Source: an optimization exercise on an open RTL-to-GDS flow (aim: small area). Production flows keep margins and buffers that such runs may drop. Where RTL was checked, it was by simulation tests only, not by an equivalence proof against the original. Some runs may be left out. An edit can pass the tests and still lose a function that they never use. Function not checked in runs 9 to 12: the RTL went through the layout flow alone. In runs 8 to 12 the design's own scripts or RTL, not TritonCTS, make the clock network. The flow treats the clock pin as an ideal source. Dropping or thinning the clock tree relies on that and would not hold on a real chip.

Fig. 1: run 1, signal wires on met3
Bar = 20 µm.
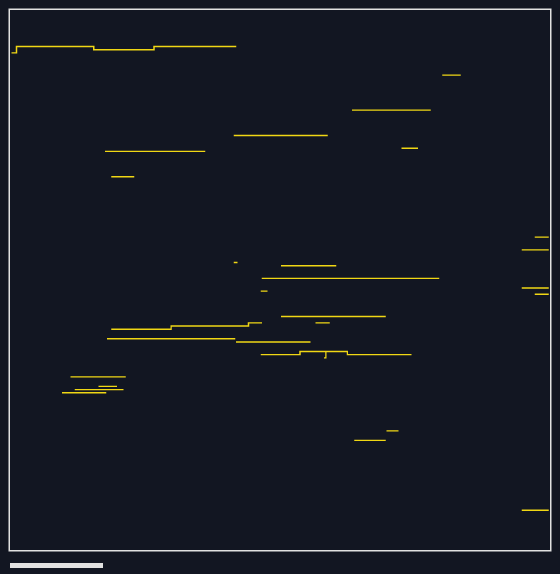
Fig. 2: run 1, pin placement
Bar = 20 µm. Pins as bars across the die edge, other pins in grey.
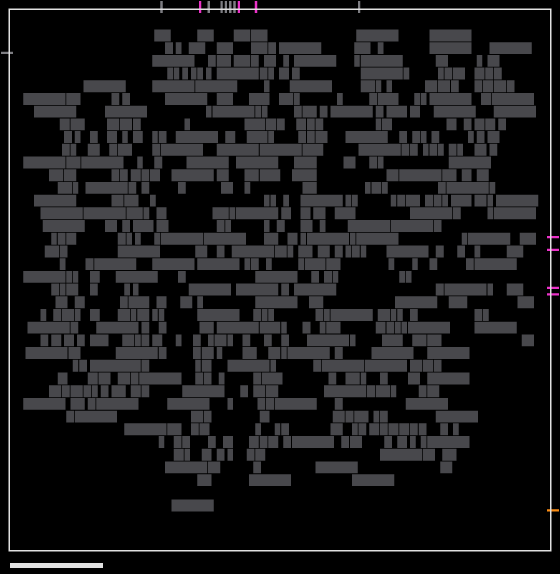
Fig. 3: run 1, cell placement
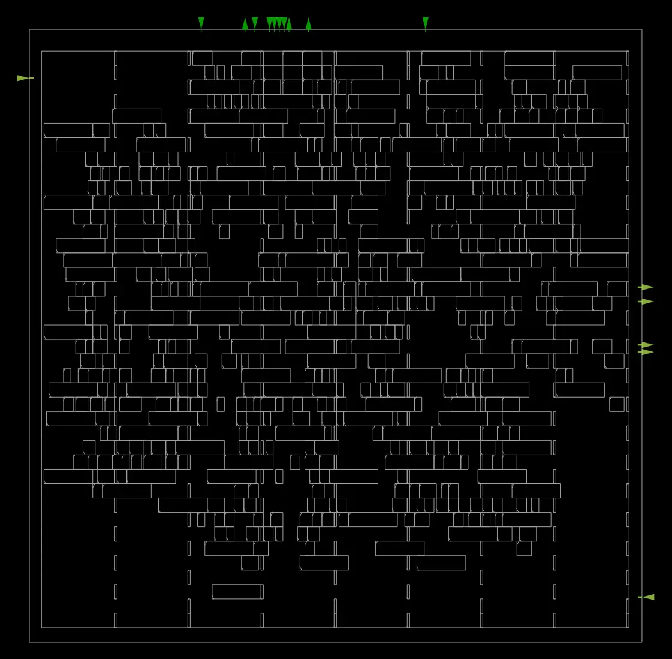
`design/flow/design.v`:
```
module ALD_miami(
    SW,
    RST_N,
    CLOCK_50,
    LEDR
);
input [7:1]SW;
input RST_N;
input CLOCK_50;
output [6:0]LEDR;
wire clk = CLOCK_50;
wire rst = RST_N;
reg [5:0] rung;
wire r0  = (rung == 6'd0);
wire r1  = (rung == 6'd1);
wire r2  = (rung == 6'd2);
wire r6  = (rung == 6'd6);
wire r7  = (rung == 6'd7);
wire r19 = (rung == 6'd19);
wire r38 = (rung == 6'd38);
reg mstop, heat, mstart, precursor, vacpumps, mfc, tok;
reg ps0, ps1, ps2;           
reg tonp1_in, trig11, trig21, trig71, trig81;
reg svac1, svac2;
reg [3:0] cyc_acc;
reg cyc_dn, done1, cyc_res;
reg SV1, SV4, VV1, VV2, heaterson, reactorheater, mfcwater;
assign LEDR = {mfcwater, reactorheater, heaterson, VV2, VV1, SV4, SV1};
reg [3:0]  c_tpvac;       
reg [9:0]  c_pulse;       
reg [10:0] c_tonp1;       
reg [11:0] c_tvac1;       
reg [10:0] c_twater;      
reg [12:0] c_tvacw;       
wire tpvac_sat  = c_tpvac[3] & c_tpvac[1] & c_tpvac[0];
wire pulse_sat  = c_pulse[9] & c_pulse[1];
wire tonp1_ge   = c_tonp1[10] & c_tonp1[1];           
wire tonp1_sat  = tonp1_ge & c_tonp1[0];
wire tvac1_ge   = c_tvac1[11] & c_tvac1[2];           
wire tvac1_sat  = tvac1_ge & c_tvac1[1];
wire twater_ge  = c_twater[10] & c_twater[1];         
wire twater_sat = twater_ge & c_twater[0];
wire tvacw_ge   = c_tvacw[12] & c_tvacw[3];           
wire tvacw_sat  = tvacw_ge & c_tvacw[0];
wire tvacw_ge3  = c_tvacw[12] & (c_tvacw[3] | (c_tvacw[2] & c_tvacw[1] & c_tvacw[0]));  
wire startpos  = ps1 & ~ps2;
wire sv11      = tonp1_in & ~tonp1_ge;
wire sv1_start = tonp1_ge & ~c_tonp1[0];
wire prec_n    = precursor | mstart;
wire tonp1_n   = prec_n & ((trig81 & ~done1) | ps1 | sv11);
wire trig11_n  = sv1_start | (trig11 & ~startpos & ~trig81);
wire trig21_n  = (tvac1_ge & c_tvac1[0]) | (trig21 & ~startpos & ~trig81);
wire sw_tt     = trig21 & ~twater_ge;
wire trig71_n  = (trig21_n & twater_ge & ~c_twater[0]) | (trig71 & ~startpos & ~trig81);
wire trig81_n  = tvacw_ge & ~c_tvacw[0];
wire cyc_full  = cyc_acc[3] & cyc_acc[1];
wire cyc_inc   = trig81 & ~cyc_res & ~cyc_full;
wire [3:0] cyc_acc31 = cyc_acc + {3'd0, cyc_inc};
wire cyc_full31 = cyc_acc31[3] & cyc_acc31[1];
always @(posedge clk or negedge rst) begin
    if (rst == 1'b0) begin
        rung <= 6'd0;
        mstop <= 1'b0; heat <= 1'b0; mstart <= 1'b0; precursor <= 1'b0;
        vacpumps <= 1'b0; mfc <= 1'b0; tok <= 1'b0;
        ps0 <= 1'b0; ps1 <= 1'b0; ps2 <= 1'b0;
        tonp1_in <= 1'b0; trig11 <= 1'b0; trig21 <= 1'b0; trig71 <= 1'b0; trig81 <= 1'b0;
        svac1 <= 1'b0; svac2 <= 1'b0;
        cyc_acc <= 4'd0; cyc_dn <= 1'b0; done1 <= 1'b0; cyc_res <= 1'b0;
        SV1 <= 1'b0; SV4 <= 1'b0; VV1 <= 1'b0; VV2 <= 1'b0;
        heaterson <= 1'b0; reactorheater <= 1'b0; mfcwater <= 1'b0;
        c_tpvac <= 4'd0; c_pulse <= 10'd0; c_tonp1 <= 11'd0;
        c_tvac1 <= 12'd0; c_twater <= 11'd0; c_tvacw <= 13'd0;
    end
    else begin
        rung <= r38 ? 6'd0 : rung + 6'd1;
        if (r0) mstop <= SW[2] | cyc_dn;
        if (r1) heat <= ~SW[7];
        if (r2) mstart <= (~SW[1] & ~SW[3]) | (mstart & ~SW[2] & ~mstop);
        if (r6) mfc <= mstart & (~SW[5] | (SW[6] & mfc));
        if (r7) begin
            tok <= mstart & (~SW[4] | tok);
            ps0 <= tok & ~pulse_sat;
            vacpumps <= mstart & (~tpvac_sat | (vacpumps & ~tok));
        end
        if (r19) begin
            c_tonp1  <= tonp1_in ? c_tonp1 + {10'd0, ~tonp1_sat} : 11'd0;
            c_tvac1  <= trig11 ? c_tvac1 + {11'd0, ~tvac1_sat} : 12'd0;
            c_twater <= trig21 ? c_twater + {10'd0, ~twater_sat} : 11'd0;
            c_tvacw  <= trig71 ? c_tvacw + {12'd0, ~tvacw_sat} : 13'd0;
        end
        if (r38) begin
            c_tpvac <= mstart ? c_tpvac + {3'd0, ~tpvac_sat} : 4'd0;
            c_pulse <= tok ? c_pulse + {9'd0, ~pulse_sat} : 10'd0;
            ps1 <= ps0; ps2 <= ps1;
            precursor <= prec_n;
            tonp1_in <= tonp1_n;
            trig11 <= trig11_n;
            trig21 <= trig21_n;
            trig71 <= trig71_n;
            trig81 <= trig81_n;
            svac1 <= trig11 & ~tvac1_ge;
            svac2 <= trig71 & ~tvacw_ge3;
            done1 <= trig81 ? cyc_full : cyc_dn;
            cyc_acc <= startpos ? 4'd0 : cyc_acc31;
            cyc_dn <= ~startpos & (trig81 ? cyc_full31 : cyc_dn);
            cyc_res <= startpos;
            SV1 <= mstart & sv11;
            SV4 <= mstart & sw_tt;
            VV1 <= mstart & (vacpumps | svac1);
            VV2 <= mstart & (vacpumps | svac2);
            heaterson <= heat;
            reactorheater <= (mstart | reactorheater) & ~mstop;
            mfcwater <= mfc;
        end
    end
end
endmodule
```
`design/flow/run.sh`:
```
#!/bin/bash
# synth_recipe.tcl (not shown) runs the flow's synth.tcl, then flattens the netlist and writes it again
# the make line also repeats each setting of config.mk as NAME=value (left out here)
make -C /OpenROAD-flow-scripts/flow DESIGN_CONFIG=/design/flow/config.mk WORK_HOME=/design/flow/orfs CLKGATE_MAP_FILE= SYNTH_SCRIPT=/design/flow/synth_recipe.tcl finish
```
`design/flow/config.mk`:
```
export PLATFORM = sky130hd
export DESIGN_NAME = ALD_miami
export DESIGN_NICKNAME = ALD_miami
export VERILOG_FILES = /design/flow/design.v
export SDC_FILE = /design/flow/constraint.sdc
export NUM_CORES = 4
export LEC_CHECK = 0
export CAP_MARGIN = 20
export CORE_MARGIN = 2
export CORE_UTILIZATION = 40
export SLEW_MARGIN = 20
```
`design/flow/constraint.sdc`:
```
create_clock -name core_clock -period 50.0 [get_ports {CLOCK_50}]
set_input_delay 10.0000 -clock core_clock [delete_from_list [all_inputs] [get_ports {CLOCK_50}]]
set_output_delay 10.0000 -clock core_clock [all_outputs]
set_load 0.01 [all_outputs]
```
==> flow_summary.yaml, run 1 <==
sta:
  fin_setup_tns_ns: 0
  post-route-min-period_ns: 11.23
  maxSlewHeadroom: 0.3562
  drv_slew: 0
  hold_ws_ns: 0.4608
  skew_ns: 0.005945
  hold_viol: 0
  worst_slew_pin_slew_ns: 0.9621
  setup_violations: 0
  min_period_over_period: 0.2246
  rsz0062_at_grt: "false"
  max_freq_mhz: 89.05
yosys:
  synth_fa_ha_area_frac: 0.03516
  ys_seq_elements: 98
  synthXorXnorAreaFrac: 0.01055
  synthArstFlopShare: 1.000
  synth_edf_count: 0
  postSynthCellCount: 542
  synth_common_cells: "98 x dfrtp_1, 87 x nand2_1, 64 x o21ai_0, 49 x nand3_1, 21 x nor2_1"
  synth_ff_type: "dfrtp_1"
  synth-simple-area-share: 0.2313
  yosysTopAreaCellShare: 0.4922
  syn_area_mm2: 0.004982
  synth_top_family_by_area: "simple AND/OR/NAND/NOR gates"
  yosys-top-cells-area: "dfrtp_1 49%, nand2_1 6.6%, o21ai_0 6.4%"
  synth_top_area_cell: "dfrtp_1"
  avgSynthCellArea_um2: 9.192
  synthMuxAreaShare: 0
  seq_area_frac_synth: 0.4922
  synth-compound-area-share: 0.1873
  synth_nets: 565
  synth_most_common_cell: "dfrtp_1"
  synth.distinct_cells: 50
  ys_warn_count: 1
die:
  design.core.area_mm2: 0.01206
  die_area_mm2: 0.01336
  io_pins: 16
  fp.dieH_um: 115.6
  row_count: 40
  die_w_um: 115.6
  start_util: 0.4131
global_route:
  antenna_found_initial: 0
  grtUsageTotal: 0.1731
  grt_max_degree: 79
  grt_pass1_wl_mm: 18.40
  grt_pass1_vias: 3795
  grt_overflow: 0
route:
  wire_per_inst_um: 15.01
  drt_iter0_drc: 271
  dr_total_vias: 3966
  drc: 0
  firstDrtPassIters: 4
  wirelength_mm: 10.73
  postRouteAntennaNets: 0
  vias_per_cell: 5.547
critical_path:
  worstPathCellList: "clkdlybuf4s50_1"
  cp.required_ns: 40.00
  crit_path_top_delay_cell: "clkdlybuf4s50_1"
  path_max_fanout: 2
  slowest_delay_ns: 0.54
  cp-start-kind: "register"
  r2r_cells: 6
  cp.depth: 1
  path_buf_inv: 1
  crit_family: "buffers and inverters"
  crit_arrival_ns: 1.23
  critPathKind: "reg2out"
  endpoint_kind: "output port"
placement:
  place_congestion: 0.8082
  post-dp-hpwl_mm: 7.247
  placement.io_buffers: 15
clock_tree:
  clock-sinks: 98
  clkTransAtPathRegs_ns: 0.07
  cts_buffers: 9
  clock_path_buffers: 2
  clockRootBuffer: "clkbuf_16"
  htree_levels: 3
  cts_hold_buf: 0
  post_cts_buffers: 0
  tritoncts: "built"
  ctsResizeCount: 0
  worstSkewPairLatency_ns: 0.34
status:
  status: "timing/DRC/antenna clean"
hold_path:
  holdPathStages: 2
  hp-class: "reg2reg"
final_layout:
  antenna_cells: 0
  area_growth_pct: 10.60
  drive_above_1_share: 0.04570
  finalNetCount: 566
job:
  drv_cap: 0
Back to the opening pictures, Fig. 1:
share of all routed wire	3.5%
main direction	horizontal
nets with wire on the layer	20
longest straight run	37.7 µm
wire length on this layer	371 µm

Back to the opening pictures, Fig. 2:
colour	port	pins	direction	edge
magenta	LEDR	7	output	4 right, 3 top
orange	RST_N	1	input	right

Back to the opening pictures, Fig. 3:
final std cells w/o fill: 715
Seq cells: 98

## run 1: final cells by class
class,count,area (µm²)
Timing Repair Buffer,20,188.9
Clock buffer,10,229.0
Multi-Input combinational cell,398,2313
Inverter,16,60.06
Tap cell,168,210.2
Sequential cell,98,2452
Fill cell,1141,6551
Clock inverter,5,56.30
## run 1: cell families after synthesis
| family | after synthesis |
|---|---|
| AOI/OAI and AO/OA | 150 |
| and+or+nand+nor | 228 |
| buffers and inverters | 46 |
| DFF | 98 |
| adders and majority gates | 14 |
| xor gates and xnor gates | 6 |
## run 1: layout by cell type (no fill, tap or decap), types with 3 or more instances in the layout
cell type / instances
dfrtp_1: 98
nand2_1: 87
o21ai_0: 64
nand3_1: 49
nor2_1: 21
a21oi_1: 20
o31ai_1: 20
inv_1: 16
ha_1: 14
clkdlybuf4s50_1: 14
and2_1: 11
or3_1: 11
and3_1: 9
clkbuf_16: 9
a21o_1: 8
o41ai_1: 7
a31oi_1: 7
or4_1: 6
and4_1: 5
nor3_1: 5
nand4_1: 5
o211ai_1: 5
nor3b_1: 5
buf_4: 5
xnor2_1: 3
xor2_1: 3
o21a_1: 3
o311ai_0: 3
## run 1: through the flow
stage / instances / util / area (µm²) / setup WS, ns
5_1_grt: 715 / 0.4568 / 5510 / 38.70
3_5_place_dp: 700 / 0.4329 / 5221 / 38.74
3_3_place_gp: 700 / 0.4329 / 5221 / 38.75
4_1_cts: 715 / 0.4565 / 5507 / 38.75
2_1_floorplan: 542 / - / 4982 / 39.51
6_report: 715 / 0.4568 / 5510 / 38.77
## run 1: routing by layer
| layer | global-route usage | vias to the layer above | part of all wire |
|---|---|---|---|
| li1 | - | 1959 | - |
| met1 | 0.2347 | 1953 | 0.48 |
| met2 | 0.2807 | 48 | 0.47 |
| met3 | 0.04498 | 6 | 0.035 |
| met4 | 0.03775 | 0 | 0.0087 |
| met5 | 0 | - | 0 |
## run 1: flip-flops by register name, summed over array words and instances, names as in the netlist, 4 cells and up
| signal | count |
|---|---|
| cyc_acc | 4 |
| c_twater | 11 |
| rung | 6 |
| c_tvacw | 13 |
| c_tonp1 | 11 |
| c_pulse | 10 |
| c_tvac1 | 12 |
| c_tpvac | 4 |
## run 1: worst reg2reg max path, stage by stage (launching register included)
cell,delay (ns)
dfrtp_1,0.48
nor4b_2,0.32
buf_4,0.23
nand2_1,0.43
buf_4,0.39
o311ai_0,0.37
o41ai_1,0.15
## run 1: worst paths after layout
kind / start / to / slack [ns]
worst max register to register: rung[3] / c_tonp1[9] / 47.49
min in group asynchronous: RST_N / VV2 / 9.53
max in group asynchronous: RST_N / c_tonp1[4] / 39.49
worst min register to register: svac2 / svac2 / 0.46
worst max-delay path: mfcwater / LEDR[6] / 38.77
worst min-delay path: svac2 / svac2 / 0.46
==> run 2: a larger rewrite; changed files in full <==
==> design/flow/design.v <==
module ALD_miami(
    SW,
    RST_N,
    CLOCK_50,
    LEDR
);
input [7:1]SW;
input RST_N;
input CLOCK_50;
output [6:0]LEDR;
wire clk = CLOCK_50;
wire rst = RST_N;
reg [5:0] rung;
wire r0  = (rung == 6'd0);
wire r1  = (rung == 6'd1);
wire r2  = (rung == 6'd2);
wire r6  = (rung == 6'd6);
wire r7  = (rung == 6'd7);
wire r38 = (rung == 6'd38);
reg started;                 
reg mstop, heat, mstart, precursor, vacpumps, mfc, tok;
reg ps0, ps1, ps2;           
reg tonp1_in, trig11, trig21, trig71, trig81;
reg svac1, svac2;
reg [3:0] cyc_acc;
reg cyc_dn, done1, cyc_res;
reg SV1, SV4, VV1, VV2, heaterson, reactorheater, mfcwater;
assign LEDR = {mfcwater, reactorheater, heaterson, VV2, VV1, SV4, SV1};
reg [38:0] ring1;
reg [12:0] ring2;
reg [12:0] ring3;
reg cy1, cy2, cy3;
wire seg_tonp1  = (rung <= 6'd10);
wire seg_tvac1  = (rung >= 6'd11) & (rung <= 6'd22);
wire seg_twater = (rung >= 6'd23) & (rung <= 6'd33);
wire seg_tpvac  = (rung >= 6'd34) & (rung <= 6'd37);
wire first1     = r0 | (rung == 6'd11) | (rung == 6'd23) | (rung == 6'd34);
wire act1       = ~r38;
wire en1  = (seg_tonp1 & tonp1_in) | (seg_tvac1 & trig11) | (seg_twater & trig21) | (seg_tpvac & mstart);
wire sat1 = seg_tvac1 ? (ring1[11] & ring1[2] & ring1[1]) :
            seg_tpvac ? (ring1[3] & ring1[1] & ring1[0]) :
                        (ring1[10] & ring1[1] & ring1[0]);
wire old1 = ring1[0] & started;
wire cin1 = first1 ? ~(sat1 & started) : cy1;
wire nb1  = act1 ? (en1 & (old1 ^ cin1)) : ring1[0];
wire act2   = (rung >= 6'd13) & (rung <= 6'd25);
wire first2 = (rung == 6'd13);
wire sat2   = ring2[12] & ring2[3] & ring2[0];
wire cin2   = first2 ? ~sat2 : cy2;
wire nb2    = act2 ? (trig71 & (ring2[0] ^ cin2)) : ring2[0];
wire act3   = (rung >= 6'd13) & (rung <= 6'd22);
wire first3 = (rung == 6'd13);
wire sat3   = ring3[9] & ring3[1];
wire old3   = ring3[0] & started;
wire cin3   = first3 ? ~(sat3 & started) : cy3;
wire nb3    = act3 ? (tok & (old3 ^ cin3)) : ring3[0];
always @(posedge clk) begin
    ring1 <= {nb1, ring1[38:1]};
    ring2 <= {nb2, ring2[12:1]};
    ring3 <= {nb3, ring3[12:1]};
    cy1 <= old1 & cin1;
    cy2 <= ring2[0] & cin2;
    cy3 <= old3 & cin3;
end
wire tonp1_ge   = ring1[11] & ring1[2];      
wire tonp1_b0   = ring1[1];
wire tvac1_ge   = ring1[23] & ring1[14];     
wire tvac1_b0   = ring1[12];
wire twater_ge  = ring1[34] & ring1[25];     
wire twater_b0  = ring1[24];
wire tvacw_ge   = ring2[0] & ring2[4];       
wire tvacw_b0   = ring2[1];
wire tvacw_ge3  = ring2[0] & (ring2[4] | (ring2[3] & ring2[2] & ring2[1]));  
wire tpvac_sat  = ring1[30] & ring1[28] & ring1[27] & started;
wire pulse_sat  = ring3[2] & ring3[7];
wire startpos  = ps1 & ~ps2;
wire sv11      = tonp1_in & ~tonp1_ge;
wire sv1_start = tonp1_ge & ~tonp1_b0;
wire prec_n    = precursor | mstart;
wire tonp1_n   = prec_n & ((trig81 & ~done1) | ps1 | sv11);
wire trig11_n  = sv1_start | (trig11 & ~startpos & ~trig81);
wire trig21_n  = (tvac1_ge & tvac1_b0) | (trig21 & ~startpos & ~trig81);
wire sw_tt     = trig21 & ~twater_ge;
wire trig71_n  = (trig21_n & twater_ge & ~twater_b0) | (trig71 & ~startpos & ~trig81);
wire trig81_n  = tvacw_ge & ~tvacw_b0;
wire cyc_full  = cyc_acc[3] & cyc_acc[1];
wire cyc_inc   = trig81 & ~cyc_res & ~cyc_full;
wire [3:0] cyc_acc31 = cyc_acc + {3'd0, cyc_inc};
wire cyc_full31 = cyc_acc31[3] & cyc_acc31[1];
always @(posedge clk) begin
    if (r0) mstop <= SW[2] | cyc_dn;
    if (r1) heat <= ~SW[7];
    if (r7) ps0 <= tok & ~pulse_sat;
    if (r38) begin
        svac1 <= trig11 & ~tvac1_ge;
        svac2 <= trig71 & ~tvacw_ge3;
    end
end
always @(posedge clk or negedge rst) begin
    if (rst == 1'b0) begin
        rung <= 6'd0;
        started <= 1'b0;
        mstart <= 1'b0; precursor <= 1'b0;
        vacpumps <= 1'b0; mfc <= 1'b0; tok <= 1'b0;
        ps1 <= 1'b0; ps2 <= 1'b0;
        tonp1_in <= 1'b0; trig11 <= 1'b0; trig21 <= 1'b0; trig71 <= 1'b0; trig81 <= 1'b0;
        cyc_acc <= 4'd0; cyc_dn <= 1'b0; done1 <= 1'b0; cyc_res <= 1'b0;
        SV1 <= 1'b0; SV4 <= 1'b0; VV1 <= 1'b0; VV2 <= 1'b0;
        heaterson <= 1'b0; reactorheater <= 1'b0; mfcwater <= 1'b0;
    end
    else begin
        rung <= r38 ? 6'd0 : rung + 6'd1;
        if (r2) mstart <= (~SW[1] & ~SW[3]) | (mstart & ~SW[2] & ~mstop);
        if (r6) mfc <= mstart & (~SW[5] | (SW[6] & mfc));
        if (r7) begin
            tok <= mstart & (~SW[4] | tok);
            vacpumps <= mstart & (~tpvac_sat | (vacpumps & ~tok));
        end
        if (r38) begin
            started <= 1'b1;
            ps1 <= ps0; ps2 <= ps1;
            precursor <= prec_n;
            tonp1_in <= tonp1_n;
            trig11 <= trig11_n;
            trig21 <= trig21_n;
            trig71 <= trig71_n;
            trig81 <= trig81_n;
            done1 <= trig81 ? cyc_full : cyc_dn;
            cyc_acc <= startpos ? 4'd0 : cyc_acc31;
            cyc_dn <= ~startpos & (trig81 ? cyc_full31 : cyc_dn);
            cyc_res <= startpos;
            SV1 <= mstart & sv11;
            SV4 <= mstart & sw_tt;
            VV1 <= mstart & (vacpumps | svac1);
            VV2 <= mstart & (vacpumps | svac2);
            heaterson <= heat;
            reactorheater <= (mstart | reactorheater) & ~mstop;
            mfcwater <= mfc;
        end
    end
end
endmodule
Fig. 4: run 2, cell sizes after repair
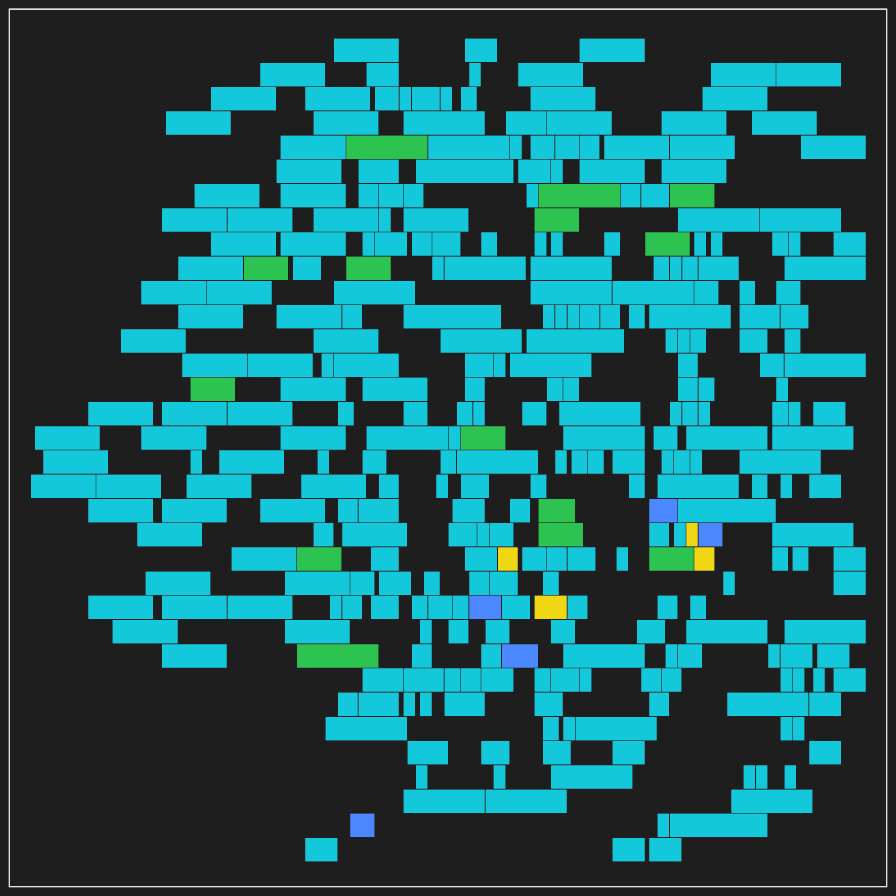
colour	size	cells	share	most used
blue	drive 3 to 4	5	1.6%	buf_4
yellow	drive 2	4	1.3%	or2_2
cyan	drive 1 or less	297	93%	dfxtp_1
green	drive 6 and up	14	4.4%	clkbuf_8

Fig. 5: run 2, pin placement
Bar = 20 µm. Pins as bars across the die edge, other pins in grey.
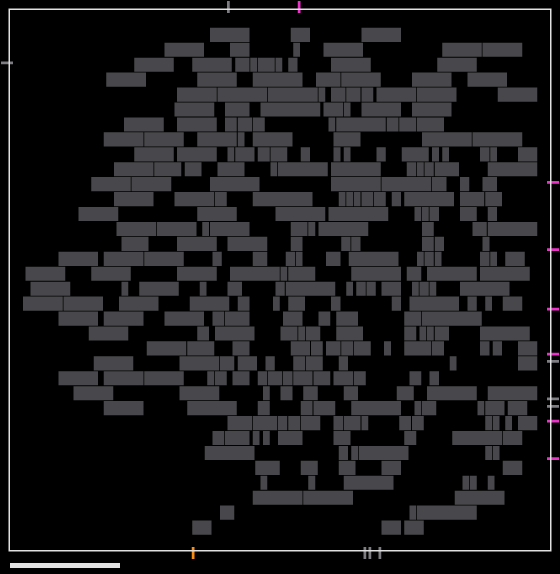
colour	port	pins	direction	edge
orange	RST_N	1	input	bottom
magenta	LEDR	7	output	6 right, 1 top
all pins by edge	9 right, 4 bottom, 2 top, 1 left

==> flow_summary.yaml, run 2 <==
clock_tree:
  post_cts_buffers: 0
  clockRootBuffer: "clkbuf_8"
  tritoncts: "built"
  cts_hold_buf: 0
  worstSkewPairLatency_ns: 0.36
  cts_buffers: 9
  clock_path_buffers: 2
  ctsResizeCount: 0
  htree_levels: 3
  clock-sinks: 106
  clkTransAtPathRegs_ns: 0.09
job:
  drv_cap: 0
critical_path:
  crit_path_top_delay_cell: "clkdlybuf4s50_1"
  path_buf_inv: 1
  crit_arrival_ns: 1.24
  slowest_delay_ns: 0.53
  cp.required_ns: 40.00
  crit_family: "buffers and inverters"
  endpoint_kind: "output port"
  critPathKind: "reg2out"
  cp-start-kind: "register"
  reg2reg_to: "ring1[38]"
  path_max_fanout: 2
  r2r_slack_ns: 47.53
  worstPathCellList: "clkdlybuf4s50_1"
  reg2reg_from: "rung[3]"
  r2r_cells: 7
route:
  vias_per_cell: 4.862
  drc: 0
  postRouteAntennaNets: 0
  dr_total_vias: 2081
  firstDrtPassIters: 4
  wire_per_inst_um: 13.68
  wirelength_mm: 5.856
  drt_iter0_drc: 79
final_layout:
  finalNetCount: 334
  largest-register: "ring1"
  drive_above_1_share: 0.07188
  area_growth_pct: 12.12
  largestRegisters: "ring1 (39), ring2 (13), ring3 (13)"
  fillCellCount: 786
  final_cell_mix: "68 x dfxtp_1, 38 x nand2_1, 33 x dfrtp_1"
  antenna_cells: 0
  largest_register_ffs: 39
  mostFrequentLayoutCell: "dfxtp_1"
  final_cells: 428
yosys:
  ys_seq_elements: 106
  synthMuxAreaShare: 0.008430
  syn_area_mm2: 0.003562
  synth_most_common_cell: "dfxtp_1"
  synthXorXnorAreaFrac: 0.01229
  synth-compound-area-share: 0.1061
  synth_common_cells: "68 x dfxtp_1, 38 x nand2_1, 33 x dfrtp_1, 16 x o21ai_0, 11 x inv_1"
  synth_edf_count: 5
  synth_nets: 323
  synth_top_family_by_area: "simple AND/OR/NAND/NOR gates"
  synth-simple-area-share: 0.1398
  synth.distinct_cells: 55
  yosys-top-cells-area: "dfxtp_1 38%, dfrtp_1 23%, edfxtp_1 4.2%"
  synth_fa_ha_area_frac: 0.03512
  postSynthCellCount: 304
  avgSynthCellArea_um2: 11.72
  synthArstFlopShare: 0.3113
  seq_area_frac_synth: 0.6561
  ys_warn_count: 1
  yosysTopAreaCellShare: 0.3822
  synth_ff_type: "dfxtp_1"
  synth_top_area_cell: "dfxtp_1"
die:
  fp.dieH_um: 98.37
  die_w_um: 98.37
  row_count: 34
  design.core.area_mm2: 0.008678
  die_area_mm2: 0.009677
  start_util: 0.4105
  io_pins: 16
sta:
  drv_slew: 0
  maxSlewHeadroom: 0.6590
  skew_ns: 0.007996
  hold_viol: 0
  hold_ws_ns: 0.3310
  rsz0062_at_grt: "false"
  min_period_over_period: 0.2249
  worst_slew_pin_slew_ns: 0.5116
  post-route-min-period_ns: 11.24
  max_freq_mhz: 88.94
  setup_violations: 0
  fin_setup_tns_ns: 0
status:
  status: "timing/DRC/antenna clean"
global_route:
  grt_pass1_wl_mm: 10.02
  grt_max_degree: 34
  grtUsageTotal: 0.1322
  grt_overflow: 0
  grt_pass1_vias: 1992
  antenna_found_initial: 0
placement:
  dp.cells: 412
  placement.io_buffers: 15
  place_congestion: 0.7646
  post-dp-hpwl_mm: 3.971
hold_path:
  min_from: "ring1[13]"
  hold_path_end: "ring1[12]"
  hp-class: "reg2reg"
  holdPathStages: 0
## run 2: changes by cell type in the layout (fill, tap and decap cells not counted), sizes merged, moves of 15 or more
cell,change
dfxtp,+68
dfrtp,-65
nand2,-49
o21ai,-47
nand3,-39
o31ai,-17
a21oi,-15
## run 2: per-layer routing
layer,vias up,part of all wire,wire length (µm),GRT usage
met5,-,0,0,0
met4,0,0.019,111,0.04531
met3,9,0.040,233,0.04510
met2,28,0.43,2535,0.1952
met1,982,0.51,2976,0.1826
li1,1062,-,-,-
## run 2: how the worst max path moves through the flow
stage               start      end  cells after the start
floorplan           SW[2]    mstop                      1
global placement    SW[2]    mstop                      2
detailed placement  SW[2]    mstop                      2
CTS                   VV1  LEDR[2]                      1
global route          VV1  LEDR[2]                      1
finish                VV1  LEDR[2]                      1
## run 2: cell type report
class / count / area [µm²] / share of cell area
Clock buffer: 14 / 216.5 / 0.05420
Clock inverter: 2 / 20.02 / 0.005013
Inverter: 12 / 45.04 / 0.01128
Multi-Input combinational cell: 169 / 1075 / 0.2691
Sequential cell: 106 / 2337 / 0.5852
Tap cell: 108 / 135.1 / 0.03383
Timing Repair Buffer: 17 / 165.2 / 0.04135
## run 2: logic make-up after synthesis
| family | Yosys count |
|---|---|
| buf+inv | 29 |
| xor+xnor | 5 |
| simple gates | 96 |
| fa+ha+maj | 10 |
| mux | 3 |
| compound gates | 55 |
| flops | 106 |
## run 2: metrics by stage
stage                     utilization  instance area [µm²]  setup slack [ns]
after global placement         0.4330                 3757             39.05
final                          0.4602                 3994             38.76
after global routing           0.4602                 3994             38.69
after floorplan                     -                 3562             39.49
after detailed placement       0.4330                 3757             39.04
after CTS                      0.4602                 3994             38.73
--- run 3 (changed files replaced; the others as in run 2) ---
==> design/flow/design.v <==
module ALD_miami(
    SW,
    RST_N,
    CLOCK_50,
    LEDR
);
input [7:1]SW;
input RST_N;
input CLOCK_50;
output [6:0]LEDR;
wire clk = CLOCK_50;
wire rst = RST_N;
reg [5:0] rung;
wire r0  = (rung == 6'd0);
wire r1  = (rung == 6'd1);
wire r2  = (rung == 6'd2);
wire r6  = (rung == 6'd6);
wire r7  = (rung == 6'd7);
wire r38 = (rung == 6'd38);
reg started;                 
reg mstart, vacpumps, mfc, tok;
reg ps0, ps1, ps2;           
reg tonp1_in, trig11, trig21, trig71, trig81;
reg [3:0] cyc_acc;           
reg cyc_ep;                  
reg SV1, SV4, VV1, VV2, heaterson, reactorheater, mfcwater;
assign LEDR = {mfcwater, reactorheater, heaterson, VV2, VV1, SV4, SV1};
reg [38:0] ring1;
reg [12:0] ring2;
reg [12:0] ring3;
reg cy1, cy2, cy3;
wire seg_tonp1  = (rung <= 6'd10);
wire seg_tvac1  = (rung >= 6'd11) & (rung <= 6'd22);
wire seg_twater = (rung >= 6'd23) & (rung <= 6'd33);
wire seg_tpvac  = (rung >= 6'd34) & (rung <= 6'd37);
wire first1     = r0 | (rung == 6'd11) | (rung == 6'd23) | (rung == 6'd34);
wire act1       = ~r38;
wire en1  = (seg_tonp1 & tonp1_in) | (seg_tvac1 & trig11) | (seg_twater & trig21) | (seg_tpvac & mstart);
wire sat1 = seg_tvac1 ? (ring1[11] & ring1[2] & ring1[1]) :
            seg_tpvac ? (ring1[3] & ring1[1] & ring1[0]) :
                        (ring1[10] & ring1[1] & ring1[0]);
wire old1 = ring1[0] & started;
wire cin1 = first1 ? ~(sat1 & started) : cy1;
wire nb1  = act1 ? (en1 & (old1 ^ cin1)) : svac1_n;
wire act2   = (rung >= 6'd13) & (rung <= 6'd25);
wire first2 = (rung == 6'd13);
wire sat2   = ring2[12] & ring2[3] & ring2[0];
wire cin2   = first2 ? ~sat2 : cy2;
wire nb2    = act2 ? (trig71 & (ring2[0] ^ cin2)) : ring2[0];
wire act3   = (rung >= 6'd15) & (rung <= 6'd24);
wire first3 = (rung == 6'd15);
wire sat3   = ring3[9] & ring3[1];
wire old3   = ring3[0] & started;
wire cin3   = first3 ? ~(sat3 & started) : cy3;
wire nb3    = act3 ? (tok & (old3 ^ cin3)) :
              r0   ? (SW[2] | cyc_dn) :
              r1   ? ~SW[7] :
              r38  ? svac2_n : ring3[0];
always @(posedge clk) begin
    ring1 <= {nb1, ring1[38:1]};
    ring2 <= {nb2, ring2[12:1]};
    ring3 <= {nb3, ring3[12:1]};
    cy1 <= old1 & cin1;
    cy2 <= ring2[0] & cin2;
    cy3 <= old3 & cin3;
end
wire tonp1_ge   = ring1[11] & ring1[2];      
wire tonp1_b0   = ring1[1];
wire tvac1_ge   = ring1[23] & ring1[14];     
wire tvac1_b0   = ring1[12];
wire twater_ge  = ring1[34] & ring1[25];     
wire twater_b0  = ring1[24];
wire tvacw_ge   = ring2[0] & ring2[4];       
wire tvacw_b0   = ring2[1];
wire tvacw_ge3  = ring2[0] & (ring2[4] | (ring2[3] & ring2[2] & ring2[1]));  
wire tpvac_sat  = ring1[30] & ring1[28] & ring1[27] & started;
wire pulse_sat  = ring3[4] & ring3[9];
wire svac1      = ring1[0];
wire mstop_r2   = ring3[11];
wire mstop      = ring3[1];
wire heat       = ring3[2];
wire svac2      = ring3[0];
wire svac1_n    = trig11 & ~tvac1_ge;
wire svac2_n    = trig71 & ~tvacw_ge3;
wire startpos  = ps1 & ~ps2;
wire sv11      = tonp1_in & ~tonp1_ge;
wire sv1_start = tonp1_ge & ~tonp1_b0;
wire tonp1_n   = (trig81 & ~cyc_ep) | ps1 | sv11;
wire trig11_n  = sv1_start | (trig11 & ~startpos & ~trig81);
wire trig21_n  = (tvac1_ge & tvac1_b0) | (trig21 & ~startpos & ~trig81);
wire sw_tt     = trig21 & ~twater_ge;
wire trig71_n  = (trig21_n & twater_ge & ~twater_b0) | (trig71 & ~startpos & ~trig81);
wire trig81_n  = tvacw_ge & ~tvacw_b0;
wire cyc_res   = cyc_acc[3] & cyc_acc[1] & cyc_acc[0];
wire cyc_full  = cyc_acc[3] & cyc_acc[1] & ~cyc_acc[0];
wire cyc_dn    = cyc_ep & ~cyc_res;
wire cyc_inc   = trig81 & ~cyc_full;
wire [3:0] cyc_acc31 = cyc_res ? 4'd0 : cyc_acc + {3'd0, cyc_inc};
wire cyc_full31 = cyc_acc31[3] & cyc_acc31[1];
always @(posedge clk) begin
    if (r7) ps0 <= tok & ~pulse_sat;
end
always @(posedge clk or negedge rst) begin
    if (rst == 1'b0) begin
        rung <= 6'd0;
        started <= 1'b0;
        mstart <= 1'b0;
        vacpumps <= 1'b0; mfc <= 1'b0; tok <= 1'b0;
        ps1 <= 1'b0; ps2 <= 1'b0;
        tonp1_in <= 1'b0; trig11 <= 1'b0; trig21 <= 1'b0; trig71 <= 1'b0; trig81 <= 1'b0;
        cyc_acc <= 4'd0; cyc_ep <= 1'b0;
        SV1 <= 1'b0; SV4 <= 1'b0; VV1 <= 1'b0; VV2 <= 1'b0;
        heaterson <= 1'b0; reactorheater <= 1'b0; mfcwater <= 1'b0;
    end
    else begin
        rung <= r38 ? 6'd0 : rung + 6'd1;
        if (r2) mstart <= (~SW[1] & ~SW[3]) | (mstart & ~SW[2] & ~mstop_r2);
        if (r6) mfc <= mstart & (~SW[5] | (SW[6] & mfc));
        if (r7) begin
            tok <= mstart & (~SW[4] | tok);
            vacpumps <= mstart & (~tpvac_sat | (vacpumps & ~tok));
        end
        if (r38) begin
            started <= 1'b1;
            ps1 <= ps0; ps2 <= ps1;
            tonp1_in <= tonp1_n;
            trig11 <= trig11_n;
            trig21 <= trig21_n;
            trig71 <= trig71_n;
            trig81 <= trig81_n;
            cyc_acc <= startpos ? 4'd11 : cyc_acc31;
            cyc_ep <= trig81 ? cyc_full31 : cyc_dn;
            SV1 <= mstart & sv11;
            SV4 <= mstart & sw_tt;
            VV1 <= mstart & (vacpumps | svac1);
            VV2 <= mstart & (vacpumps | svac2);
            heaterson <= heat;
            reactorheater <= (mstart | reactorheater) & ~mstop;
            mfcwater <= mfc;
        end
    end
end
endmodule
==> design/flow/config.mk <==
export PLATFORM = sky130hd
export DESIGN_NAME = ALD_miami
export DESIGN_NICKNAME = ALD_miami
export VERILOG_FILES = /design/flow/design.v
export SDC_FILE = /design/flow/constraint.sdc
export NUM_CORES = 4
export LEC_CHECK = 0
export CAP_MARGIN = 20
export CORE_MARGIN = 2
export CORE_UTILIZATION = 40
export CTS_BUF_LIST = sky130_fd_sc_hd__clkbuf_8
export CTS_CLUSTER_DIAMETER = 500
export CTS_CLUSTER_SIZE = 100
export SLEW_MARGIN = 20
Fig. 6: run 3, routed metal per tile
19 x 19 tiles, from dark blue (low) to red (high), scaled to the fullest tile. Values are wire area over tile area, all layers added.
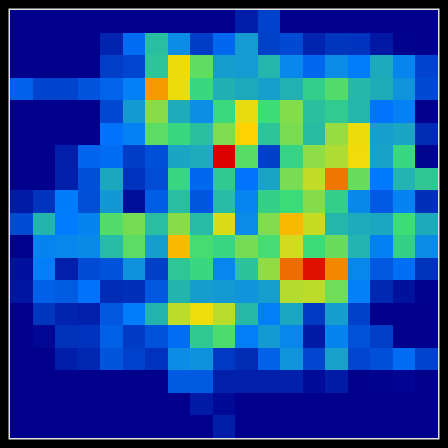
mean over tiles	0.10
tiles over half the peak	14%
fullest tile	0.43
nearly empty tiles	27%
emptiest ninth of the die	bottom left

Fig. 7: run 3, signal wires on met3
Bar = 20 µm.
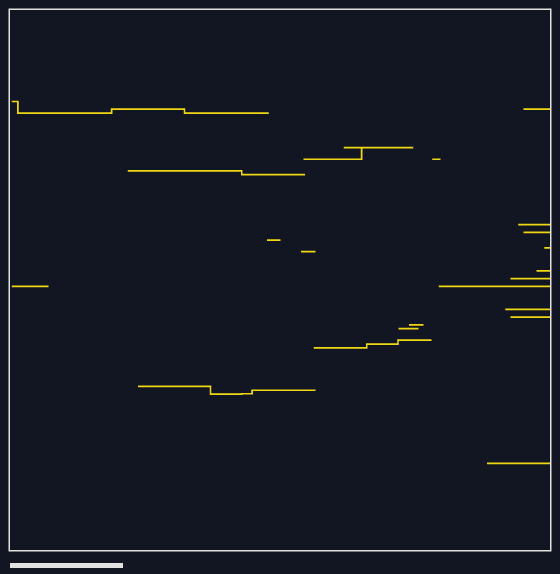
longest straight run	20.0 µm
nets with wire on the layer	15
wire length on this layer	244 µm

==> flow_summary.yaml, run 3 <==
global_route:
  antenna_found_initial: 0
  grt_overflow: 0
  grt_pass1_vias: 1987
  grt_pass1_wl_mm: 9.991
  grt_max_degree: 34
  grtUsageTotal: 0.1475
route:
  drc: 0
  wire_per_inst_um: 14.32
  wirelength_mm: 5.958
  firstDrtPassIters: 4
  postRouteAntennaNets: 0
  routed-wl-met2_mm: 2.636
  vias_per_cell: 4.933
  dr_wl_met3_um: 244
  highest_layer: "met4"
  dr_total_vias: 2052
  wl_met1_mm: 2.992
  drt_iter0_drc: 76
yosys:
  yosysTopAreaCellShare: 0.4075
  ys_warn_count: 1
  synth_edf_count: 1
  postSynthCellCount: 296
  yosys-top-cells-area: "dfxtp_1 41%, dfrtp_1 22%, nand2_1 3.7%"
  syn_area_mm2: 0.003341
  seq_area_frac_synth: 0.6412
  ys_seq_elements: 99
  synth_nets: 314
  synth_top_area_cell: "dfxtp_1"
  avgSynthCellArea_um2: 11.29
  synthArstFlopShare: 0.3030
  synth_common_cells: "68 x dfxtp_1, 33 x nand2_1, 30 x dfrtp_1, 17 x o21ai_0, 15 x nor2_1"
  synth_ff_type: "dfxtp_1"
  synth_most_common_cell: "dfxtp_1"
  synth.distinct_cells: 50
clock_tree:
  clock-sinks: 99
  clockRootBuffer: "clkbuf_8"
  clock_path_buffers: 2
  worstSkewPairLatency_ns: 0.36
  ctsResizeCount: 0
  cts_buffers: 9
  clkTransAtPathRegs_ns: 0.09
  htree_levels: 3
  cts_hold_buf: 0
  post_cts_buffers: 0
  tritoncts: "built"
sta:
  drv_slew: 0
  rsz0062_at_grt: "false"
  hold_ws_ns: 0.3281
  max_freq_mhz: 88.81
  setup_violations: 0
  hold_viol: 0
  min_period_over_period: 0.2252
  post-route-min-period_ns: 11.26
  fin_setup_tns_ns: 0
  skew_ns: 0.01190
  maxSlewHeadroom: 0.5142
  worst_slew_pin_slew_ns: 0.7280
final_layout:
  area_growth_pct: 11.31
  mostFrequentLayoutCell: "dfxtp_1"
  finalNetCount: 324
  largestRegisters: "ring1 (39), ring2 (13), ring3 (13)"
  drive_above_1_share: 0.07395
  largest_register_ffs: 39
  antenna_cells: 0
  utilization: 0.4549
  design_area_mm2: 0.003719
  final_cells: 416
  largest-register: "ring1"
  fillCellCount: 753
  final_cell_mix: "68 x dfxtp_1, 33 x nand2_1, 30 x dfrtp_1"
critical_path:
  critPathKind: "reg2out"
  path_max_fanout: 2
  slowest_delay_ns: 0.54
  crit_path_top_delay_cell: "clkdlybuf4s50_1"
  r2r_slack_ns: 47.31
  crit_arrival_ns: 1.26
  path_buf_inv: 1
  crit_family: "buffers and inverters"
  cp-start-kind: "register"
  endpoint_kind: "output port"
  cp.required_ns: 40.00
  worstPathCellList: "clkdlybuf4s50_1"
placement:
  post-dp-hpwl_mm: 4.086
  place_congestion: 0.8037
  dp.cells: 400
  placement.io_buffers: 15
  placed_area_mm2: 0.003525
die:
  io_pins: 16
  die_w_um: 95.39
  die_area_mm2: 0.009098
  start_util: 0.4086
  row_count: 33
  fp.dieH_um: 95.39
  design.core.area_mm2: 0.008175
status:
  status: "timing/DRC/antenna clean"
job:
  drv_cap: 0
hold_path:
  hp-class: "reg2reg"
[run 3: cell types whose count changed in the layout (fill, tap and decap cells not counted), sizes merged, moves of 3 or more]
| cell | before | now |
|---|---|---|
| a21o | 5 | 1 |
| a21oi | 5 | 9 |
| clkbuf | 14 | 11 |
| nand4 | 3 | 6 |
| dfrtp | 33 | 30 |
| and2 | 9 | 6 |
| nand2 | 38 | 33 |
| nor4 | 4 | 1 |
| nor2 | 8 | 16 |
| nand2b | 3 | 6 |
| edfxtp | 5 | 1 |
| o21ai | 17 | 23 |
[run 3: final cells by class]
type / instances / area [µm²] / share of cell area
Timing Repair Buffer: 17 / 165.2 / 0.04441
Tap cell: 105 / 131.4 / 0.03533
Sequential cell: 99 / 2142 / 0.5760
Clock inverter: 5 / 42.54 / 0.01144
Multi-Input combinational cell: 171 / 1056 / 0.2840
Inverter: 8 / 30.03 / 0.008075
Clock buffer: 11 / 151.4 / 0.04071
[run 3: path summary, 6_finish.rpt]
path	from	to	depth (start not counted)
worst max-delay path	SV4	LEDR[1]	1
worst min-delay path	ring2[8]	ring2[7]	0
worst max register to register	rung[1]	ring1[38]	10
worst min register to register	ring2[8]	ring2[7]	0
max in group asynchronous	RST_N	ps2	2
min in group asynchronous	RST_N	trig21	2
[run 3: routing by layer]
layer  vias up  global-route usage
li1       1036                   -
met1       981              0.1999
met2        25              0.2254
met3        10             0.04901
met4         0             0.04405
met5         -                   0
[run 3: cells by family after synthesis]
logic type	count (synthesis)	synth area share
AOI/OAI and AO/OA	63	0.1270
xor gates and xnor gates	5	0.01311
adders and majority gates	9	0.03371
buffers and inverters	26	0.04269
DFF	99	0.6412
muxes	3	0.008989
and+or+nand+nor	91	0.1333
[run 3: metrics by stage]
stage,worst slack (ns)
5_1_grt,38.69
2_1_floorplan,39.51
3_5_place_dp,39.08
3_3_place_gp,39.10
6_report,38.74
4_1_cts,38.72
--- run 4 (diff from run 3) ---
--- a/design/flow/config.mk
+++ b/design/flow/config.mk
@@ -10,5 +10,2 @@
 export CORE_UTILIZATION = 40
-export CTS_BUF_LIST = sky130_fd_sc_hd__clkbuf_8
-export CTS_CLUSTER_DIAMETER = 500
-export CTS_CLUSTER_SIZE = 100
 export SLEW_MARGIN = 20
Fig. 8: run 4, cell sizes after repair
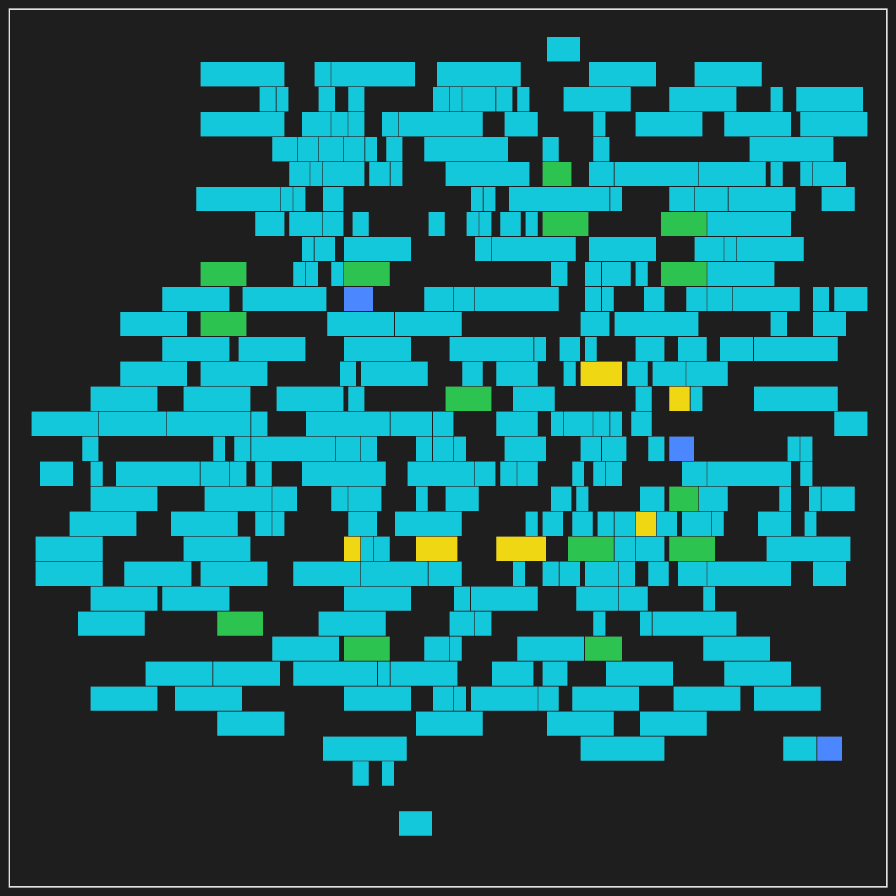
colour	size	cells	share
yellow	drive 2	6	1.9%
cyan	drive 1 or less	288	93%
blue	drive 3 to 4	3	0.96%
green	drive 6 and up	14	4.5%

Fig. 9: run 4, cell placement
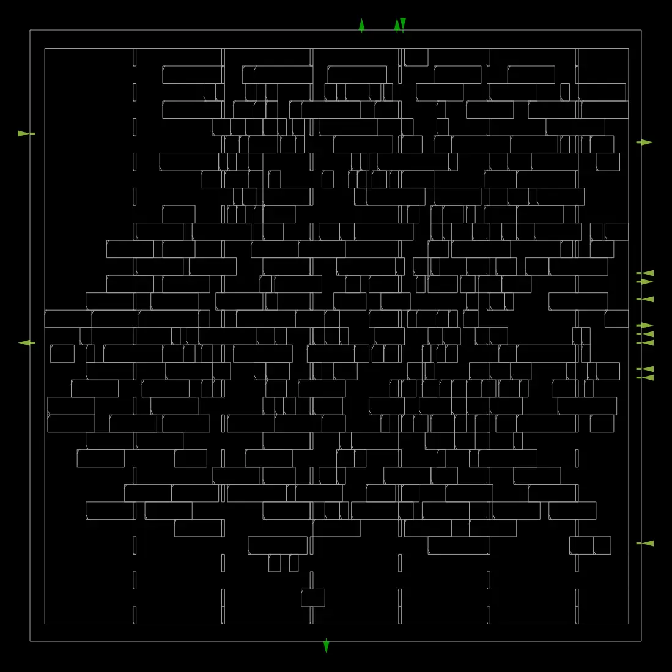
final std cells w/o fill: 416
Core ar.: 0.008175 mm²

==> flow_summary.yaml, run 4 <==
route:
  wirelength_mm: 5.958
  vias_per_cell: 4.933
  dr_total_vias: 2052
  postRouteAntennaNets: 0
  firstDrtPassIters: 4
die:
  row_count: 33
  die_w_um: 95.39
  fp.dieH_um: 95.39
  die_area_mm2: 0.009098
  io_pins: 16
  start_util: 0.4086
final_layout:
  drive_above_1_share: 0.07395
  fillCellCount: 753
  design_area_mm2: 0.003719
  largest-register: "ring1"
  largestRegisters: "ring1 (39), ring2 (13), ring3 (13)"
  largest_register_ffs: 39
  antenna_cells: 0
  mostFrequentLayoutCell: "dfxtp_1"
  finalNetCount: 324
  final_cell_mix: "68 x dfxtp_1, 33 x nand2_1, 30 x dfrtp_1"
  utilization: 0.4549
clock_tree:
  tritoncts: "built"
  cts_buffers: 9
  worstSkewPairLatency_ns: 0.36
  ctsResizeCount: 0
  clockRootBuffer: "clkbuf_8"
  clock-sinks: 99
  cts_hold_buf: 0
  post_cts_buffers: 0
  clkTransAtPathRegs_ns: 0.09
critical_path:
  endpoint_kind: "output port"
  worstPathCellList: "clkdlybuf4s50_1"
  crit_family: "buffers and inverters"
  critPathKind: "reg2out"
  crit_path_top_delay_cell: "clkdlybuf4s50_1"
  cp.depth: 1
  slowest_delay_ns: 0.54
  path_buf_inv: 1
  cp.required_ns: 40.00
  crit_arrival_ns: 1.26
yosys:
  synth_top_area_cell: "dfxtp_1"
  ys_seq_elements: 99
  synth_nets: 314
  postSynthCellCount: 296
  ys_warn_count: 1
  avgSynthCellArea_um2: 11.29
  yosysTopAreaCellShare: 0.4075
  synth_ff_type: "dfxtp_1"
  seq_area_frac_synth: 0.6412
  synth.distinct_cells: 50
  yosys-top-cells-area: "dfxtp_1 41%, dfrtp_1 22%, nand2_1 3.7%"
  synthArstFlopShare: 0.3030
global_route:
  grtUsageTotal: 0.1475
  grt_pass1_vias: 1987
  grt_overflow: 0
  grt_pass1_wl_mm: 9.991
  antenna_found_initial: 0
sta:
  skew_ns: 0.01190
  setup_violations: 0
  maxSlewHeadroom: 0.5142
  fin_ws_ns: 38.74
  rsz0062_at_grt: "false"
  fin_setup_tns_ns: 0
  post-route-min-period_ns: 11.26
  drv_slew: 0
  min_period_over_period: 0.2252
  max_freq_mhz: 88.81
  hold_ws_ns: 0.3281
  hold_viol: 0
  worst_slew_pin_slew_ns: 0.7280
hold_path:
  holdPathStages: 0
  hp-class: "reg2reg"
placement:
  dp_slack_ns: 39.08
  dp.cells: 400
  place_congestion: 0.8037
  placed_area_mm2: 0.003525
  placement.io_buffers: 15
  post-dp-hpwl_mm: 4.086
job:
  drv_cap: 0
status:
  status: "timing/DRC/antenna clean"
run 4: cell families (layout without fill, tap and decap cells):
group | count (synthesis) | in the layout | synth area share
AOI/OAI and AO/OA | 63 | 63 | 0.1270
xor gates and xnor gates | 5 | 5 | 0.01311
adders and majority gates | 9 | 9 | 0.03371
buffers and inverters | 26 | 41 | 0.04269
DFF | 99 | 99 | 0.6412
muxes | 3 | 3 | 0.008989
and+or+nand+nor | 91 | 91 | 0.1333
run 4: area by class of cell:
type                            count  area (µm²)  area share
Tap cell                          105       131.4     0.03533
Clock inverter                      5       42.54     0.01144
Sequential cell                    99        2142      0.5760
Multi-Input combinational cell    171        1056      0.2840
Clock buffer                       11       151.4     0.04071
Inverter                            8       30.03    0.008075
Timing Repair Buffer               17       165.2     0.04441
run 4: layer usage:
layer,track usage,vias up,share of wire
li1,-,1036,-
met1,0.1999,981,0.50
met2,0.2254,25,0.44
met3,0.04901,10,0.041
met4,0.04405,0,0.014
met5,0,-,0
run 4: final timing paths:
kind                          start   endpoint  slack [ns]
max                             SV4    LEDR[1]       38.74
min                        ring2[8]   ring2[7]        0.33
max reg2reg                 rung[1]  ring1[38]       47.31
min reg2reg                ring2[8]   ring2[7]        0.33
max in group asynchronous     RST_N        ps2       39.68
min in group asynchronous     RST_N     trig21       10.02
--- run 5 (diff from run 4) ---
==> design/flow/flow/run.sh (new file) <==
#!/bin/bash
# Standard layout, run whole through standard.sh.
bash standard.sh > standard.log 2>&1
==> design/flow/standard.sh (new file) <==
#!/bin/bash
# synth_recipe.tcl (not shown) runs the flow's synth.tcl, then flattens the netlist and writes it again
# the make line also repeats each setting of config.mk as NAME=value (left out here)
make -C /OpenROAD-flow-scripts/flow DESIGN_CONFIG=/design/flow/config.mk WORK_HOME=/design/flow/orfs CLKGATE_MAP_FILE= SYNTH_SCRIPT=/design/flow/synth_recipe.tcl "${@:-finish}"
removed: design/flow/run.sh
Fig. 10: run 5, pin placement
Bar = 20 µm. Pins as bars across the die edge, other pins in grey.
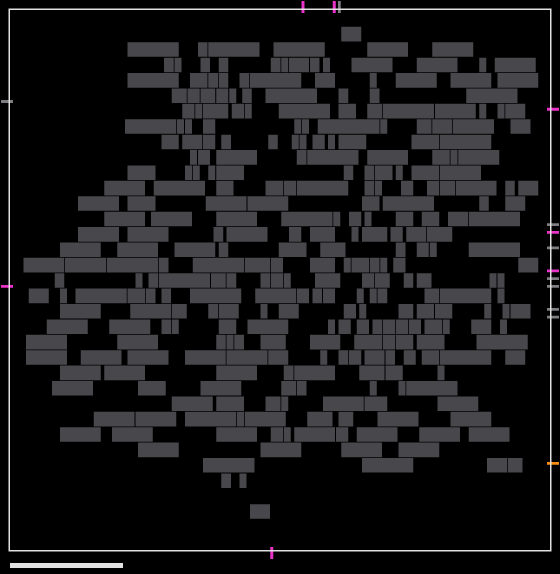
colour	port	pins	direction	edge
orange	RST_N	1	input	right
magenta	LEDR	7	output	3 right, 2 top, 1 bottom, 1 left
all pins by edge	10 right, 3 top, 2 left, 1 bottom

Fig. 11: run 5, the whole layout, all layers
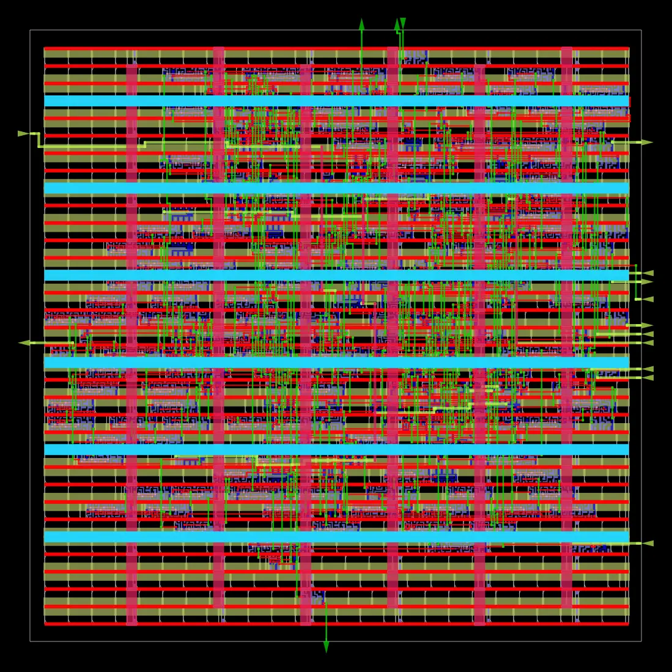
Post-Layout Inst Area: 0.003719 mm²
die area: 0.009098 mm²
Routed WL: 5.958 mm
Die H: 95.39 µm
row count: 33

==> flow_summary.yaml, run 5 <==
route:
  firstDrtPassIters: 4
  dr_total_vias: 2052
  vias_per_cell: 4.933
  drc: 0
  wire_per_inst_um: 14.32
  postRouteAntennaNets: 0
  drt_iter0_drc: 76
hold_path:
  hp-class: "reg2reg"
yosys:
  ys_seq_elements: 99
  synth_most_common_cell: "dfxtp_1"
  synth_top_area_cell: "dfxtp_1"
  synthArstFlopShare: 0.3030
  synth_common_cells: "68 x dfxtp_1, 33 x nand2_1, 30 x dfrtp_1, 17 x o21ai_0, 15 x nor2_1"
  synth_nets: 314
  syn_area_mm2: 0.003341
  postSynthCellCount: 296
  synth_ff_type: "dfxtp_1"
  yosysTopAreaCellShare: 0.4075
  yosys-top-cells-area: "dfxtp_1 41%, dfrtp_1 22%, nand2_1 3.7%"
  synth.distinct_cells: 50
  seq_area_frac_synth: 0.6412
  avgSynthCellArea_um2: 11.29
  synth_edf_count: 1
  ys_warn_count: 1
global_route:
  grt_pass1_wl_mm: 9.991
  grt_max_degree: 34
  use_met3: 0.04901
  grt_overflow: 0
  grt_pass1_vias: 1987
  grt.busiest_layer: "met2"
  grtUsageTotal: 0.1475
  gr-usage-met2: 0.2254
  antenna_found_initial: 0
  grt_use_met1: 0.1999
sta:
  drv_slew: 0
  fin_setup_tns_ns: 0
  min_period_over_period: 0.2252
  hold_viol: 0
  hold_ws_ns: 0.3281
  maxSlewHeadroom: 0.5142
  post-route-min-period_ns: 11.26
  worst_slew_pin_slew_ns: 0.7280
  fin_ws_ns: 38.74
  max_freq_mhz: 88.81
  rsz0062_at_grt: "false"
  skew_ns: 0.01190
  setup_violations: 0
die:
  start_util: 0.4086
  die_w_um: 95.39
  design.core.area_mm2: 0.008175
  io_pins: 16
critical_path:
  critPathKind: "reg2out"
  slowest_delay_ns: 0.54
  crit_family: "buffers and inverters"
  crit_arrival_ns: 1.26
  cp.required_ns: 40.00
  worstPathCellList: "clkdlybuf4s50_1"
  path_buf_inv: 1
  crit_path_top_delay_cell: "clkdlybuf4s50_1"
  path_max_fanout: 2
  endpoint_kind: "output port"
  cp-start-kind: "register"
clock_tree:
  cts_buffers: 9
  clockRootBuffer: "clkbuf_8"
  clock_path_buffers: 2
  tritoncts: "built"
  post_cts_buffers: 0
  htree_levels: 3
  cts_hold_buf: 0
  ctsResizeCount: 0
  clock-sinks: 99
  worstSkewPairLatency_ns: 0.36
  clkTransAtPathRegs_ns: 0.09
final_layout:
  area_growth_pct: 11.31
  largest_register_ffs: 39
  finalNetCount: 324
  largest-register: "ring1"
  drive_above_1_share: 0.07395
  fillCellCount: 753
  antenna_cells: 0
  mostFrequentLayoutCell: "dfxtp_1"
  largestRegisters: "ring1 (39), ring2 (13), ring3 (13)"
  final_cell_mix: "68 x dfxtp_1, 33 x nand2_1, 30 x dfrtp_1"
  utilization: 0.4549
placement:
  place_congestion: 0.8037
  post-dp-hpwl_mm: 4.086
  placement.io_buffers: 15
  dp_slack_ns: 39.08
job:
  drv_cap: 0
status:
  status: "timing/DRC/antenna clean"
## run 5: cell families (layout without fill, tap and decap cells)
| kind of cell | Yosys count | after routing | share of synthesized area |
|---|---|---|---|
| AND/OR/NAND/NOR | 91 | 91 | 0.1333 |
| flip-flops | 99 | 99 | 0.6412 |
| XOR/XNOR | 5 | 5 | 0.01311 |
| buffers and inverters | 26 | 41 | 0.04269 |
| adder cells (fa/ha/maj) | 9 | 9 | 0.03371 |
| multiplexers | 3 | 3 | 0.008989 |
| AO/OA/AOI/OAI | 63 | 63 | 0.1270 |
## run 5: path summary, 6_finish.rpt
check | start | end | slack (ns) | depth (start not counted)
min in group asynchronous | RST_N | trig21 | 10.02 | 2
max in group asynchronous | RST_N | ps2 | 39.68 | 2
worst max-delay path | SV4 | LEDR[1] | 38.74 | 1
worst min register to register | ring2[8] | ring2[7] | 0.33 | 0
worst min-delay path | ring2[8] | ring2[7] | 0.33 | 0
worst max register to register | rung[1] | ring1[38] | 47.31 | 10
## run 5: cell type report
class                   instances  area, µm²  share of cell area
clock inverters                 5      42.54             0.01144
clock buffers                  11      151.4             0.04071
flip-flops and latches         99       2142              0.5760
inverters                       8      30.03            0.008075
well taps                     105      131.4             0.03533
multi-input cells             171       1056              0.2840
repair buffers                 17      165.2             0.04441
## run 5: per-layer routing
| layer | wire length, µm | vias up |
|---|---|---|
| met5 | 0 | - |
| met4 | 85 | 0 |
| met3 | 244 | 10 |
| met2 | 2636 | 25 |
| met1 | 2992 | 981 |
| li1 | - | 1036 |
## run 5: per-stage QoR
| stage | std cells | instance area (µm²) |
|---|---|---|
| floorplan | 296 | 3341 |
| global placement | 400 | 3525 |
| detailed placement | 400 | 3525 |
| CTS | 416 | 3719 |
| global route | 416 | 3719 |
| finish | 416 | 3719 |
--- run 6 (diff from run 5) ---
==> design/flow/flow/run.sh (replaced) <==
#!/bin/bash
# The standard layout with two ORFS settings changed:
#  - the port buffers are the smallest buffer (buf_1) rather than the default
#  - clock tree synthesis inserts no dummy loads
set -euo pipefail
bash standard.sh \
  BUFFER_PORTS_ARGS="-buffer_cell sky130_fd_sc_hd__buf_1" \
  CTS_ARGS="-sink_clustering_enable -repair_clock_nets -dont_use_dummy_load" \
  finish > standard.log 2>&1
Fig. 12: run 6, routed metal per tile
19 x 19 tiles, from dark blue (low) to red (high), scaled to the fullest tile. Values are wire area over tile area, all layers added.
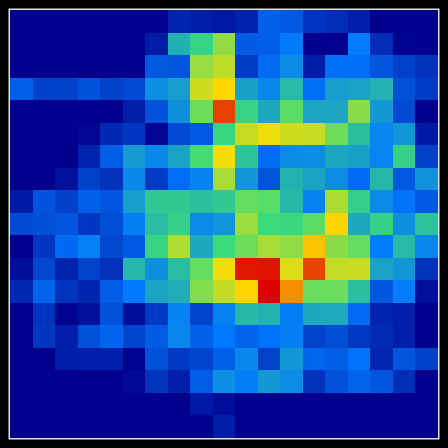
fullest tile	0.44
tiles over half the peak	13%
densest ninth of the die	middle
nearly empty tiles	26%
mean over tiles	0.10

Fig. 13: run 6, pin placement
Bar = 20 µm. Pins as bars across the die edge, other pins in grey.
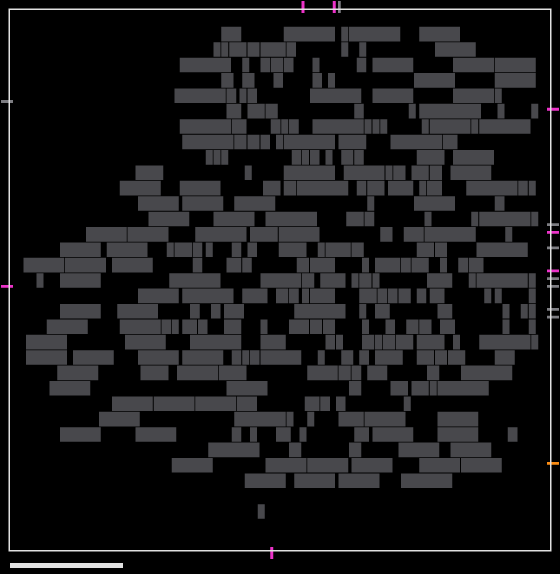
colour	port	pins	direction	edge
magenta	LEDR	7	output	3 right, 2 top, 1 bottom, 1 left
orange	RST_N	1	input	right

==> flow_summary.yaml, run 6 <==
yosys:
  synthArstFlopShare: 0.3030
  yosysTopAreaCellShare: 0.4075
  seq_area_frac_synth: 0.6412
  syn_area_mm2: 0.003341
  synth_common_cells: "68 x dfxtp_1, 33 x nand2_1, 30 x dfrtp_1, 17 x o21ai_0, 15 x nor2_1"
  synth_top_area_cell: "dfxtp_1"
  synth_nets: 314
  synth.distinct_cells: 50
  ys_warn_count: 1
  avgSynthCellArea_um2: 11.29
  synth_most_common_cell: "dfxtp_1"
  ys_seq_elements: 99
  yosys-top-cells-area: "dfxtp_1 41%, dfrtp_1 22%, nand2_1 3.7%"
  postSynthCellCount: 296
  synth_ff_type: "dfxtp_1"
  synth_edf_count: 1
route:
  wire_per_inst_um: 14.32
  postRouteAntennaNets: 0
  wirelength_mm: 5.843
  drc: 0
  firstDrtPassIters: 4
  drt_iter0_drc: 106
  dr_total_vias: 2042
  vias_per_cell: 5.005
placement:
  place_congestion: 0.7787
  post-dp-hpwl_mm: 3.973
  placement.io_buffers: 15
  dp.cells: 399
  dp_slack_ns: 39.32
  placed_area_mm2: 0.003425
critical_path:
  endpoint_kind: "output port"
  path_buf_inv: 1
  crit_arrival_ns: 0.88
  path_max_fanout: 2
  worstPathCellList: "buf_1"
  critPathKind: "reg2out"
  slowest_delay_ns: 0.39
  crit_path_top_delay_cell: "dfrtp_1"
  cp-start-kind: "register"
  crit_family: "flip-flops"
  cp.required_ns: 40.00
clock_tree:
  ctsResizeCount: 0
  worstSkewPairLatency_ns: 0.35
  clock-sinks: 99
  clkTransAtPathRegs_ns: 0.08
  cts_buffers: 9
  post_cts_buffers: 0
  cts_hold_buf: 0
  htree_levels: 3
  clockRootBuffer: "clkbuf_8"
  clock_path_buffers: 2
  tritoncts: "built"
sta:
  max_freq_mhz: 91.88
  fin_ws_ns: 39.12
  skew_ns: 0.02146
  min_period_over_period: 0.2177
  maxSlewHeadroom: 0.4668
  worst_slew_pin_slew_ns: 0.7998
  post-route-min-period_ns: 10.88
  drv_slew: 0
  fin_setup_tns_ns: 0
  rsz0062_at_grt: "false"
  hold_viol: 0
  setup_violations: 0
die:
  design.core.area_mm2: 0.008175
  fp.dieH_um: 95.39
  die_area_mm2: 0.009098
  die_w_um: 95.39
  io_pins: 16
  row_count: 33
  start_util: 0.4086
final_layout:
  mostFrequentLayoutCell: "dfxtp_1"
  area_growth_pct: 6.217
  drive_above_1_share: 0.05281
  final_cell_mix: "68 x dfxtp_1, 33 x nand2_1, 30 x dfrtp_1"
  largestRegisters: "ring1 (39), ring2 (13), ring3 (13)"
  multi_input_area_mm2: 0.001056
  largest-register: "ring1"
  final_cells: 408
  largest_register_ffs: 39
  fillCellCount: 776
  layout.area.seq_mm2: 0.002142
  antenna_cells: 0
  design_area_mm2: 0.003548
  finalNetCount: 323
global_route:
  grtUsageTotal: 0.1459
  antenna_found_initial: 0
  grt_overflow: 0
  grt_pass1_vias: 1976
  grt_pass1_wl_mm: 9.908
  grt_max_degree: 34
job:
  drv_cap: 0
status:
  status: "timing/DRC/antenna clean"
hold_path:
  hp-class: "reg2reg"
## run 6: cell counts after synthesis
Identical to the previous run, type by type.
## run 6: worst paths after layout
check | start | end | slack [ns] | cells after the start
worst max register to register | rung[1] | ring1[38] | 47.22 | 10
min in group asynchronous | RST_N | reactorheater | 9.72 | 1
worst min-delay path | ring1[31] | ring1[30] | 0.32 | 0
worst min register to register | ring1[31] | ring1[30] | 0.32 | 0
worst max-delay path | SV4 | LEDR[1] | 39.12 | 1
max in group asynchronous | RST_N | tonp1_in | 39.75 | 1
## run 6: cell families (layout without fill, tap and decap cells)
logic type               Yosys count  in the layout  synth area share
adder cells (fa/ha/maj)            9              9           0.03371
buffers and inverters             26             33           0.04269
multiplexers                       3              3          0.008989
XOR/XNOR                           5              5           0.01311
flip-flops                        99             99            0.6412
AND/OR/NAND/NOR                   91             91            0.1333
AO/OA/AOI/OAI                     63             63            0.1270
## run 6: cell type report
class                   count  area share
clock buffers               9     0.03491
inverters                   8    0.008463
multi-input cells         171      0.2976
flip-flops and latches     99      0.6037
well taps                 105     0.03702
repair buffers             16     0.01834
## run 6: through the flow
| stage | util | hold WS (ns) |
|---|---|---|
| after floorplan | - | 0.3096 |
| after global placement | 0.4189 | 0.3109 |
| after detailed placement | 0.4189 | 0.3121 |
| after CTS | 0.4340 | 0.3200 |
| after global routing | 0.4340 | 0.3161 |
| final | 0.4340 | 0.3188 |
## run 6: routing by layer
layer,part of all wire,vias to the layer above,track usage
li1,-,1025,-
met1,0.51,978,0.1969
met2,0.44,34,0.2195
met3,0.045,5,0.05929
met4,0.0098,0,0.03571
met5,0,-,0
--- run 7 (diff from run 6) ---
--- a/design/flow/flow/run.sh
+++ b/design/flow/flow/run.sh
@@ -7,3 +7,3 @@
   BUFFER_PORTS_ARGS="-buffer_cell sky130_fd_sc_hd__buf_1" \
-  CTS_ARGS="-sink_clustering_enable -repair_clock_nets -dont_use_dummy_load" \
+  CTS_ARGS="-sink_clustering_enable -repair_clock_nets -dont_use_dummy_load -root_buf sky130_fd_sc_hd__clkbuf_8 -buf_list sky130_fd_sc_hd__clkbuf_4" \
   finish > standard.log 2>&1
Fig. 14: run 7, cell placement
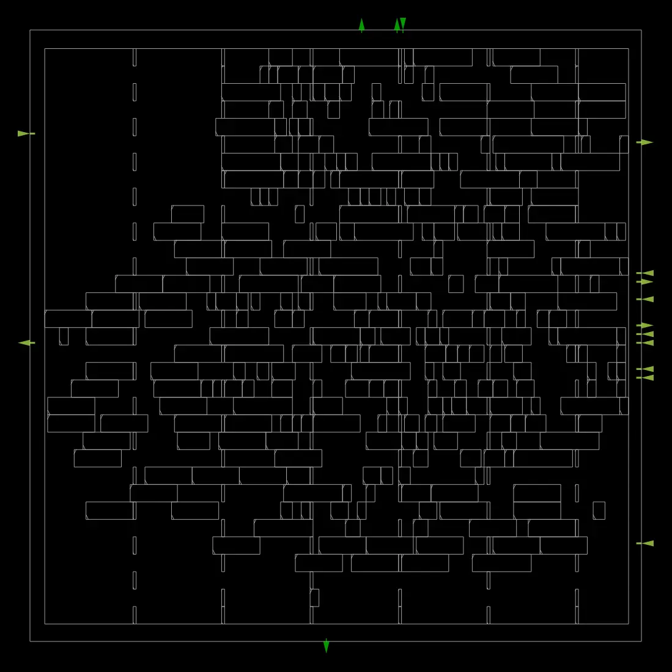
fraction of area in registers: 0.6037
final std cells w/o fill: 408
Seq cells: 99
Filler cells: 776
Util after Layout: 0.4340

Fig. 15: run 7, cell sizes after repair
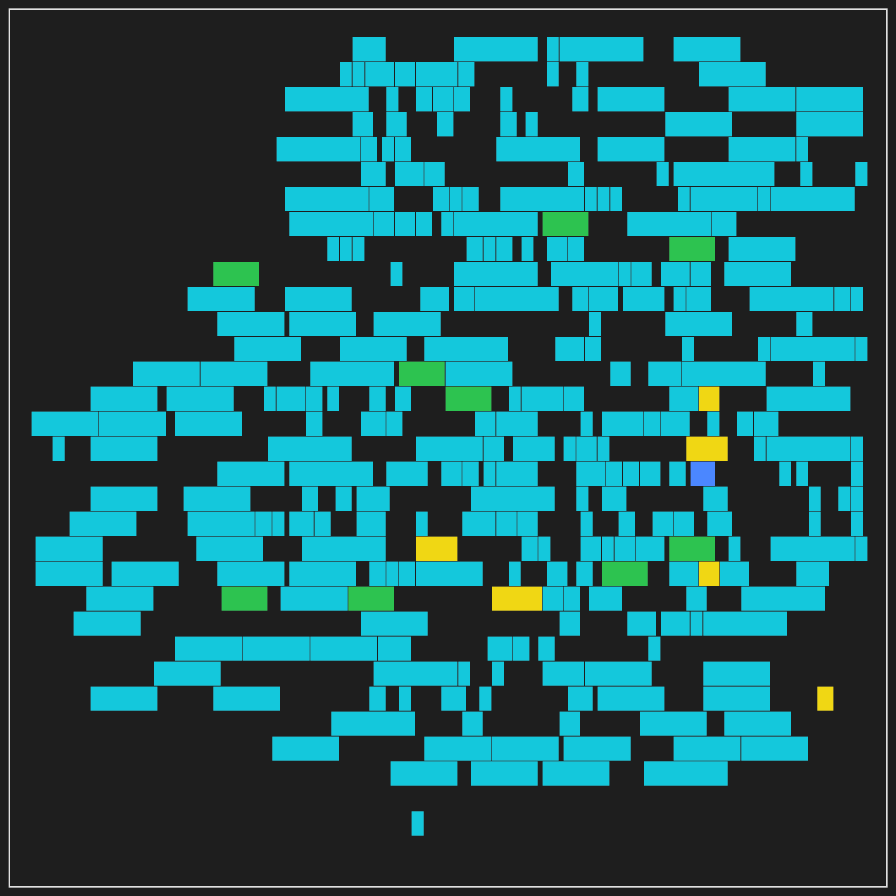
colour	size	cells	share
cyan	drive 1 or less	287	95%
yellow	drive 2	6	2.0%
blue	drive 3 to 4	1	0.33%
green	drive 6 and up	9	3.0%

==> flow_summary.yaml, run 7 <==
status:
  status: "timing/DRC/antenna clean"
final_layout:
  area_growth_pct: 6.217
  largest-register: "ring1"
  finalNetCount: 323
  mostFrequentLayoutCell: "dfxtp_1"
  design_area_mm2: 0.003548
  largest_register_ffs: 39
  antenna_cells: 0
route:
  vias_per_cell: 5.005
  drt_iter0_drc: 106
  dr_total_vias: 2042
  postRouteAntennaNets: 0
  drc: 0
  wire_per_inst_um: 14.32
clock_tree:
  cts_buffers: 9
  tritoncts: "built"
  ctsResizeCount: 0
  clock_path_buffers: 2
  post_cts_buffers: 0
  worstSkewPairLatency_ns: 0.35
  clockRootBuffer: "clkbuf_8"
  cts_hold_buf: 0
critical_path:
  cp.required_ns: 40.00
  slowest_delay_ns: 0.39
  endpoint_kind: "output port"
  reg2reg_from: "rung[1]"
  crit_path_top_delay_cell: "dfrtp_1"
  cp.depth: 1
  cp-start-kind: "register"
  worstPathCellList: "buf_1"
  r2r_slack_ns: 47.22
  reg2reg_to: "ring1[38]"
  path_buf_inv: 1
  path_max_fanout: 2
  r2r_cells: 10
  critPathKind: "reg2out"
  crit_family: "flip-flops"
job:
  drv_cap: 0
global_route:
  grt_pass1_vias: 1976
  grt_max_degree: 34
  grtUsageTotal: 0.1459
  grt_pass1_wl_mm: 9.908
  grt_overflow: 0
yosys:
  synth_nets: 314
  ys_warn_count: 1
  postSynthCellCount: 296
  yosysTopAreaCellShare: 0.4075
  synth.distinct_cells: 50
  synth_most_common_cell: "dfxtp_1"
  seq_area_frac_synth: 0.6412
  synth_ff_type: "dfxtp_1"
  ys_seq_elements: 99
sta:
  hold_ws_ns: 0.3188
  rsz0062_at_grt: "false"
  skew_ns: 0.02146
  hold_viol: 0
  fin_ws_ns: 39.12
  post-route-min-period_ns: 10.88
  min_period_over_period: 0.2177
  drv_slew: 0
hold_path:
  hold_path_end: "ring1[30]"
  hp-class: "reg2reg"
die:
  die_w_um: 95.39
  io_pins: 16
  die_area_mm2: 0.009098
  fp.dieH_um: 95.39
  design.core.area_mm2: 0.008175
  row_count: 33
placement:
  dp.cells: 399
  placed_area_mm2: 0.003425
  placement.io_buffers: 15
run 7: cell counts after synthesis:
Identical to the previous run, type by type.
run 7: worst max path at each step:
stage	slack, ns	endpoint	start
2_1_floorplan	39.51	LEDR[0]	SV1
3_3_place_gp	39.36	cyc_acc[0]	RST_N
3_5_place_dp	39.32	cyc_acc[0]	RST_N
4_1_cts	39.11	LEDR[3]	VV2
5_1_grt	39.05	LEDR[3]	VV2
6_report	39.12	LEDR[1]	SV4
run 7: kinds of logic after synthesis:
group	after synthesis	synth area share
buf+inv	26	0.04269
compound gates	63	0.1270
xor+xnor	5	0.01311
fa+ha+maj	9	0.03371
flops	99	0.6412
mux	3	0.008989
simple gates	91	0.1333
run 7: per-layer routing:
layer	vias to the layer above	wire, µm	track usage
li1	1025	-	-
met1	978	2952	0.1969
met2	34	2570	0.2195
met3	5	262	0.05929
met4	0	57	0.03571
met5	-	0	0
run 7: final cells by class:
type / instances / area, µm²
clock buffers: 9 / 123.9
fillers: 776 / 4627
inverters: 8 / 30.03
multi-input cells: 171 / 1056
flip-flops and latches: 99 / 2142
well taps: 105 / 131.4
repair buffers: 16 / 65.06
--- run 8 (diff from run 7) ---
==> design/flow/flow/run.sh (replaced) <==
#!/bin/bash
# The standard layout, except:
#  - the port buffers are the smallest buffer (buf_1) rather than the default
#  - the clock tree is built by flow/mycts.tcl: the clock port drives four
#    clkbuf_16, each driving a quarter of the flip-flops, split by position
set -euo pipefail
P="BUFFER_PORTS_ARGS=-buffer_cell sky130_fd_sc_hd__buf_1"
bash standard.sh "$P" place > standard_place.log 2>&1
bash standard.sh "$P" run RUN_SCRIPT=$PWD/flow/mycts.tcl RUN_LOG_NAME_STEM=4_1_cts \
  MYCTS_NBUF=4 MYCTS_BUF=sky130_fd_sc_hd__clkbuf_16 MYCTS_CLKNET=CLOCK_50 > mycts.log 2>&1
bash standard.sh "$P" finish > standard_finish.log 2>&1
==> design/flow/flow/mycts.tcl (new file) <==
# Clock tree built by hand: the clock port drives NBUF clock buffers, each of
# which drives one group of flip-flops (groups split by position).
utl::set_metrics_stage "cts__{}"
source $::env(SCRIPTS_DIR)/load.tcl
erase_non_stage_variables cts
load_design 3_place.odb 3_place.sdc

set nbuf $::env(MYCTS_NBUF)
set bufm $::env(MYCTS_BUF)

set db [ord::get_db]
set block [ord::get_db_block]
set clk_port_net [$block findNet $::env(MYCTS_CLKNET)]
set master [$db findMaster $bufm]

# sinks with their positions
set sinks {}
foreach it [$clk_port_net getITerms] {
  set inst [$it getInst]
  set loc [$inst getLocation]
  set m [$inst getMaster]
  set x [expr {[lindex $loc 0] + [$m getWidth] / 2}]
  set y [expr {[lindex $loc 1] + [$m getHeight] / 2}]
  lappend sinks [list $it $x $y]
}
puts "mycts: [llength $sinks] sinks, $nbuf buffers of $bufm"

# recursive bisection into nbuf groups (nbuf a power of two)
proc split_groups { sinks n dir } {
  if { $n <= 1 } { return [list $sinks] }
  set idx [expr {$dir == 0 ? 1 : 2}]
  set s [lsort -integer -index $idx $sinks]
  set half [expr {[llength $s] / 2}]
  set a [lrange $s 0 [expr {$half - 1}]]
  set b [lrange $s $half end]
  set nd [expr {1 - $dir}]
  return [concat [split_groups $a [expr {$n / 2}] $nd] [split_groups $b [expr {$n / 2}] $nd]]
}
set groups [split_groups $sinks $nbuf 0]

set i 0
foreach g $groups {
  set sx 0; set sy 0
  foreach s $g { incr sx [lindex $s 1]; incr sy [lindex $s 2] }
  set cx [expr {$sx / [llength $g]}]
  set cy [expr {$sy / [llength $g]}]
  set inst [odb::dbInst_create $block $master "clkbuf_hand_$i"]
  set net [odb::dbNet_create $block "clknet_hand_$i"]
  $net setSigType CLOCK
  foreach s $g {
    set it [lindex $s 0]
    $it disconnect
    $it connect $net
  }
  [$inst findITerm A] connect $clk_port_net
  [$inst findITerm X] connect $net
  $inst setLocation [expr {$cx - [$master getWidth] / 2}] [expr {$cy - [$master getHeight] / 2}]
  $inst setPlacementStatus PLACED
  puts "mycts: buffer $i drives [llength $g] sinks at ($cx, $cy)"
  incr i
}

set_placement_padding -global \
  -left $::env(CELL_PAD_IN_SITES_DETAIL_PLACEMENT) \
  -right $::env(CELL_PAD_IN_SITES_DETAIL_PLACEMENT)
detailed_placement
set_propagated_clock [all_clocks]
estimate_parasitics -placement
report_clock_skew
report_check_types -max_slew -max_capacitance -violators
# slew at the flip-flop clock pins
for {set j 0} {$j < $i} {incr j} {
  set pins [get_pins -of_objects [get_nets clknet_hand_$j] -filter "direction==input"]
  set p [lindex $pins end]
  report_slews $p
}


if { !$::env(SKIP_CTS_REPAIR_TIMING) } {
  repair_timing_helper
  set result [catch { detailed_placement } msg]
  if { $result != 0 } {
    error "Detailed placement failed in CTS: $msg"
  }
  check_placement -verbose
}
report_metrics 4 "cts final"
orfs_write_db $::env(RESULTS_DIR)/4_1_cts.odb
orfs_write_sdc $::env(RESULTS_DIR)/4_cts.sdc
Fig. 16: run 8, pin placement
Bar = 20 µm. Pins as bars across the die edge, other pins in grey.
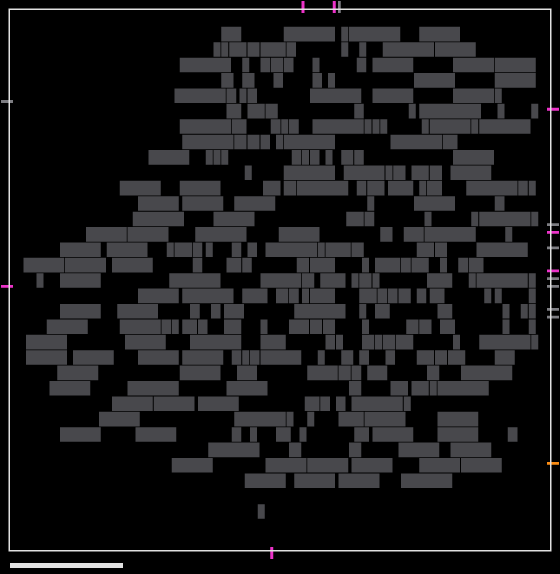
colour	port	pins	direction	edge
orange	RST_N	1	input	right
magenta	LEDR	7	output	3 right, 2 top, 1 bottom, 1 left
all pins by edge	10 right, 3 top, 2 left, 1 bottom

Fig. 17: run 8, cell placement
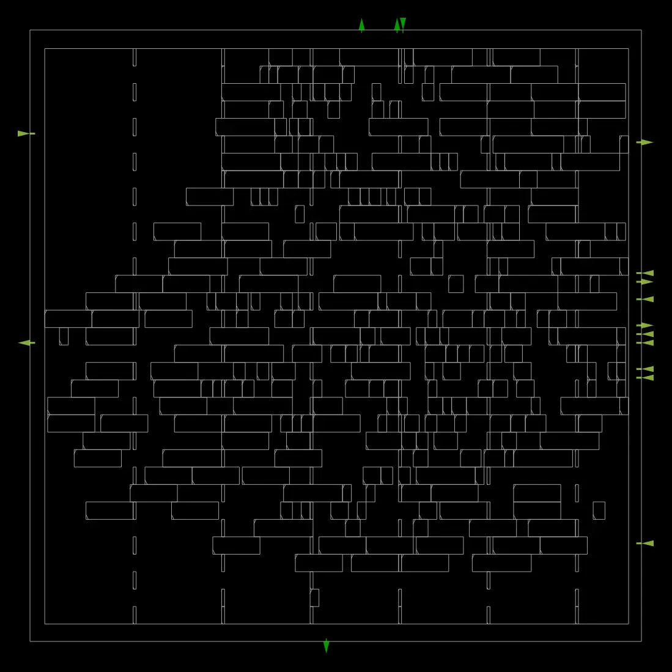
fraction of area in registers: 0.6077
Filler cells: 774
tap cells: 105
final std cells w/o fill: 403

==> flow_summary.yaml, run 8 <==
yosys:
  synthArstFlopShare: 0.3030
  synth_ff_type: "dfxtp_1"
  synth.distinct_cells: 50
  postSynthCellCount: 296
  seq_area_frac_synth: 0.6412
  synth_nets: 314
  syn_area_mm2: 0.003341
  ys_warn_count: 1
  ys_seq_elements: 99
  yosysTopAreaCellShare: 0.4075
  synth_common_cells: "68 x dfxtp_1, 33 x nand2_1, 30 x dfrtp_1, 17 x o21ai_0, 15 x nor2_1"
  synth_top_area_cell: "dfxtp_1"
  synth_most_common_cell: "dfxtp_1"
  synth_edf_count: 1
  yosys-top-cells-area: "dfxtp_1 41%, dfrtp_1 22%, nand2_1 3.7%"
critical_path:
  slowest_delay_ns: 0.41
  path_buf_inv: 1
  path_max_fanout: 2
  cp-start-kind: "register"
  crit_arrival_ns: 0.69
  cp.depth: 1
  r2r_cells: 10
  critPathKind: "reg2out"
  crit_end: "LEDR[1]"
  cp.required_ns: 40.00
  worstSetupStartpoint: "SV4"
  crit_family: "flip-flops"
  r2r_slack_ns: 47.25
  crit_path_top_delay_cell: "dfrtp_1"
  reg2reg_from: "rung[1]"
  reg2reg_to: "ring1[38]"
  endpoint_kind: "output port"
  worstPathCellList: "buf_1"
job:
  drv_cap: 0
global_route:
  grt_max_degree: 34
  grt_overflow: 0
  grt_pass1_wl_mm: 9.639
  grtUsageTotal: 0.1314
  grt_pass1_vias: 1905
  antenna_found_initial: 0
route:
  dr_wl_met3_um: 233
  drt_iter0_drc: 80
  dr_total_vias: 2016
  routed-wl-met2_mm: 2.535
  highest_layer: "met4"
  vias_per_cell: 5.002
  postRouteAntennaNets: 0
  firstDrtPassIters: 4
  wire_per_inst_um: 14.04
  drc: 0
  wl_met1_mm: 2.839
  wirelength_mm: 5.659
sta:
  skew_ns: 0.008914
  maxSlewHeadroom: 0.4887
  post-route-min-period_ns: 10.69
  rsz0062_at_grt: "false"
  fin_ws_ns: 39.31
  hold_viol: 0
  max_freq_mhz: 93.54
  fin_setup_tns_ns: 0
  min_period_over_period: 0.2138
  setup_violations: 0
  hold_ws_ns: 0.3325
  drv_slew: 0
  worst_slew_pin_slew_ns: 0.7670
final_layout:
  largest_register_ffs: 39
  finalNetCount: 318
  largest-register: "ring1"
  design_area_mm2: 0.003525
  utilization: 0.4311
  antenna_cells: 0
  mostFrequentLayoutCell: "dfxtp_1"
  area_growth_pct: 5.506
  largestRegisters: "ring1 (39), ring2 (13), ring3 (13)"
  drive_above_1_share: 0.03691
  final_cell_mix: "68 x dfxtp_1, 33 x nand2_1, 30 x dfrtp_1"
placement:
  place_congestion: 0.7787
  placement.io_buffers: 15
  post-dp-hpwl_mm: 3.973
  dp.cells: 399
  placed_area_mm2: 0.003425
die:
  fp.dieH_um: 95.39
  io_pins: 16
  design.core.area_mm2: 0.008175
  start_util: 0.4086
  row_count: 33
  die_area_mm2: 0.009098
  die_w_um: 95.39
hold_path:
  hp-class: "reg2reg"
clock_tree:
  worstSkewPairLatency_ns: 0.16
  cts_hold_buf: 0
  post_cts_buffers: 0
  ctsResizeCount: 0
  clkTransAtPathRegs_ns: 0.09
status:
  status: "timing/DRC/antenna clean"
==> run 8: cell families after synthesis <==
family / count (synthesis) / synth area share
DFF: 99 / 0.6412
muxes: 3 / 0.008989
xor gates and xnor gates: 5 / 0.01311
and+or+nand+nor: 91 / 0.1333
buffers and inverters: 26 / 0.04269
adders and majority gates: 9 / 0.03371
AOI/OAI and AO/OA: 63 / 0.1270
==> run 8: area by class of cell <==
cell class                      instances  area, µm²
Timing Repair Buffer                   16      65.06
Buffer                                  4      100.1
Fill cell                             774       4651
Inverter                                8      30.03
Multi-Input combinational cell        171       1056
Sequential cell                        99       2142
Tap cell                              105      131.4
==> run 8: routing by layer <==
layer / track usage / vias up
met1: 0.1986 / 966
met2: 0.2142 / 27
met4: 0.01071 / 0
li1: - / 1020
met5: 0 / -
met3: 0.01186 / 3
==> run 8: how the worst min path moves through the flow <==
| stage | from | end | slack (ns) | depth (start not counted) |
|---|---|---|---|---|
| 5_1_grt | ring1[36] | ring1[35] | 0.34 | 0 |
| 6_report | ring1[36] | ring1[35] | 0.33 | 0 |
| 4_1_cts | ring3[6] | ring3[5] | 0.33 | 0 |
| 2_1_floorplan | ring1[13] | ring1[12] | 0.31 | 0 |
| 3_3_place_gp | ring2[11] | ring2[10] | 0.31 | 0 |
| 3_5_place_dp | ring3[6] | ring3[5] | 0.31 | 0 |
--- run 9 (diff from run 8) ---
--- a/design/flow/design.v
+++ b/design/flow/design.v
@@ -20,3 +20,4 @@
 reg started;                 
-reg mstart, vacpumps, mfc, tok;
+reg mstart, mfc, tok;
+reg vacpumps;                
 reg ps0, ps1, ps2;           
@@ -44,3 +45,2 @@
 wire nb1  = act1 ? (en1 & (old1 ^ cin1)) : svac1_n;
-wire act2   = (rung >= 6'd13) & (rung <= 6'd25);
 wire first2 = (rung == 6'd13);
@@ -48,3 +48,3 @@
 wire cin2   = first2 ? ~sat2 : cy2;
-wire nb2    = act2 ? (trig71 & (ring2[0] ^ cin2)) : ring2[0];
+wire nb2    = trig71 & (ring2[0] ^ cin2);
 wire act3   = (rung >= 6'd15) & (rung <= 6'd24);
@@ -100,3 +100,6 @@
 always @(posedge clk) begin
-    if (r7) ps0 <= tok & ~pulse_sat;
+    if (r7) begin
+        ps0 <= tok & ~pulse_sat;
+        vacpumps <= mstart & (~tpvac_sat | (vacpumps & ~tok));
+    end
 end
@@ -107,3 +110,3 @@
         mstart <= 1'b0;
-        vacpumps <= 1'b0; mfc <= 1'b0; tok <= 1'b0;
+        mfc <= 1'b0; tok <= 1'b0;
         ps1 <= 1'b0; ps2 <= 1'b0;
@@ -120,3 +123,2 @@
             tok <= mstart & (~SW[4] | tok);
-            vacpumps <= mstart & (~tpvac_sat | (vacpumps & ~tok));
         end
Fig. 18: run 9, the whole layout, all layers
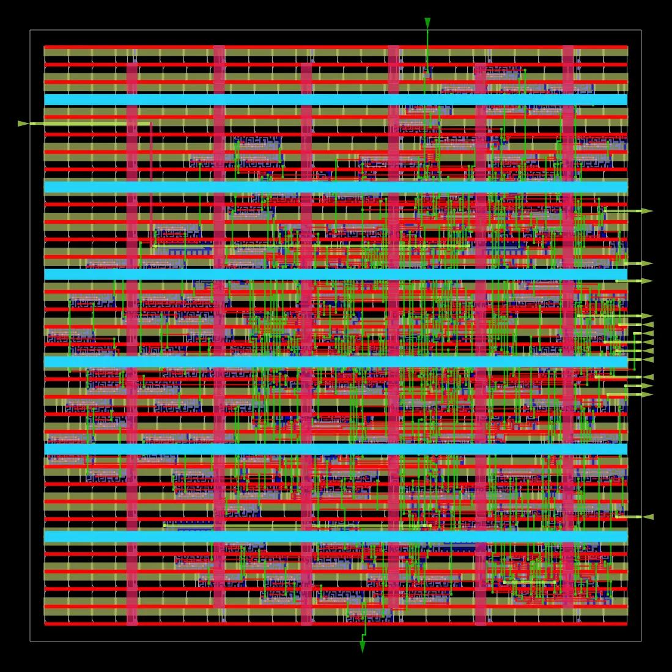
Die W: 95.15 µm
Ports: 16

Fig. 19: run 9, cell sizes after repair
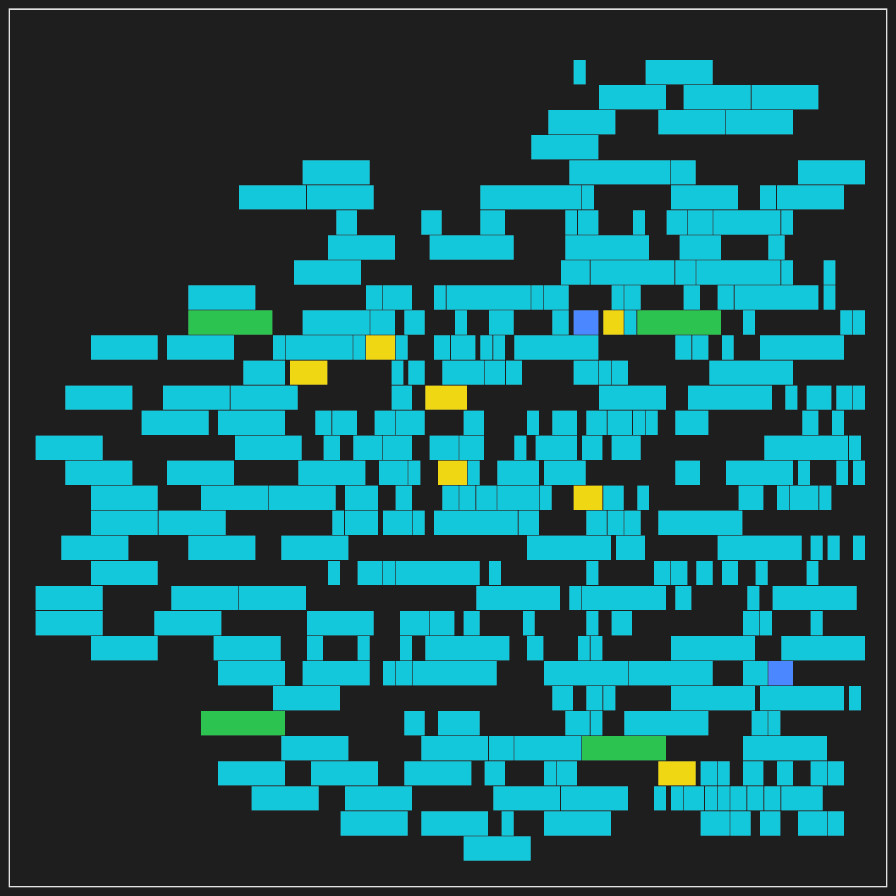
colour	size	cells	share	most used
green	drive 6 and up	4	1.3%	clkbuf_16
yellow	drive 2	7	2.3%	mux2_2
blue	drive 3 to 4	2	0.67%	buf_4
cyan	drive 1 or less	286	96%	dfxtp_1

==> flow_summary.yaml, run 9 <==
critical_path:
  path_max_fanout: 2
  cp.required_ns: 40.00
  reg2reg_from: "rung[1]"
  endpoint_kind: "output port"
  slowest_delay_ns: 0.38
  critPathKind: "reg2out"
  crit_path_top_delay_cell: "dfrtp_1"
  worstSetupStartpoint: "SV4"
  cp-start-kind: "register"
  worstPathCellList: "buf_1"
  crit_arrival_ns: 0.70
sta:
  rsz0062_at_grt: "false"
  max_freq_mhz: 93.42
  skew_ns: 0.01173
  drv_slew: 0
  hold_viol: 0
  worst_slew_pin_slew_ns: 0.5706
  min_period_over_period: 0.2141
  post-route-min-period_ns: 10.70
  fin_setup_tns_ns: 0
  maxSlewHeadroom: 0.6161
  setup_violations: 0
yosys:
  synth_nets: 315
  synth.distinct_cells: 49
  synth_ff_type: "dfxtp_1"
  synth_common_cells: "68 x dfxtp_1, 38 x nand2_1, 29 x dfrtp_1, 20 x o21ai_0, 15 x nor2_1"
  yosysTopAreaCellShare: 0.4096
  synth_most_common_cell: "dfxtp_1"
  synth_top_area_cell: "dfxtp_1"
  seq_area_frac_synth: 0.6461
  synthArstFlopShare: 0.2929
  yosys-top-cells-area: "dfxtp_1 41%, dfrtp_1 22%, nand2_1 4.3%"
  synth_edf_count: 2
  syn_area_mm2: 0.003323
  ys_seq_elements: 99
  postSynthCellCount: 297
route:
  firstDrtPassIters: 4
  wire_per_inst_um: 14.48
  drt_iter0_drc: 143
  drc: 0
  wirelength_mm: 5.848
  postRouteAntennaNets: 0
  dr_total_vias: 2018
  vias_per_cell: 4.995
job:
  drv_cap: 0
global_route:
  grt_max_degree: 32
  grtUsageTotal: 0.1287
  grt_pass1_wl_mm: 9.425
  antenna_found_initial: 0
  grt_overflow: 0
  grt_pass1_vias: 1928
hold_path:
  min_from: "ring2[6]"
  hp-class: "reg2reg"
clock_tree:
  worstSkewPairLatency_ns: 0.16
  ctsResizeCount: 0
  post_cts_buffers: 0
final_layout:
  finalNetCount: 319
  mostFrequentLayoutCell: "dfxtp_1"
  drive_above_1_share: 0.04348
  largest_register_ffs: 39
  area_growth_pct: 5.949
  final_cell_mix: "68 x dfxtp_1, 38 x nand2_1, 29 x dfrtp_1"
  utilization: 0.4329
  final_cells: 404
  largest-register: "ring1"
  largestRegisters: "ring1 (39), ring2 (13), ring3 (13)"
  antenna_cells: 0
die:
  die_area_mm2: 0.009054
  start_util: 0.4086
  design.core.area_mm2: 0.008134
placement:
  dp.cells: 400
  post-dp-hpwl_mm: 4.115
  placement.io_buffers: 15
  place_congestion: 0.7666
status:
  status: "timing/DRC/antenna clean"
==> run 9: cell type report <==
| cell class | instances | area [µm²] |
|---|---|---|
| Fill cell | 774 | 4613 |
| Inverter | 6 | 22.52 |
| Timing Repair Buffer | 17 | 71.32 |
| Sequential cell | 99 | 2147 |
| Tap cell | 105 | 131.4 |
| Multi-Input combinational cell | 173 | 1049 |
| Buffer | 4 | 100.1 |
==> run 9: path summary, 6_finish.rpt <==
kind | slack (ns) | cells past startpoint | endpoint
worst min register to register | 0.33 | 0 | ring2[5]
worst min-delay path | 0.33 | 0 | ring2[5]
max in group asynchronous | 39.68 | 2 | trig21
min in group asynchronous | 9.70 | 1 | cyc_acc[2]
worst max-delay path | 39.30 | 1 | LEDR[1]
worst max register to register | 47.14 | 10 | ring1[38]
==> run 9: cell families (layout without fill, tap and decap cells) <==
kind of cell,Yosys count,after routing,share of synthesized area
AO/OA/AOI/OAI,58,58,0.1126
XOR/XNOR,3,3,0.007908
adder cells (fa/ha/maj),9,9,0.03389
buffers and inverters,25,27,0.03916
flip-flops,99,99,0.6461
multiplexers,2,2,0.006777
AND/OR/NAND/NOR,101,101,0.1536
==> run 9: through the flow <==
step	setup slack [ns]	hold WS [ns]	cell area [µm²]
2_1_floorplan	39.51	0.3096	3323
3_3_place_gp	39.42	0.3106	3418
3_5_place_dp	39.39	0.3121	3418
5_1_grt	39.25	0.3370	3521
6_report	39.30	0.3257	3521
==> run 9: per-layer routing <==
layer,up-vias,global-route usage,wire length [µm]
met5,-,0,0
met4,0,0.01087,19
met3,2,0.01186,169
met2,21,0.2154,2589
met1,973,0.1888,3070
li1,1022,-,-
--- run 10 (diff from run 9) ---
==> design/flow/flow/run.sh (replaced) <==
#!/bin/bash
# The standard layout, except:
#  - the port buffers are the smallest buffer (buf_1) rather than the default
#  - the clock tree is built by flow/mycts.tcl: the clock port drives three
#    clkbuf_16, each driving a third of the flip-flops, split by position
set -euo pipefail
P="BUFFER_PORTS_ARGS=-buffer_cell sky130_fd_sc_hd__buf_1"
bash standard.sh "$P" place > standard_place.log 2>&1
bash standard.sh "$P" run RUN_SCRIPT=$PWD/flow/mycts.tcl RUN_LOG_NAME_STEM=4_1_cts \
  MYCTS_NBUF=3 MYCTS_BUF=sky130_fd_sc_hd__clkbuf_16 MYCTS_CLKNET=CLOCK_50 > mycts.log 2>&1
bash standard.sh "$P" finish > standard_finish.log 2>&1
--- a/design/flow/flow/mycts.tcl
+++ b/design/flow/flow/mycts.tcl
@@ -27,3 +27,4 @@
 
-# recursive bisection into nbuf groups (nbuf a power of two)
+# split into nbuf groups: recursive bisection for powers of two, else
+# strips along the longer side of the sink region
 proc split_groups { sinks n dir } {
@@ -32,2 +33,12 @@
   set s [lsort -integer -index $idx $sinks]
+  if { $n % 2 == 1 } {
+    set out {}
+    set len [llength $s]
+    for {set k 0} {$k < $n} {incr k} {
+      set lo [expr {$k * $len / $n}]
+      set hi [expr {($k + 1) * $len / $n - 1}]
+      lappend out [lrange $s $lo $hi]
+    }
+    return $out
+  }
   set half [expr {[llength $s] / 2}]
Fig. 20: run 10, pin placement
Bar = 20 µm. Pins as bars across the die edge, other pins in grey.
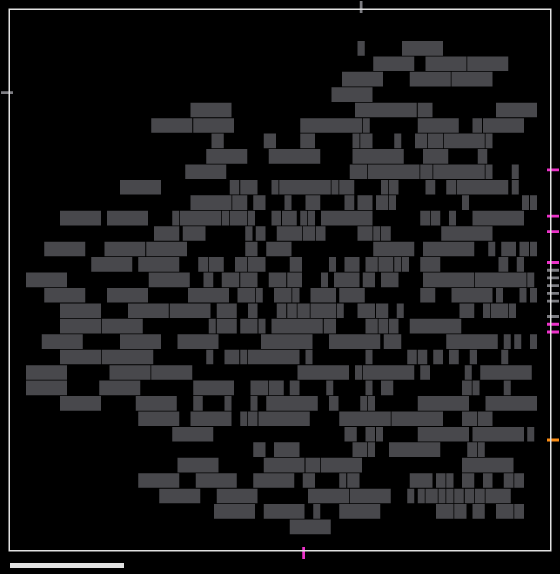
Die H: 95.15 µm
Port Buffers: 15

Fig. 21: run 10, routed metal per tile
19 x 19 tiles, from dark blue (low) to red (high), scaled to the fullest tile. Values are wire area over tile area, all layers added.
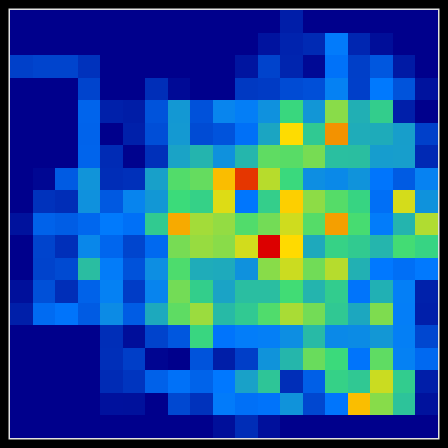
tiles over half the peak	14%
densest ninth of the die	middle
mean over tiles	0.098
fullest tile	0.42
nearly empty tiles	27%
emptiest ninth of the die	top left

==> flow_summary.yaml, run 10 <==
die:
  design.core.area_mm2: 0.008134
  die_area_mm2: 0.009054
  row_count: 33
  start_util: 0.4086
  die_w_um: 95.15
  io_pins: 16
critical_path:
  cp-start-kind: "register"
  r2r_cells: 8
  crit_family: "flip-flops"
  cp.required_ns: 40.00
  cp.depth: 1
  slowest_delay_ns: 0.40
  path_max_fanout: 2
  endpoint_kind: "output port"
  critPathKind: "reg2out"
  r2r_slack_ns: 47.10
  reg2reg_to: "ring1[38]"
  crit_arrival_ns: 0.74
  reg2reg_from: "rung[2]"
  crit_path_top_delay_cell: "dfrtp_1"
  worstPathCellList: "buf_1"
  path_buf_inv: 1
route:
  firstDrtPassIters: 4
  drc: 0
  wirelength_mm: 5.798
  vias_per_cell: 5.015
  postRouteAntennaNets: 0
  dr_total_vias: 2021
  drt_iter0_drc: 153
  wire_per_inst_um: 14.39
yosys:
  synth_common_cells: "68 x dfxtp_1, 38 x nand2_1, 29 x dfrtp_1, 20 x o21ai_0, 15 x nor2_1"
  yosysTopAreaCellShare: 0.4096
  synth_edf_count: 2
  synthArstFlopShare: 0.2929
  synth_nets: 315
  synth_top_area_cell: "dfxtp_1"
  yosys-top-cells-area: "dfxtp_1 41%, dfrtp_1 22%, nand2_1 4.3%"
  avgSynthCellArea_um2: 11.19
  synth_most_common_cell: "dfxtp_1"
  postSynthCellCount: 297
  seq_area_frac_synth: 0.6461
  syn_area_mm2: 0.003323
  ys_warn_count: 1
  synth_ff_type: "dfxtp_1"
  ys_seq_elements: 99
  synth.distinct_cells: 49
sta:
  skew_ns: 0.009474
  worst_slew_pin_slew_ns: 0.6185
  maxSlewHeadroom: 0.5839
  fin_setup_tns_ns: 0
  max_freq_mhz: 93.15
  hold_viol: 0
  rsz0062_at_grt: "false"
  min_period_over_period: 0.2147
  post-route-min-period_ns: 10.74
  setup_violations: 0
  drv_slew: 0
  hold_ws_ns: 0.3315
global_route:
  grtUsageTotal: 0.1291
  grt_overflow: 0
  antenna_found_initial: 0
  grt_pass1_wl_mm: 9.432
  grt_max_degree: 34
  grt_pass1_vias: 1914
final_layout:
  fillCellCount: 774
  largestRegisters: "ring1 (39), ring2 (13), ring3 (13)"
  finalNetCount: 318
  largest-register: "ring1"
  antenna_cells: 0
  final_cell_mix: "68 x dfxtp_1, 38 x nand2_1, 29 x dfrtp_1"
  final_cells: 403
  largest_register_ffs: 39
  area_growth_pct: 5.196
  mostFrequentLayoutCell: "dfxtp_1"
  drive_above_1_share: 0.04027
hold_path:
  hp-class: "reg2reg"
  min_from: "ring2[9]"
  hold_path_end: "ring2[8]"
  holdPathStages: 0
job:
  drv_cap: 0
clock_tree:
  ctsResizeCount: 0
  post_cts_buffers: 0
  clkTransAtPathRegs_ns: 0.11
  cts_hold_buf: 0
  worstSkewPairLatency_ns: 0.17
placement:
  dp.cells: 400
  place_congestion: 0.7666
  post-dp-hpwl_mm: 4.115
status:
  status: "timing/DRC/antenna clean"
[run 10: cell counts after synthesis]
No cell type changed its count.
[run 10: logic make-up after synthesis]
family	after synthesis	synth area share
buffers and inverters	25	0.03916
DFF	99	0.6461
AOI/OAI and AO/OA	58	0.1126
xor gates and xnor gates	3	0.007908
adders and majority gates	9	0.03389
and+or+nand+nor	101	0.1536
muxes	2	0.006777
[run 10: final cells by class]
cell class	instances	area [µm²]	share of cell area
multi-input combinational	173	1049	0.2999
sequential	99	2147	0.6142
inverter	6	22.52	0.006442
timing repair buffer	17	71.32	0.02040
tap	105	131.4	0.03758
buffer	3	75.07	0.02147
[run 10: metal layers]
layer / wire length [µm] / vias up / GRT usage
met4: 57 / 0 / 0.01087
met2: 2652 / 26 / 0.2207
li1: - / 1020 / -
met1: 2901 / 971 / 0.1878
met5: 0 / - / 0
met3: 186 / 4 / 0.007905
[run 10: worst max path at each step]
stage                     start         to  slack [ns]
after floorplan             SV1    LEDR[0]       39.51
after global placement    SW[2]  ring3[12]       39.42
after detailed placement  SW[2]  ring3[12]       39.39
after CTS                   SV4    LEDR[1]       39.26
after global routing        SV4    LEDR[1]       39.22
final                       SV4    LEDR[1]       39.26
[run 10: per-stage QoR]
| stage | util | setup WS [ns] | instance area, µm² |
|---|---|---|---|
| floorplan | - | 39.51 | 3323 |
| global placement | 0.4202 | 39.42 | 3418 |
| detailed placement | 0.4202 | 39.39 | 3418 |
| global route | 0.4298 | 39.22 | 3496 |
| finish | 0.4298 | 39.26 | 3496 |
--- run 11 (diff from run 10) ---
--- a/design/flow/config.mk
+++ b/design/flow/config.mk
@@ -9,3 +9,4 @@
 export CORE_MARGIN = 2
-export CORE_UTILIZATION = 40
+export CORE_UTILIZATION = 65
+export PLACE_DENSITY = 0.75
 export SLEW_MARGIN = 20
Fig. 22: run 11, cell sizes after repair
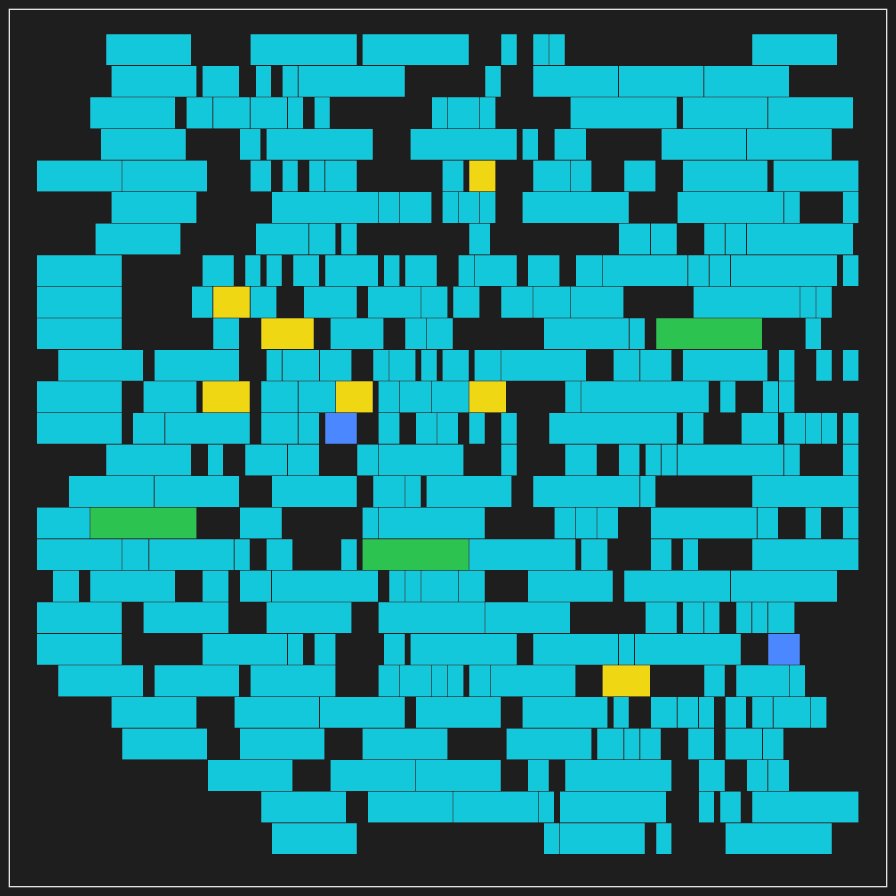
Post-Layout Inst Area: 0.003452 mm²
area delta synth->final: 3.878%
final worst setup slack: 39.30 ns

Fig. 23: run 11, routed metal per tile
15 x 15 tiles, from dark blue (low) to red (high), scaled to the fullest tile. Values are wire area over tile area, all layers added.
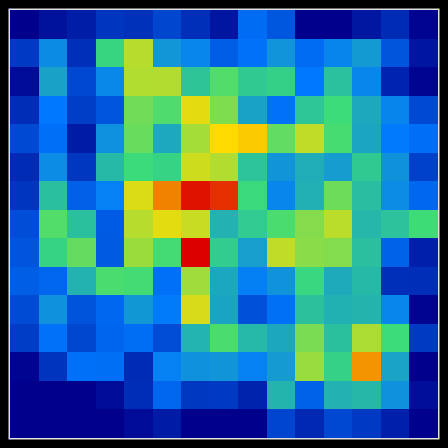
densest ninth of the die	middle
nearly empty tiles	8.4%
tiles over half the peak	21%
mean over tiles	0.15
emptiest ninth of the die	bottom left

==> flow_summary.yaml, run 11 <==
route:
  dr_total_vias: 2008
  drc: 0
  postRouteAntennaNets: 0
  wire_per_inst_um: 14.85
  firstDrtPassIters: 4
  wirelength_mm: 5.463
  vias_per_cell: 5.457
  drt_iter0_drc: 117
critical_path:
  crit_arrival_ns: 0.70
  slowest_delay_ns: 0.40
  critPathKind: "reg2out"
  worstPathCellList: "buf_1"
  cp-start-kind: "register"
  path_buf_inv: 1
  crit_path_top_delay_cell: "dfrtp_1"
  cp.depth: 1
  r2r_cells: 8
  crit_family: "flip-flops"
  r2r_slack_ns: 47.22
  path_max_fanout: 2
  endpoint_kind: "output port"
  cp.required_ns: 40.00
sta:
  hold_viol: 0
  maxSlewHeadroom: 0.6094
  rsz0062_at_grt: "false"
  min_period_over_period: 0.2140
  post-route-min-period_ns: 10.70
  fin_setup_tns_ns: 0
  skew_ns: 0.01474
  worst_slew_pin_slew_ns: 0.5859
  max_freq_mhz: 93.47
  setup_violations: 0
  hold_ws_ns: 0.3218
  drv_slew: 0
final_layout:
  antenna_cells: 0
  largest_register_ffs: 39
  mostFrequentLayoutCell: "dfxtp_1"
  drive_above_1_share: 0.04027
  finalNetCount: 318
  largest-register: "ring1"
  largestRegisters: "ring1 (39), ring2 (13), ring3 (13)"
  final_cell_mix: "68 x dfxtp_1, 38 x nand2_1, 29 x dfrtp_1"
hold_path:
  holdPathStages: 0
  hp-class: "reg2reg"
clock_tree:
  clkTransAtPathRegs_ns: 0.12
  worstSkewPairLatency_ns: 0.17
  post_cts_buffers: 0
  ctsResizeCount: 0
  cts_hold_buf: 0
die:
  start_util: 0.6633
  design.core.area_mm2: 0.005010
  row_count: 26
  die_area_mm2: 0.005700
  fp.dieH_um: 75.50
  die_w_um: 75.50
  io_pins: 16
global_route:
  grt_max_degree: 34
  grt_pass1_wl_mm: 8.521
  grt_overflow: 0
  grt_pass1_vias: 1777
  grtUsageTotal: 0.1903
  antenna_found_initial: 0
yosys:
  seq_area_frac_synth: 0.6461
  synth_ff_type: "dfxtp_1"
  synth_common_cells: "68 x dfxtp_1, 38 x nand2_1, 29 x dfrtp_1, 20 x o21ai_0, 15 x nor2_1"
  postSynthCellCount: 297
  yosysTopAreaCellShare: 0.4096
  synth_nets: 315
  syn_area_mm2: 0.003323
  synthArstFlopShare: 0.2929
  synth_most_common_cell: "dfxtp_1"
  avgSynthCellArea_um2: 11.19
  synth_edf_count: 2
  yosys-top-cells-area: "dfxtp_1 41%, dfrtp_1 22%, nand2_1 4.3%"
  ys_warn_count: 1
  ys_seq_elements: 99
  synth.distinct_cells: 49
  synth_top_area_cell: "dfxtp_1"
placement:
  placement.io_buffers: 15
  place_congestion: 0.8070
  post-dp-hpwl_mm: 3.755
status:
  status: "timing/DRC/antenna clean"
job:
  drv_cap: 0
## run 11: area by class of cell
class	count	area, µm²
tap	70	87.58
buffer	3	75.07
multi-input combinational	173	1049
sequential	99	2147
inverter	6	22.52
fill	393	1558
timing repair buffer	17	71.32
## run 11: metal layers
metal / vias to the layer above / global-route usage / part of all wire
li1: 1019 / - / -
met1: 957 / 0.2889 / 0.50
met2: 30 / 0.3179 / 0.47
met3: 2 / 0.01058 / 0.021
met4: 0 / 0.01559 / 0.0070
met5: - / 0 / 0
## run 11: path summary, 6_finish.rpt
kind                                start          to
worst max register to register    rung[2]   ring1[38]
worst min register to register  ring1[38]   ring1[37]
max in group asynchronous           RST_N      mstart
worst min-delay path            ring1[38]   ring1[37]
worst max-delay path                  SV4     LEDR[1]
min in group asynchronous           RST_N  cyc_acc[2]
## run 11: logic make-up (layout without fill, tap and decap cells)
| family | Yosys count | in the layout | share of synthesized area |
|---|---|---|---|
| DFF | 99 | 99 | 0.6461 |
| and+or+nand+nor | 101 | 101 | 0.1536 |
| AOI/OAI and AO/OA | 58 | 58 | 0.1126 |
| buffers and inverters | 25 | 26 | 0.03916 |
| muxes | 2 | 2 | 0.006777 |
| xor gates and xnor gates | 3 | 3 | 0.007908 |
| adders and majority gates | 9 | 9 | 0.03389 |
## run 11: worst reg2reg max path: cells and delay by family, from the launching register on
kind / cells / cell delay, ns
compound gates: 4 / 0.62
flops: 1 / 0.61
mux: 1 / 0.34
simple gates: 2 / 0.81
fa+ha+maj: 1 / 0.30
## run 11: per-stage QoR
| stage | instance area [µm²] | cells | worst slack (ns) | utilization |
|---|---|---|---|---|
| after floorplan | 3323 | 297 | 39.51 | - |
| after global routing | 3452 | 368 | 39.25 | 0.6891 |
| final | 3452 | 368 | 39.30 | 0.6891 |
| after detailed placement | 3374 | 365 | 39.40 | 0.6736 |
| after global placement | 3374 | 365 | 39.42 | 0.6736 |
--- run 12 (diff from run 11) ---
--- a/design/flow/config.mk
+++ b/design/flow/config.mk
@@ -7,6 +7,5 @@
 export LEC_CHECK = 0
-export CAP_MARGIN = 20
+export CAP_MARGIN = 0
 export CORE_MARGIN = 2
-export CORE_UTILIZATION = 65
-export PLACE_DENSITY = 0.75
-export SLEW_MARGIN = 20
+export CORE_UTILIZATION = 40
+export SLEW_MARGIN = 0
Fig. 24: run 12, cell sizes after repair
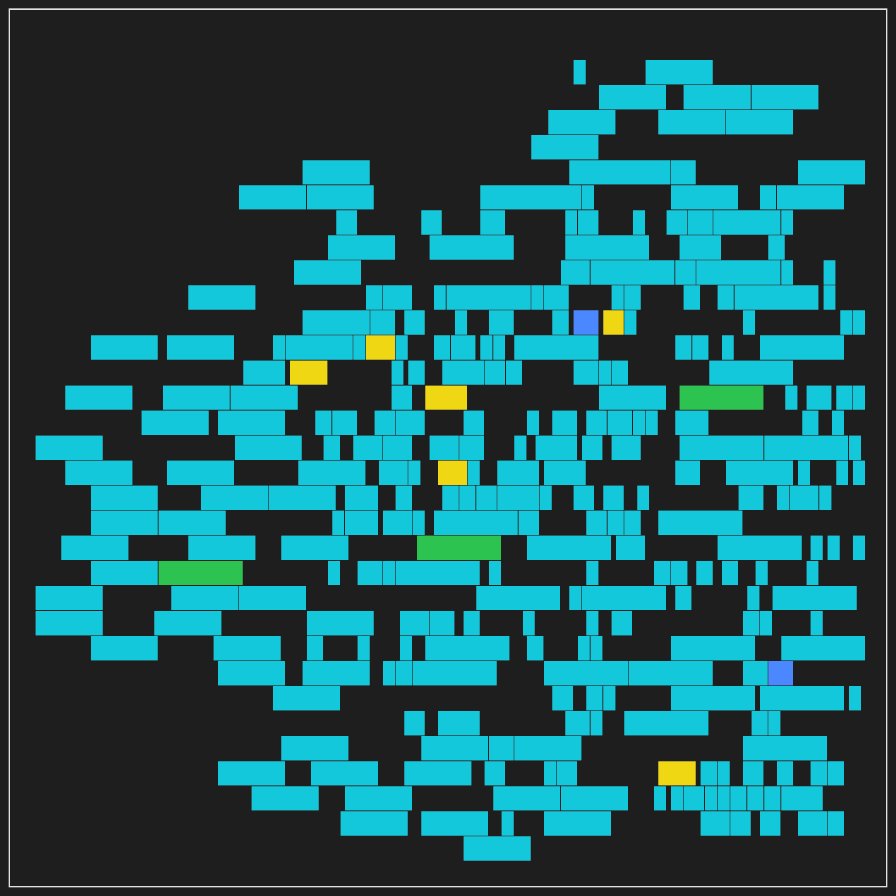
colour	size	cells	share	most used
yellow	drive 2	6	2.0%	mux2_2
blue	drive 3 to 4	2	0.67%	buf_4
green	drive 6 and up	3	1.0%	clkbuf_16
cyan	drive 1 or less	287	96%	dfxtp_1

Fig. 25: run 12, signal wires on met3
Bar = 20 µm.
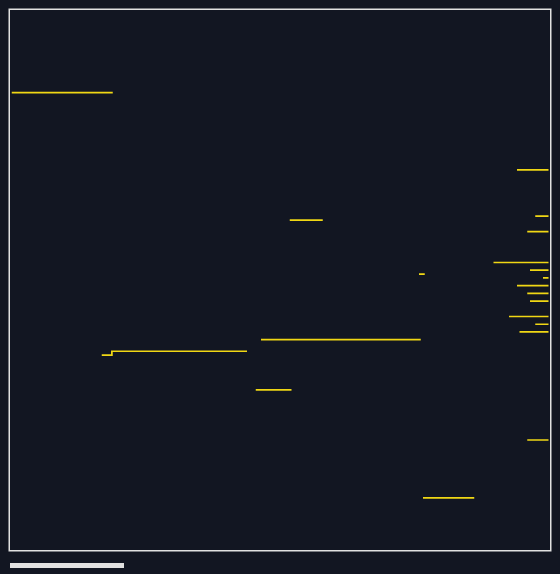
main direction	horizontal
nets with wire on the layer	17
wire length on this layer	145 µm
share of all routed wire	2.5%

==> flow_summary.yaml, run 12 <==
status:
  status: "timing/DRC/antenna clean"
yosys:
  synth_ff_type: "dfxtp_1"
  seq_area_frac_synth: 0.6461
  synth_common_cells: "68 x dfxtp_1, 38 x nand2_1, 29 x dfrtp_1, 20 x o21ai_0, 15 x nor2_1"
  ys_seq_elements: 99
  synth_edf_count: 2
  yosysTopAreaCellShare: 0.4096
  syn_area_mm2: 0.003323
  synth.distinct_cells: 49
  synth_top_area_cell: "dfxtp_1"
  postSynthCellCount: 297
  yosys-top-cells-area: "dfxtp_1 41%, dfrtp_1 22%, nand2_1 4.3%"
  synth_most_common_cell: "dfxtp_1"
  synth_nets: 315
  avgSynthCellArea_um2: 11.19
  synthArstFlopShare: 0.2929
  ys_warn_count: 1
final_layout:
  mostFrequentLayoutCell: "dfxtp_1"
  final_cell_mix: "68 x dfxtp_1, 38 x nand2_1, 29 x dfrtp_1"
  fillCellCount: 775
  largestRegisters: "ring1 (39), ring2 (13), ring3 (13)"
  drive_above_1_share: 0.03691
  antenna_cells: 0
  largest_register_ffs: 39
  finalNetCount: 318
job:
  drv_cap: 0
sta:
  setup_violations: 0
  maxSlewHeadroom: 0.2750
  hold_ws_ns: 0.3297
  worst_slew_pin_slew_ns: 1.088
  hold_viol: 0
  max_freq_mhz: 93.23
  rsz0062_at_grt: "false"
  post-route-min-period_ns: 10.73
  fin_setup_tns_ns: 0
  min_period_over_period: 0.2145
  skew_ns: 0.009804
clock_tree:
  cts_hold_buf: 0
  ctsResizeCount: 0
  post_cts_buffers: 0
  worstSkewPairLatency_ns: 0.17
  clkTransAtPathRegs_ns: 0.12
route:
  postRouteAntennaNets: 0
  drc: 0
  wire_per_inst_um: 14.47
  drt_iter0_drc: 187
  firstDrtPassIters: 4
  vias_per_cell: 4.973
  dr_total_vias: 2004
critical_path:
  cp-start-kind: "register"
  path_buf_inv: 1
  reg2reg_from: "rung[2]"
  path_max_fanout: 2
  crit_path_top_delay_cell: "dfrtp_1"
  endpoint_kind: "output port"
  critPathKind: "reg2out"
  worstSetupStartpoint: "SV4"
  crit_arrival_ns: 0.73
  crit_family: "flip-flops"
  worstPathCellList: "buf_1"
  cp.required_ns: 40.00
global_route:
  antenna_found_initial: 0
  grt_max_degree: 34
  grtUsageTotal: 0.1291
  grt_pass1_wl_mm: 9.432
  grt_overflow: 0
  grt_pass1_vias: 1914
die:
  design.core.area_mm2: 0.008134
  die_w_um: 95.15
  row_count: 33
  start_util: 0.4086
  io_pins: 16
  fp.dieH_um: 95.15
  die_area_mm2: 0.009054
placement:
  place_congestion: 0.7666
  post-dp-hpwl_mm: 4.115
hold_path:
  hp-class: "reg2reg"
  min_from: "ring2[9]"
==> run 12: cell counts after synthesis <==
Identical to the previous run, type by type.
==> run 12: layout make-up <==
| cell class | count | area (µm²) | area share |
|---|---|---|---|
| inverter | 6 | 22.52 | 0.006447 |
| buffer | 3 | 75.07 | 0.02149 |
| multi-input combinational | 173 | 1046 | 0.2994 |
| timing repair buffer | 17 | 71.32 | 0.02042 |
| tap | 105 | 131.4 | 0.03761 |
| sequential | 99 | 2147 | 0.6146 |
==> run 12: worst paths after layout <==
kind                         endpoint  slack [ns]  cells past startpoint
hold / removal               ring2[8]        0.33                      0
setup reg to reg            ring1[38]       47.09                      8
min in group asynchronous  cyc_acc[1]        9.68                      1
hold reg to reg              ring2[8]        0.33                      0
setup / recovery              LEDR[1]       39.27                      1
max in group asynchronous     rung[1]       39.71                      2
==> run 12: kinds of logic after synthesis <==
family | count (synthesis) | share of synthesized area
muxes | 2 | 0.006777
AOI/OAI and AO/OA | 58 | 0.1126
adders and majority gates | 9 | 0.03389
xor gates and xnor gates | 3 | 0.007908
DFF | 99 | 0.6461
buffers and inverters | 25 | 0.03916
and+or+nand+nor | 101 | 0.1536
==> run 12: metal layers <==
metal / wire length [µm] / track usage / share of wire / up-vias
met1: 2973 / 0.1878 / 0.51 / 956
met5: 0 / 0 / 0 / -
li1: - / - / - / 1021
met3: 144 / 0.007905 / 0.025 / 4
met4: 57 / 0.01087 / 0.0098 / 0
met2: 2657 / 0.2207 / 0.46 / 23
==> run 12: metrics by stage <==
step | worst slack, ns | std cells | instance area [µm²] | utilization
2_1_floorplan | 39.51 | 297 | 3323 | -
3_3_place_gp | 39.42 | 400 | 3418 | 0.4202
3_5_place_dp | 39.39 | 400 | 3418 | 0.4202
5_1_grt | 39.22 | 403 | 3493 | 0.4295
6_report | 39.27 | 403 | 3493 | 0.4295
==> run 12: worst register-to-register path, delay by kind of cell (launching register included) <==
kind            cells  cell delay [ns]
mux                 1             0.34
flops               1             0.62
fa+ha+maj           1             0.31
simple gates        2             0.91
compound gates      4             0.62

-- afterwards: timing with drivers on the ports --
How much do the figures lean on ideal ports? The routed layouts below were timed once more, with nothing changed but the port constraints.
Step 1 assumes that a clkbuf_16 drives the clock port and a buf_2 every other input.
Step 2 adds t to the input delays and takes it off the output delays; t is the mean of the earliest and latest rising clock arrival at the registers after step 1. Input paths then give back, and output paths get back, about the clock's delay inside the block.
Slacks: ideal / step 1 / step 2; pairs: ideal / step 1.
| run | t, ns | setup WS [ns] | worst data-port slew with drivers (ns) | cell pins on the clock port's net |
|---|---|---|---|---|
| run 1 | 0.376 | 38.770 / 38.733 / 39.109 | 0.04 | 1 |
| run 2 | 0.386 | 38.756 / 38.724 / 39.035 | 0.03 | 1 |
| run 3 | 0.380 | 38.740 / 38.712 / 39.092 | 0.06 | 1 |
| run 4 | 0.380 | 38.740 / 38.712 / 39.092 | 0.06 | 1 |
| run 5 | 0.380 | 38.740 / 38.712 / 39.092 | 0.06 | 1 |
| run 6 | 0.369 | 39.117 / 39.088 / 39.388 | 0.03 | 1 |
| run 7 | 0.369 | 39.117 / 39.088 / 39.388 | 0.03 | 1 |
| run 8 | 0.224 | 39.310 / 39.237 / 39.428 | 0.03 | 4 |
| run 9 | 0.228 | 39.295 / 39.221 / 39.387 | 0.03 | 4 |
| run 10 | 0.230 | 39.265 / 39.203 / 39.394 | 0.03 | 3 |
| run 11 | 0.226 | 39.301 / 39.243 / 39.403 | 0.03 | 3 |
| run 12 | 0.231 | 39.274 / 39.212 / 39.394 | 0.03 | 3 |
After both steps every run listed still meets setup and hold. The worst setup slack also covers recovery checks on asynchronous resets.
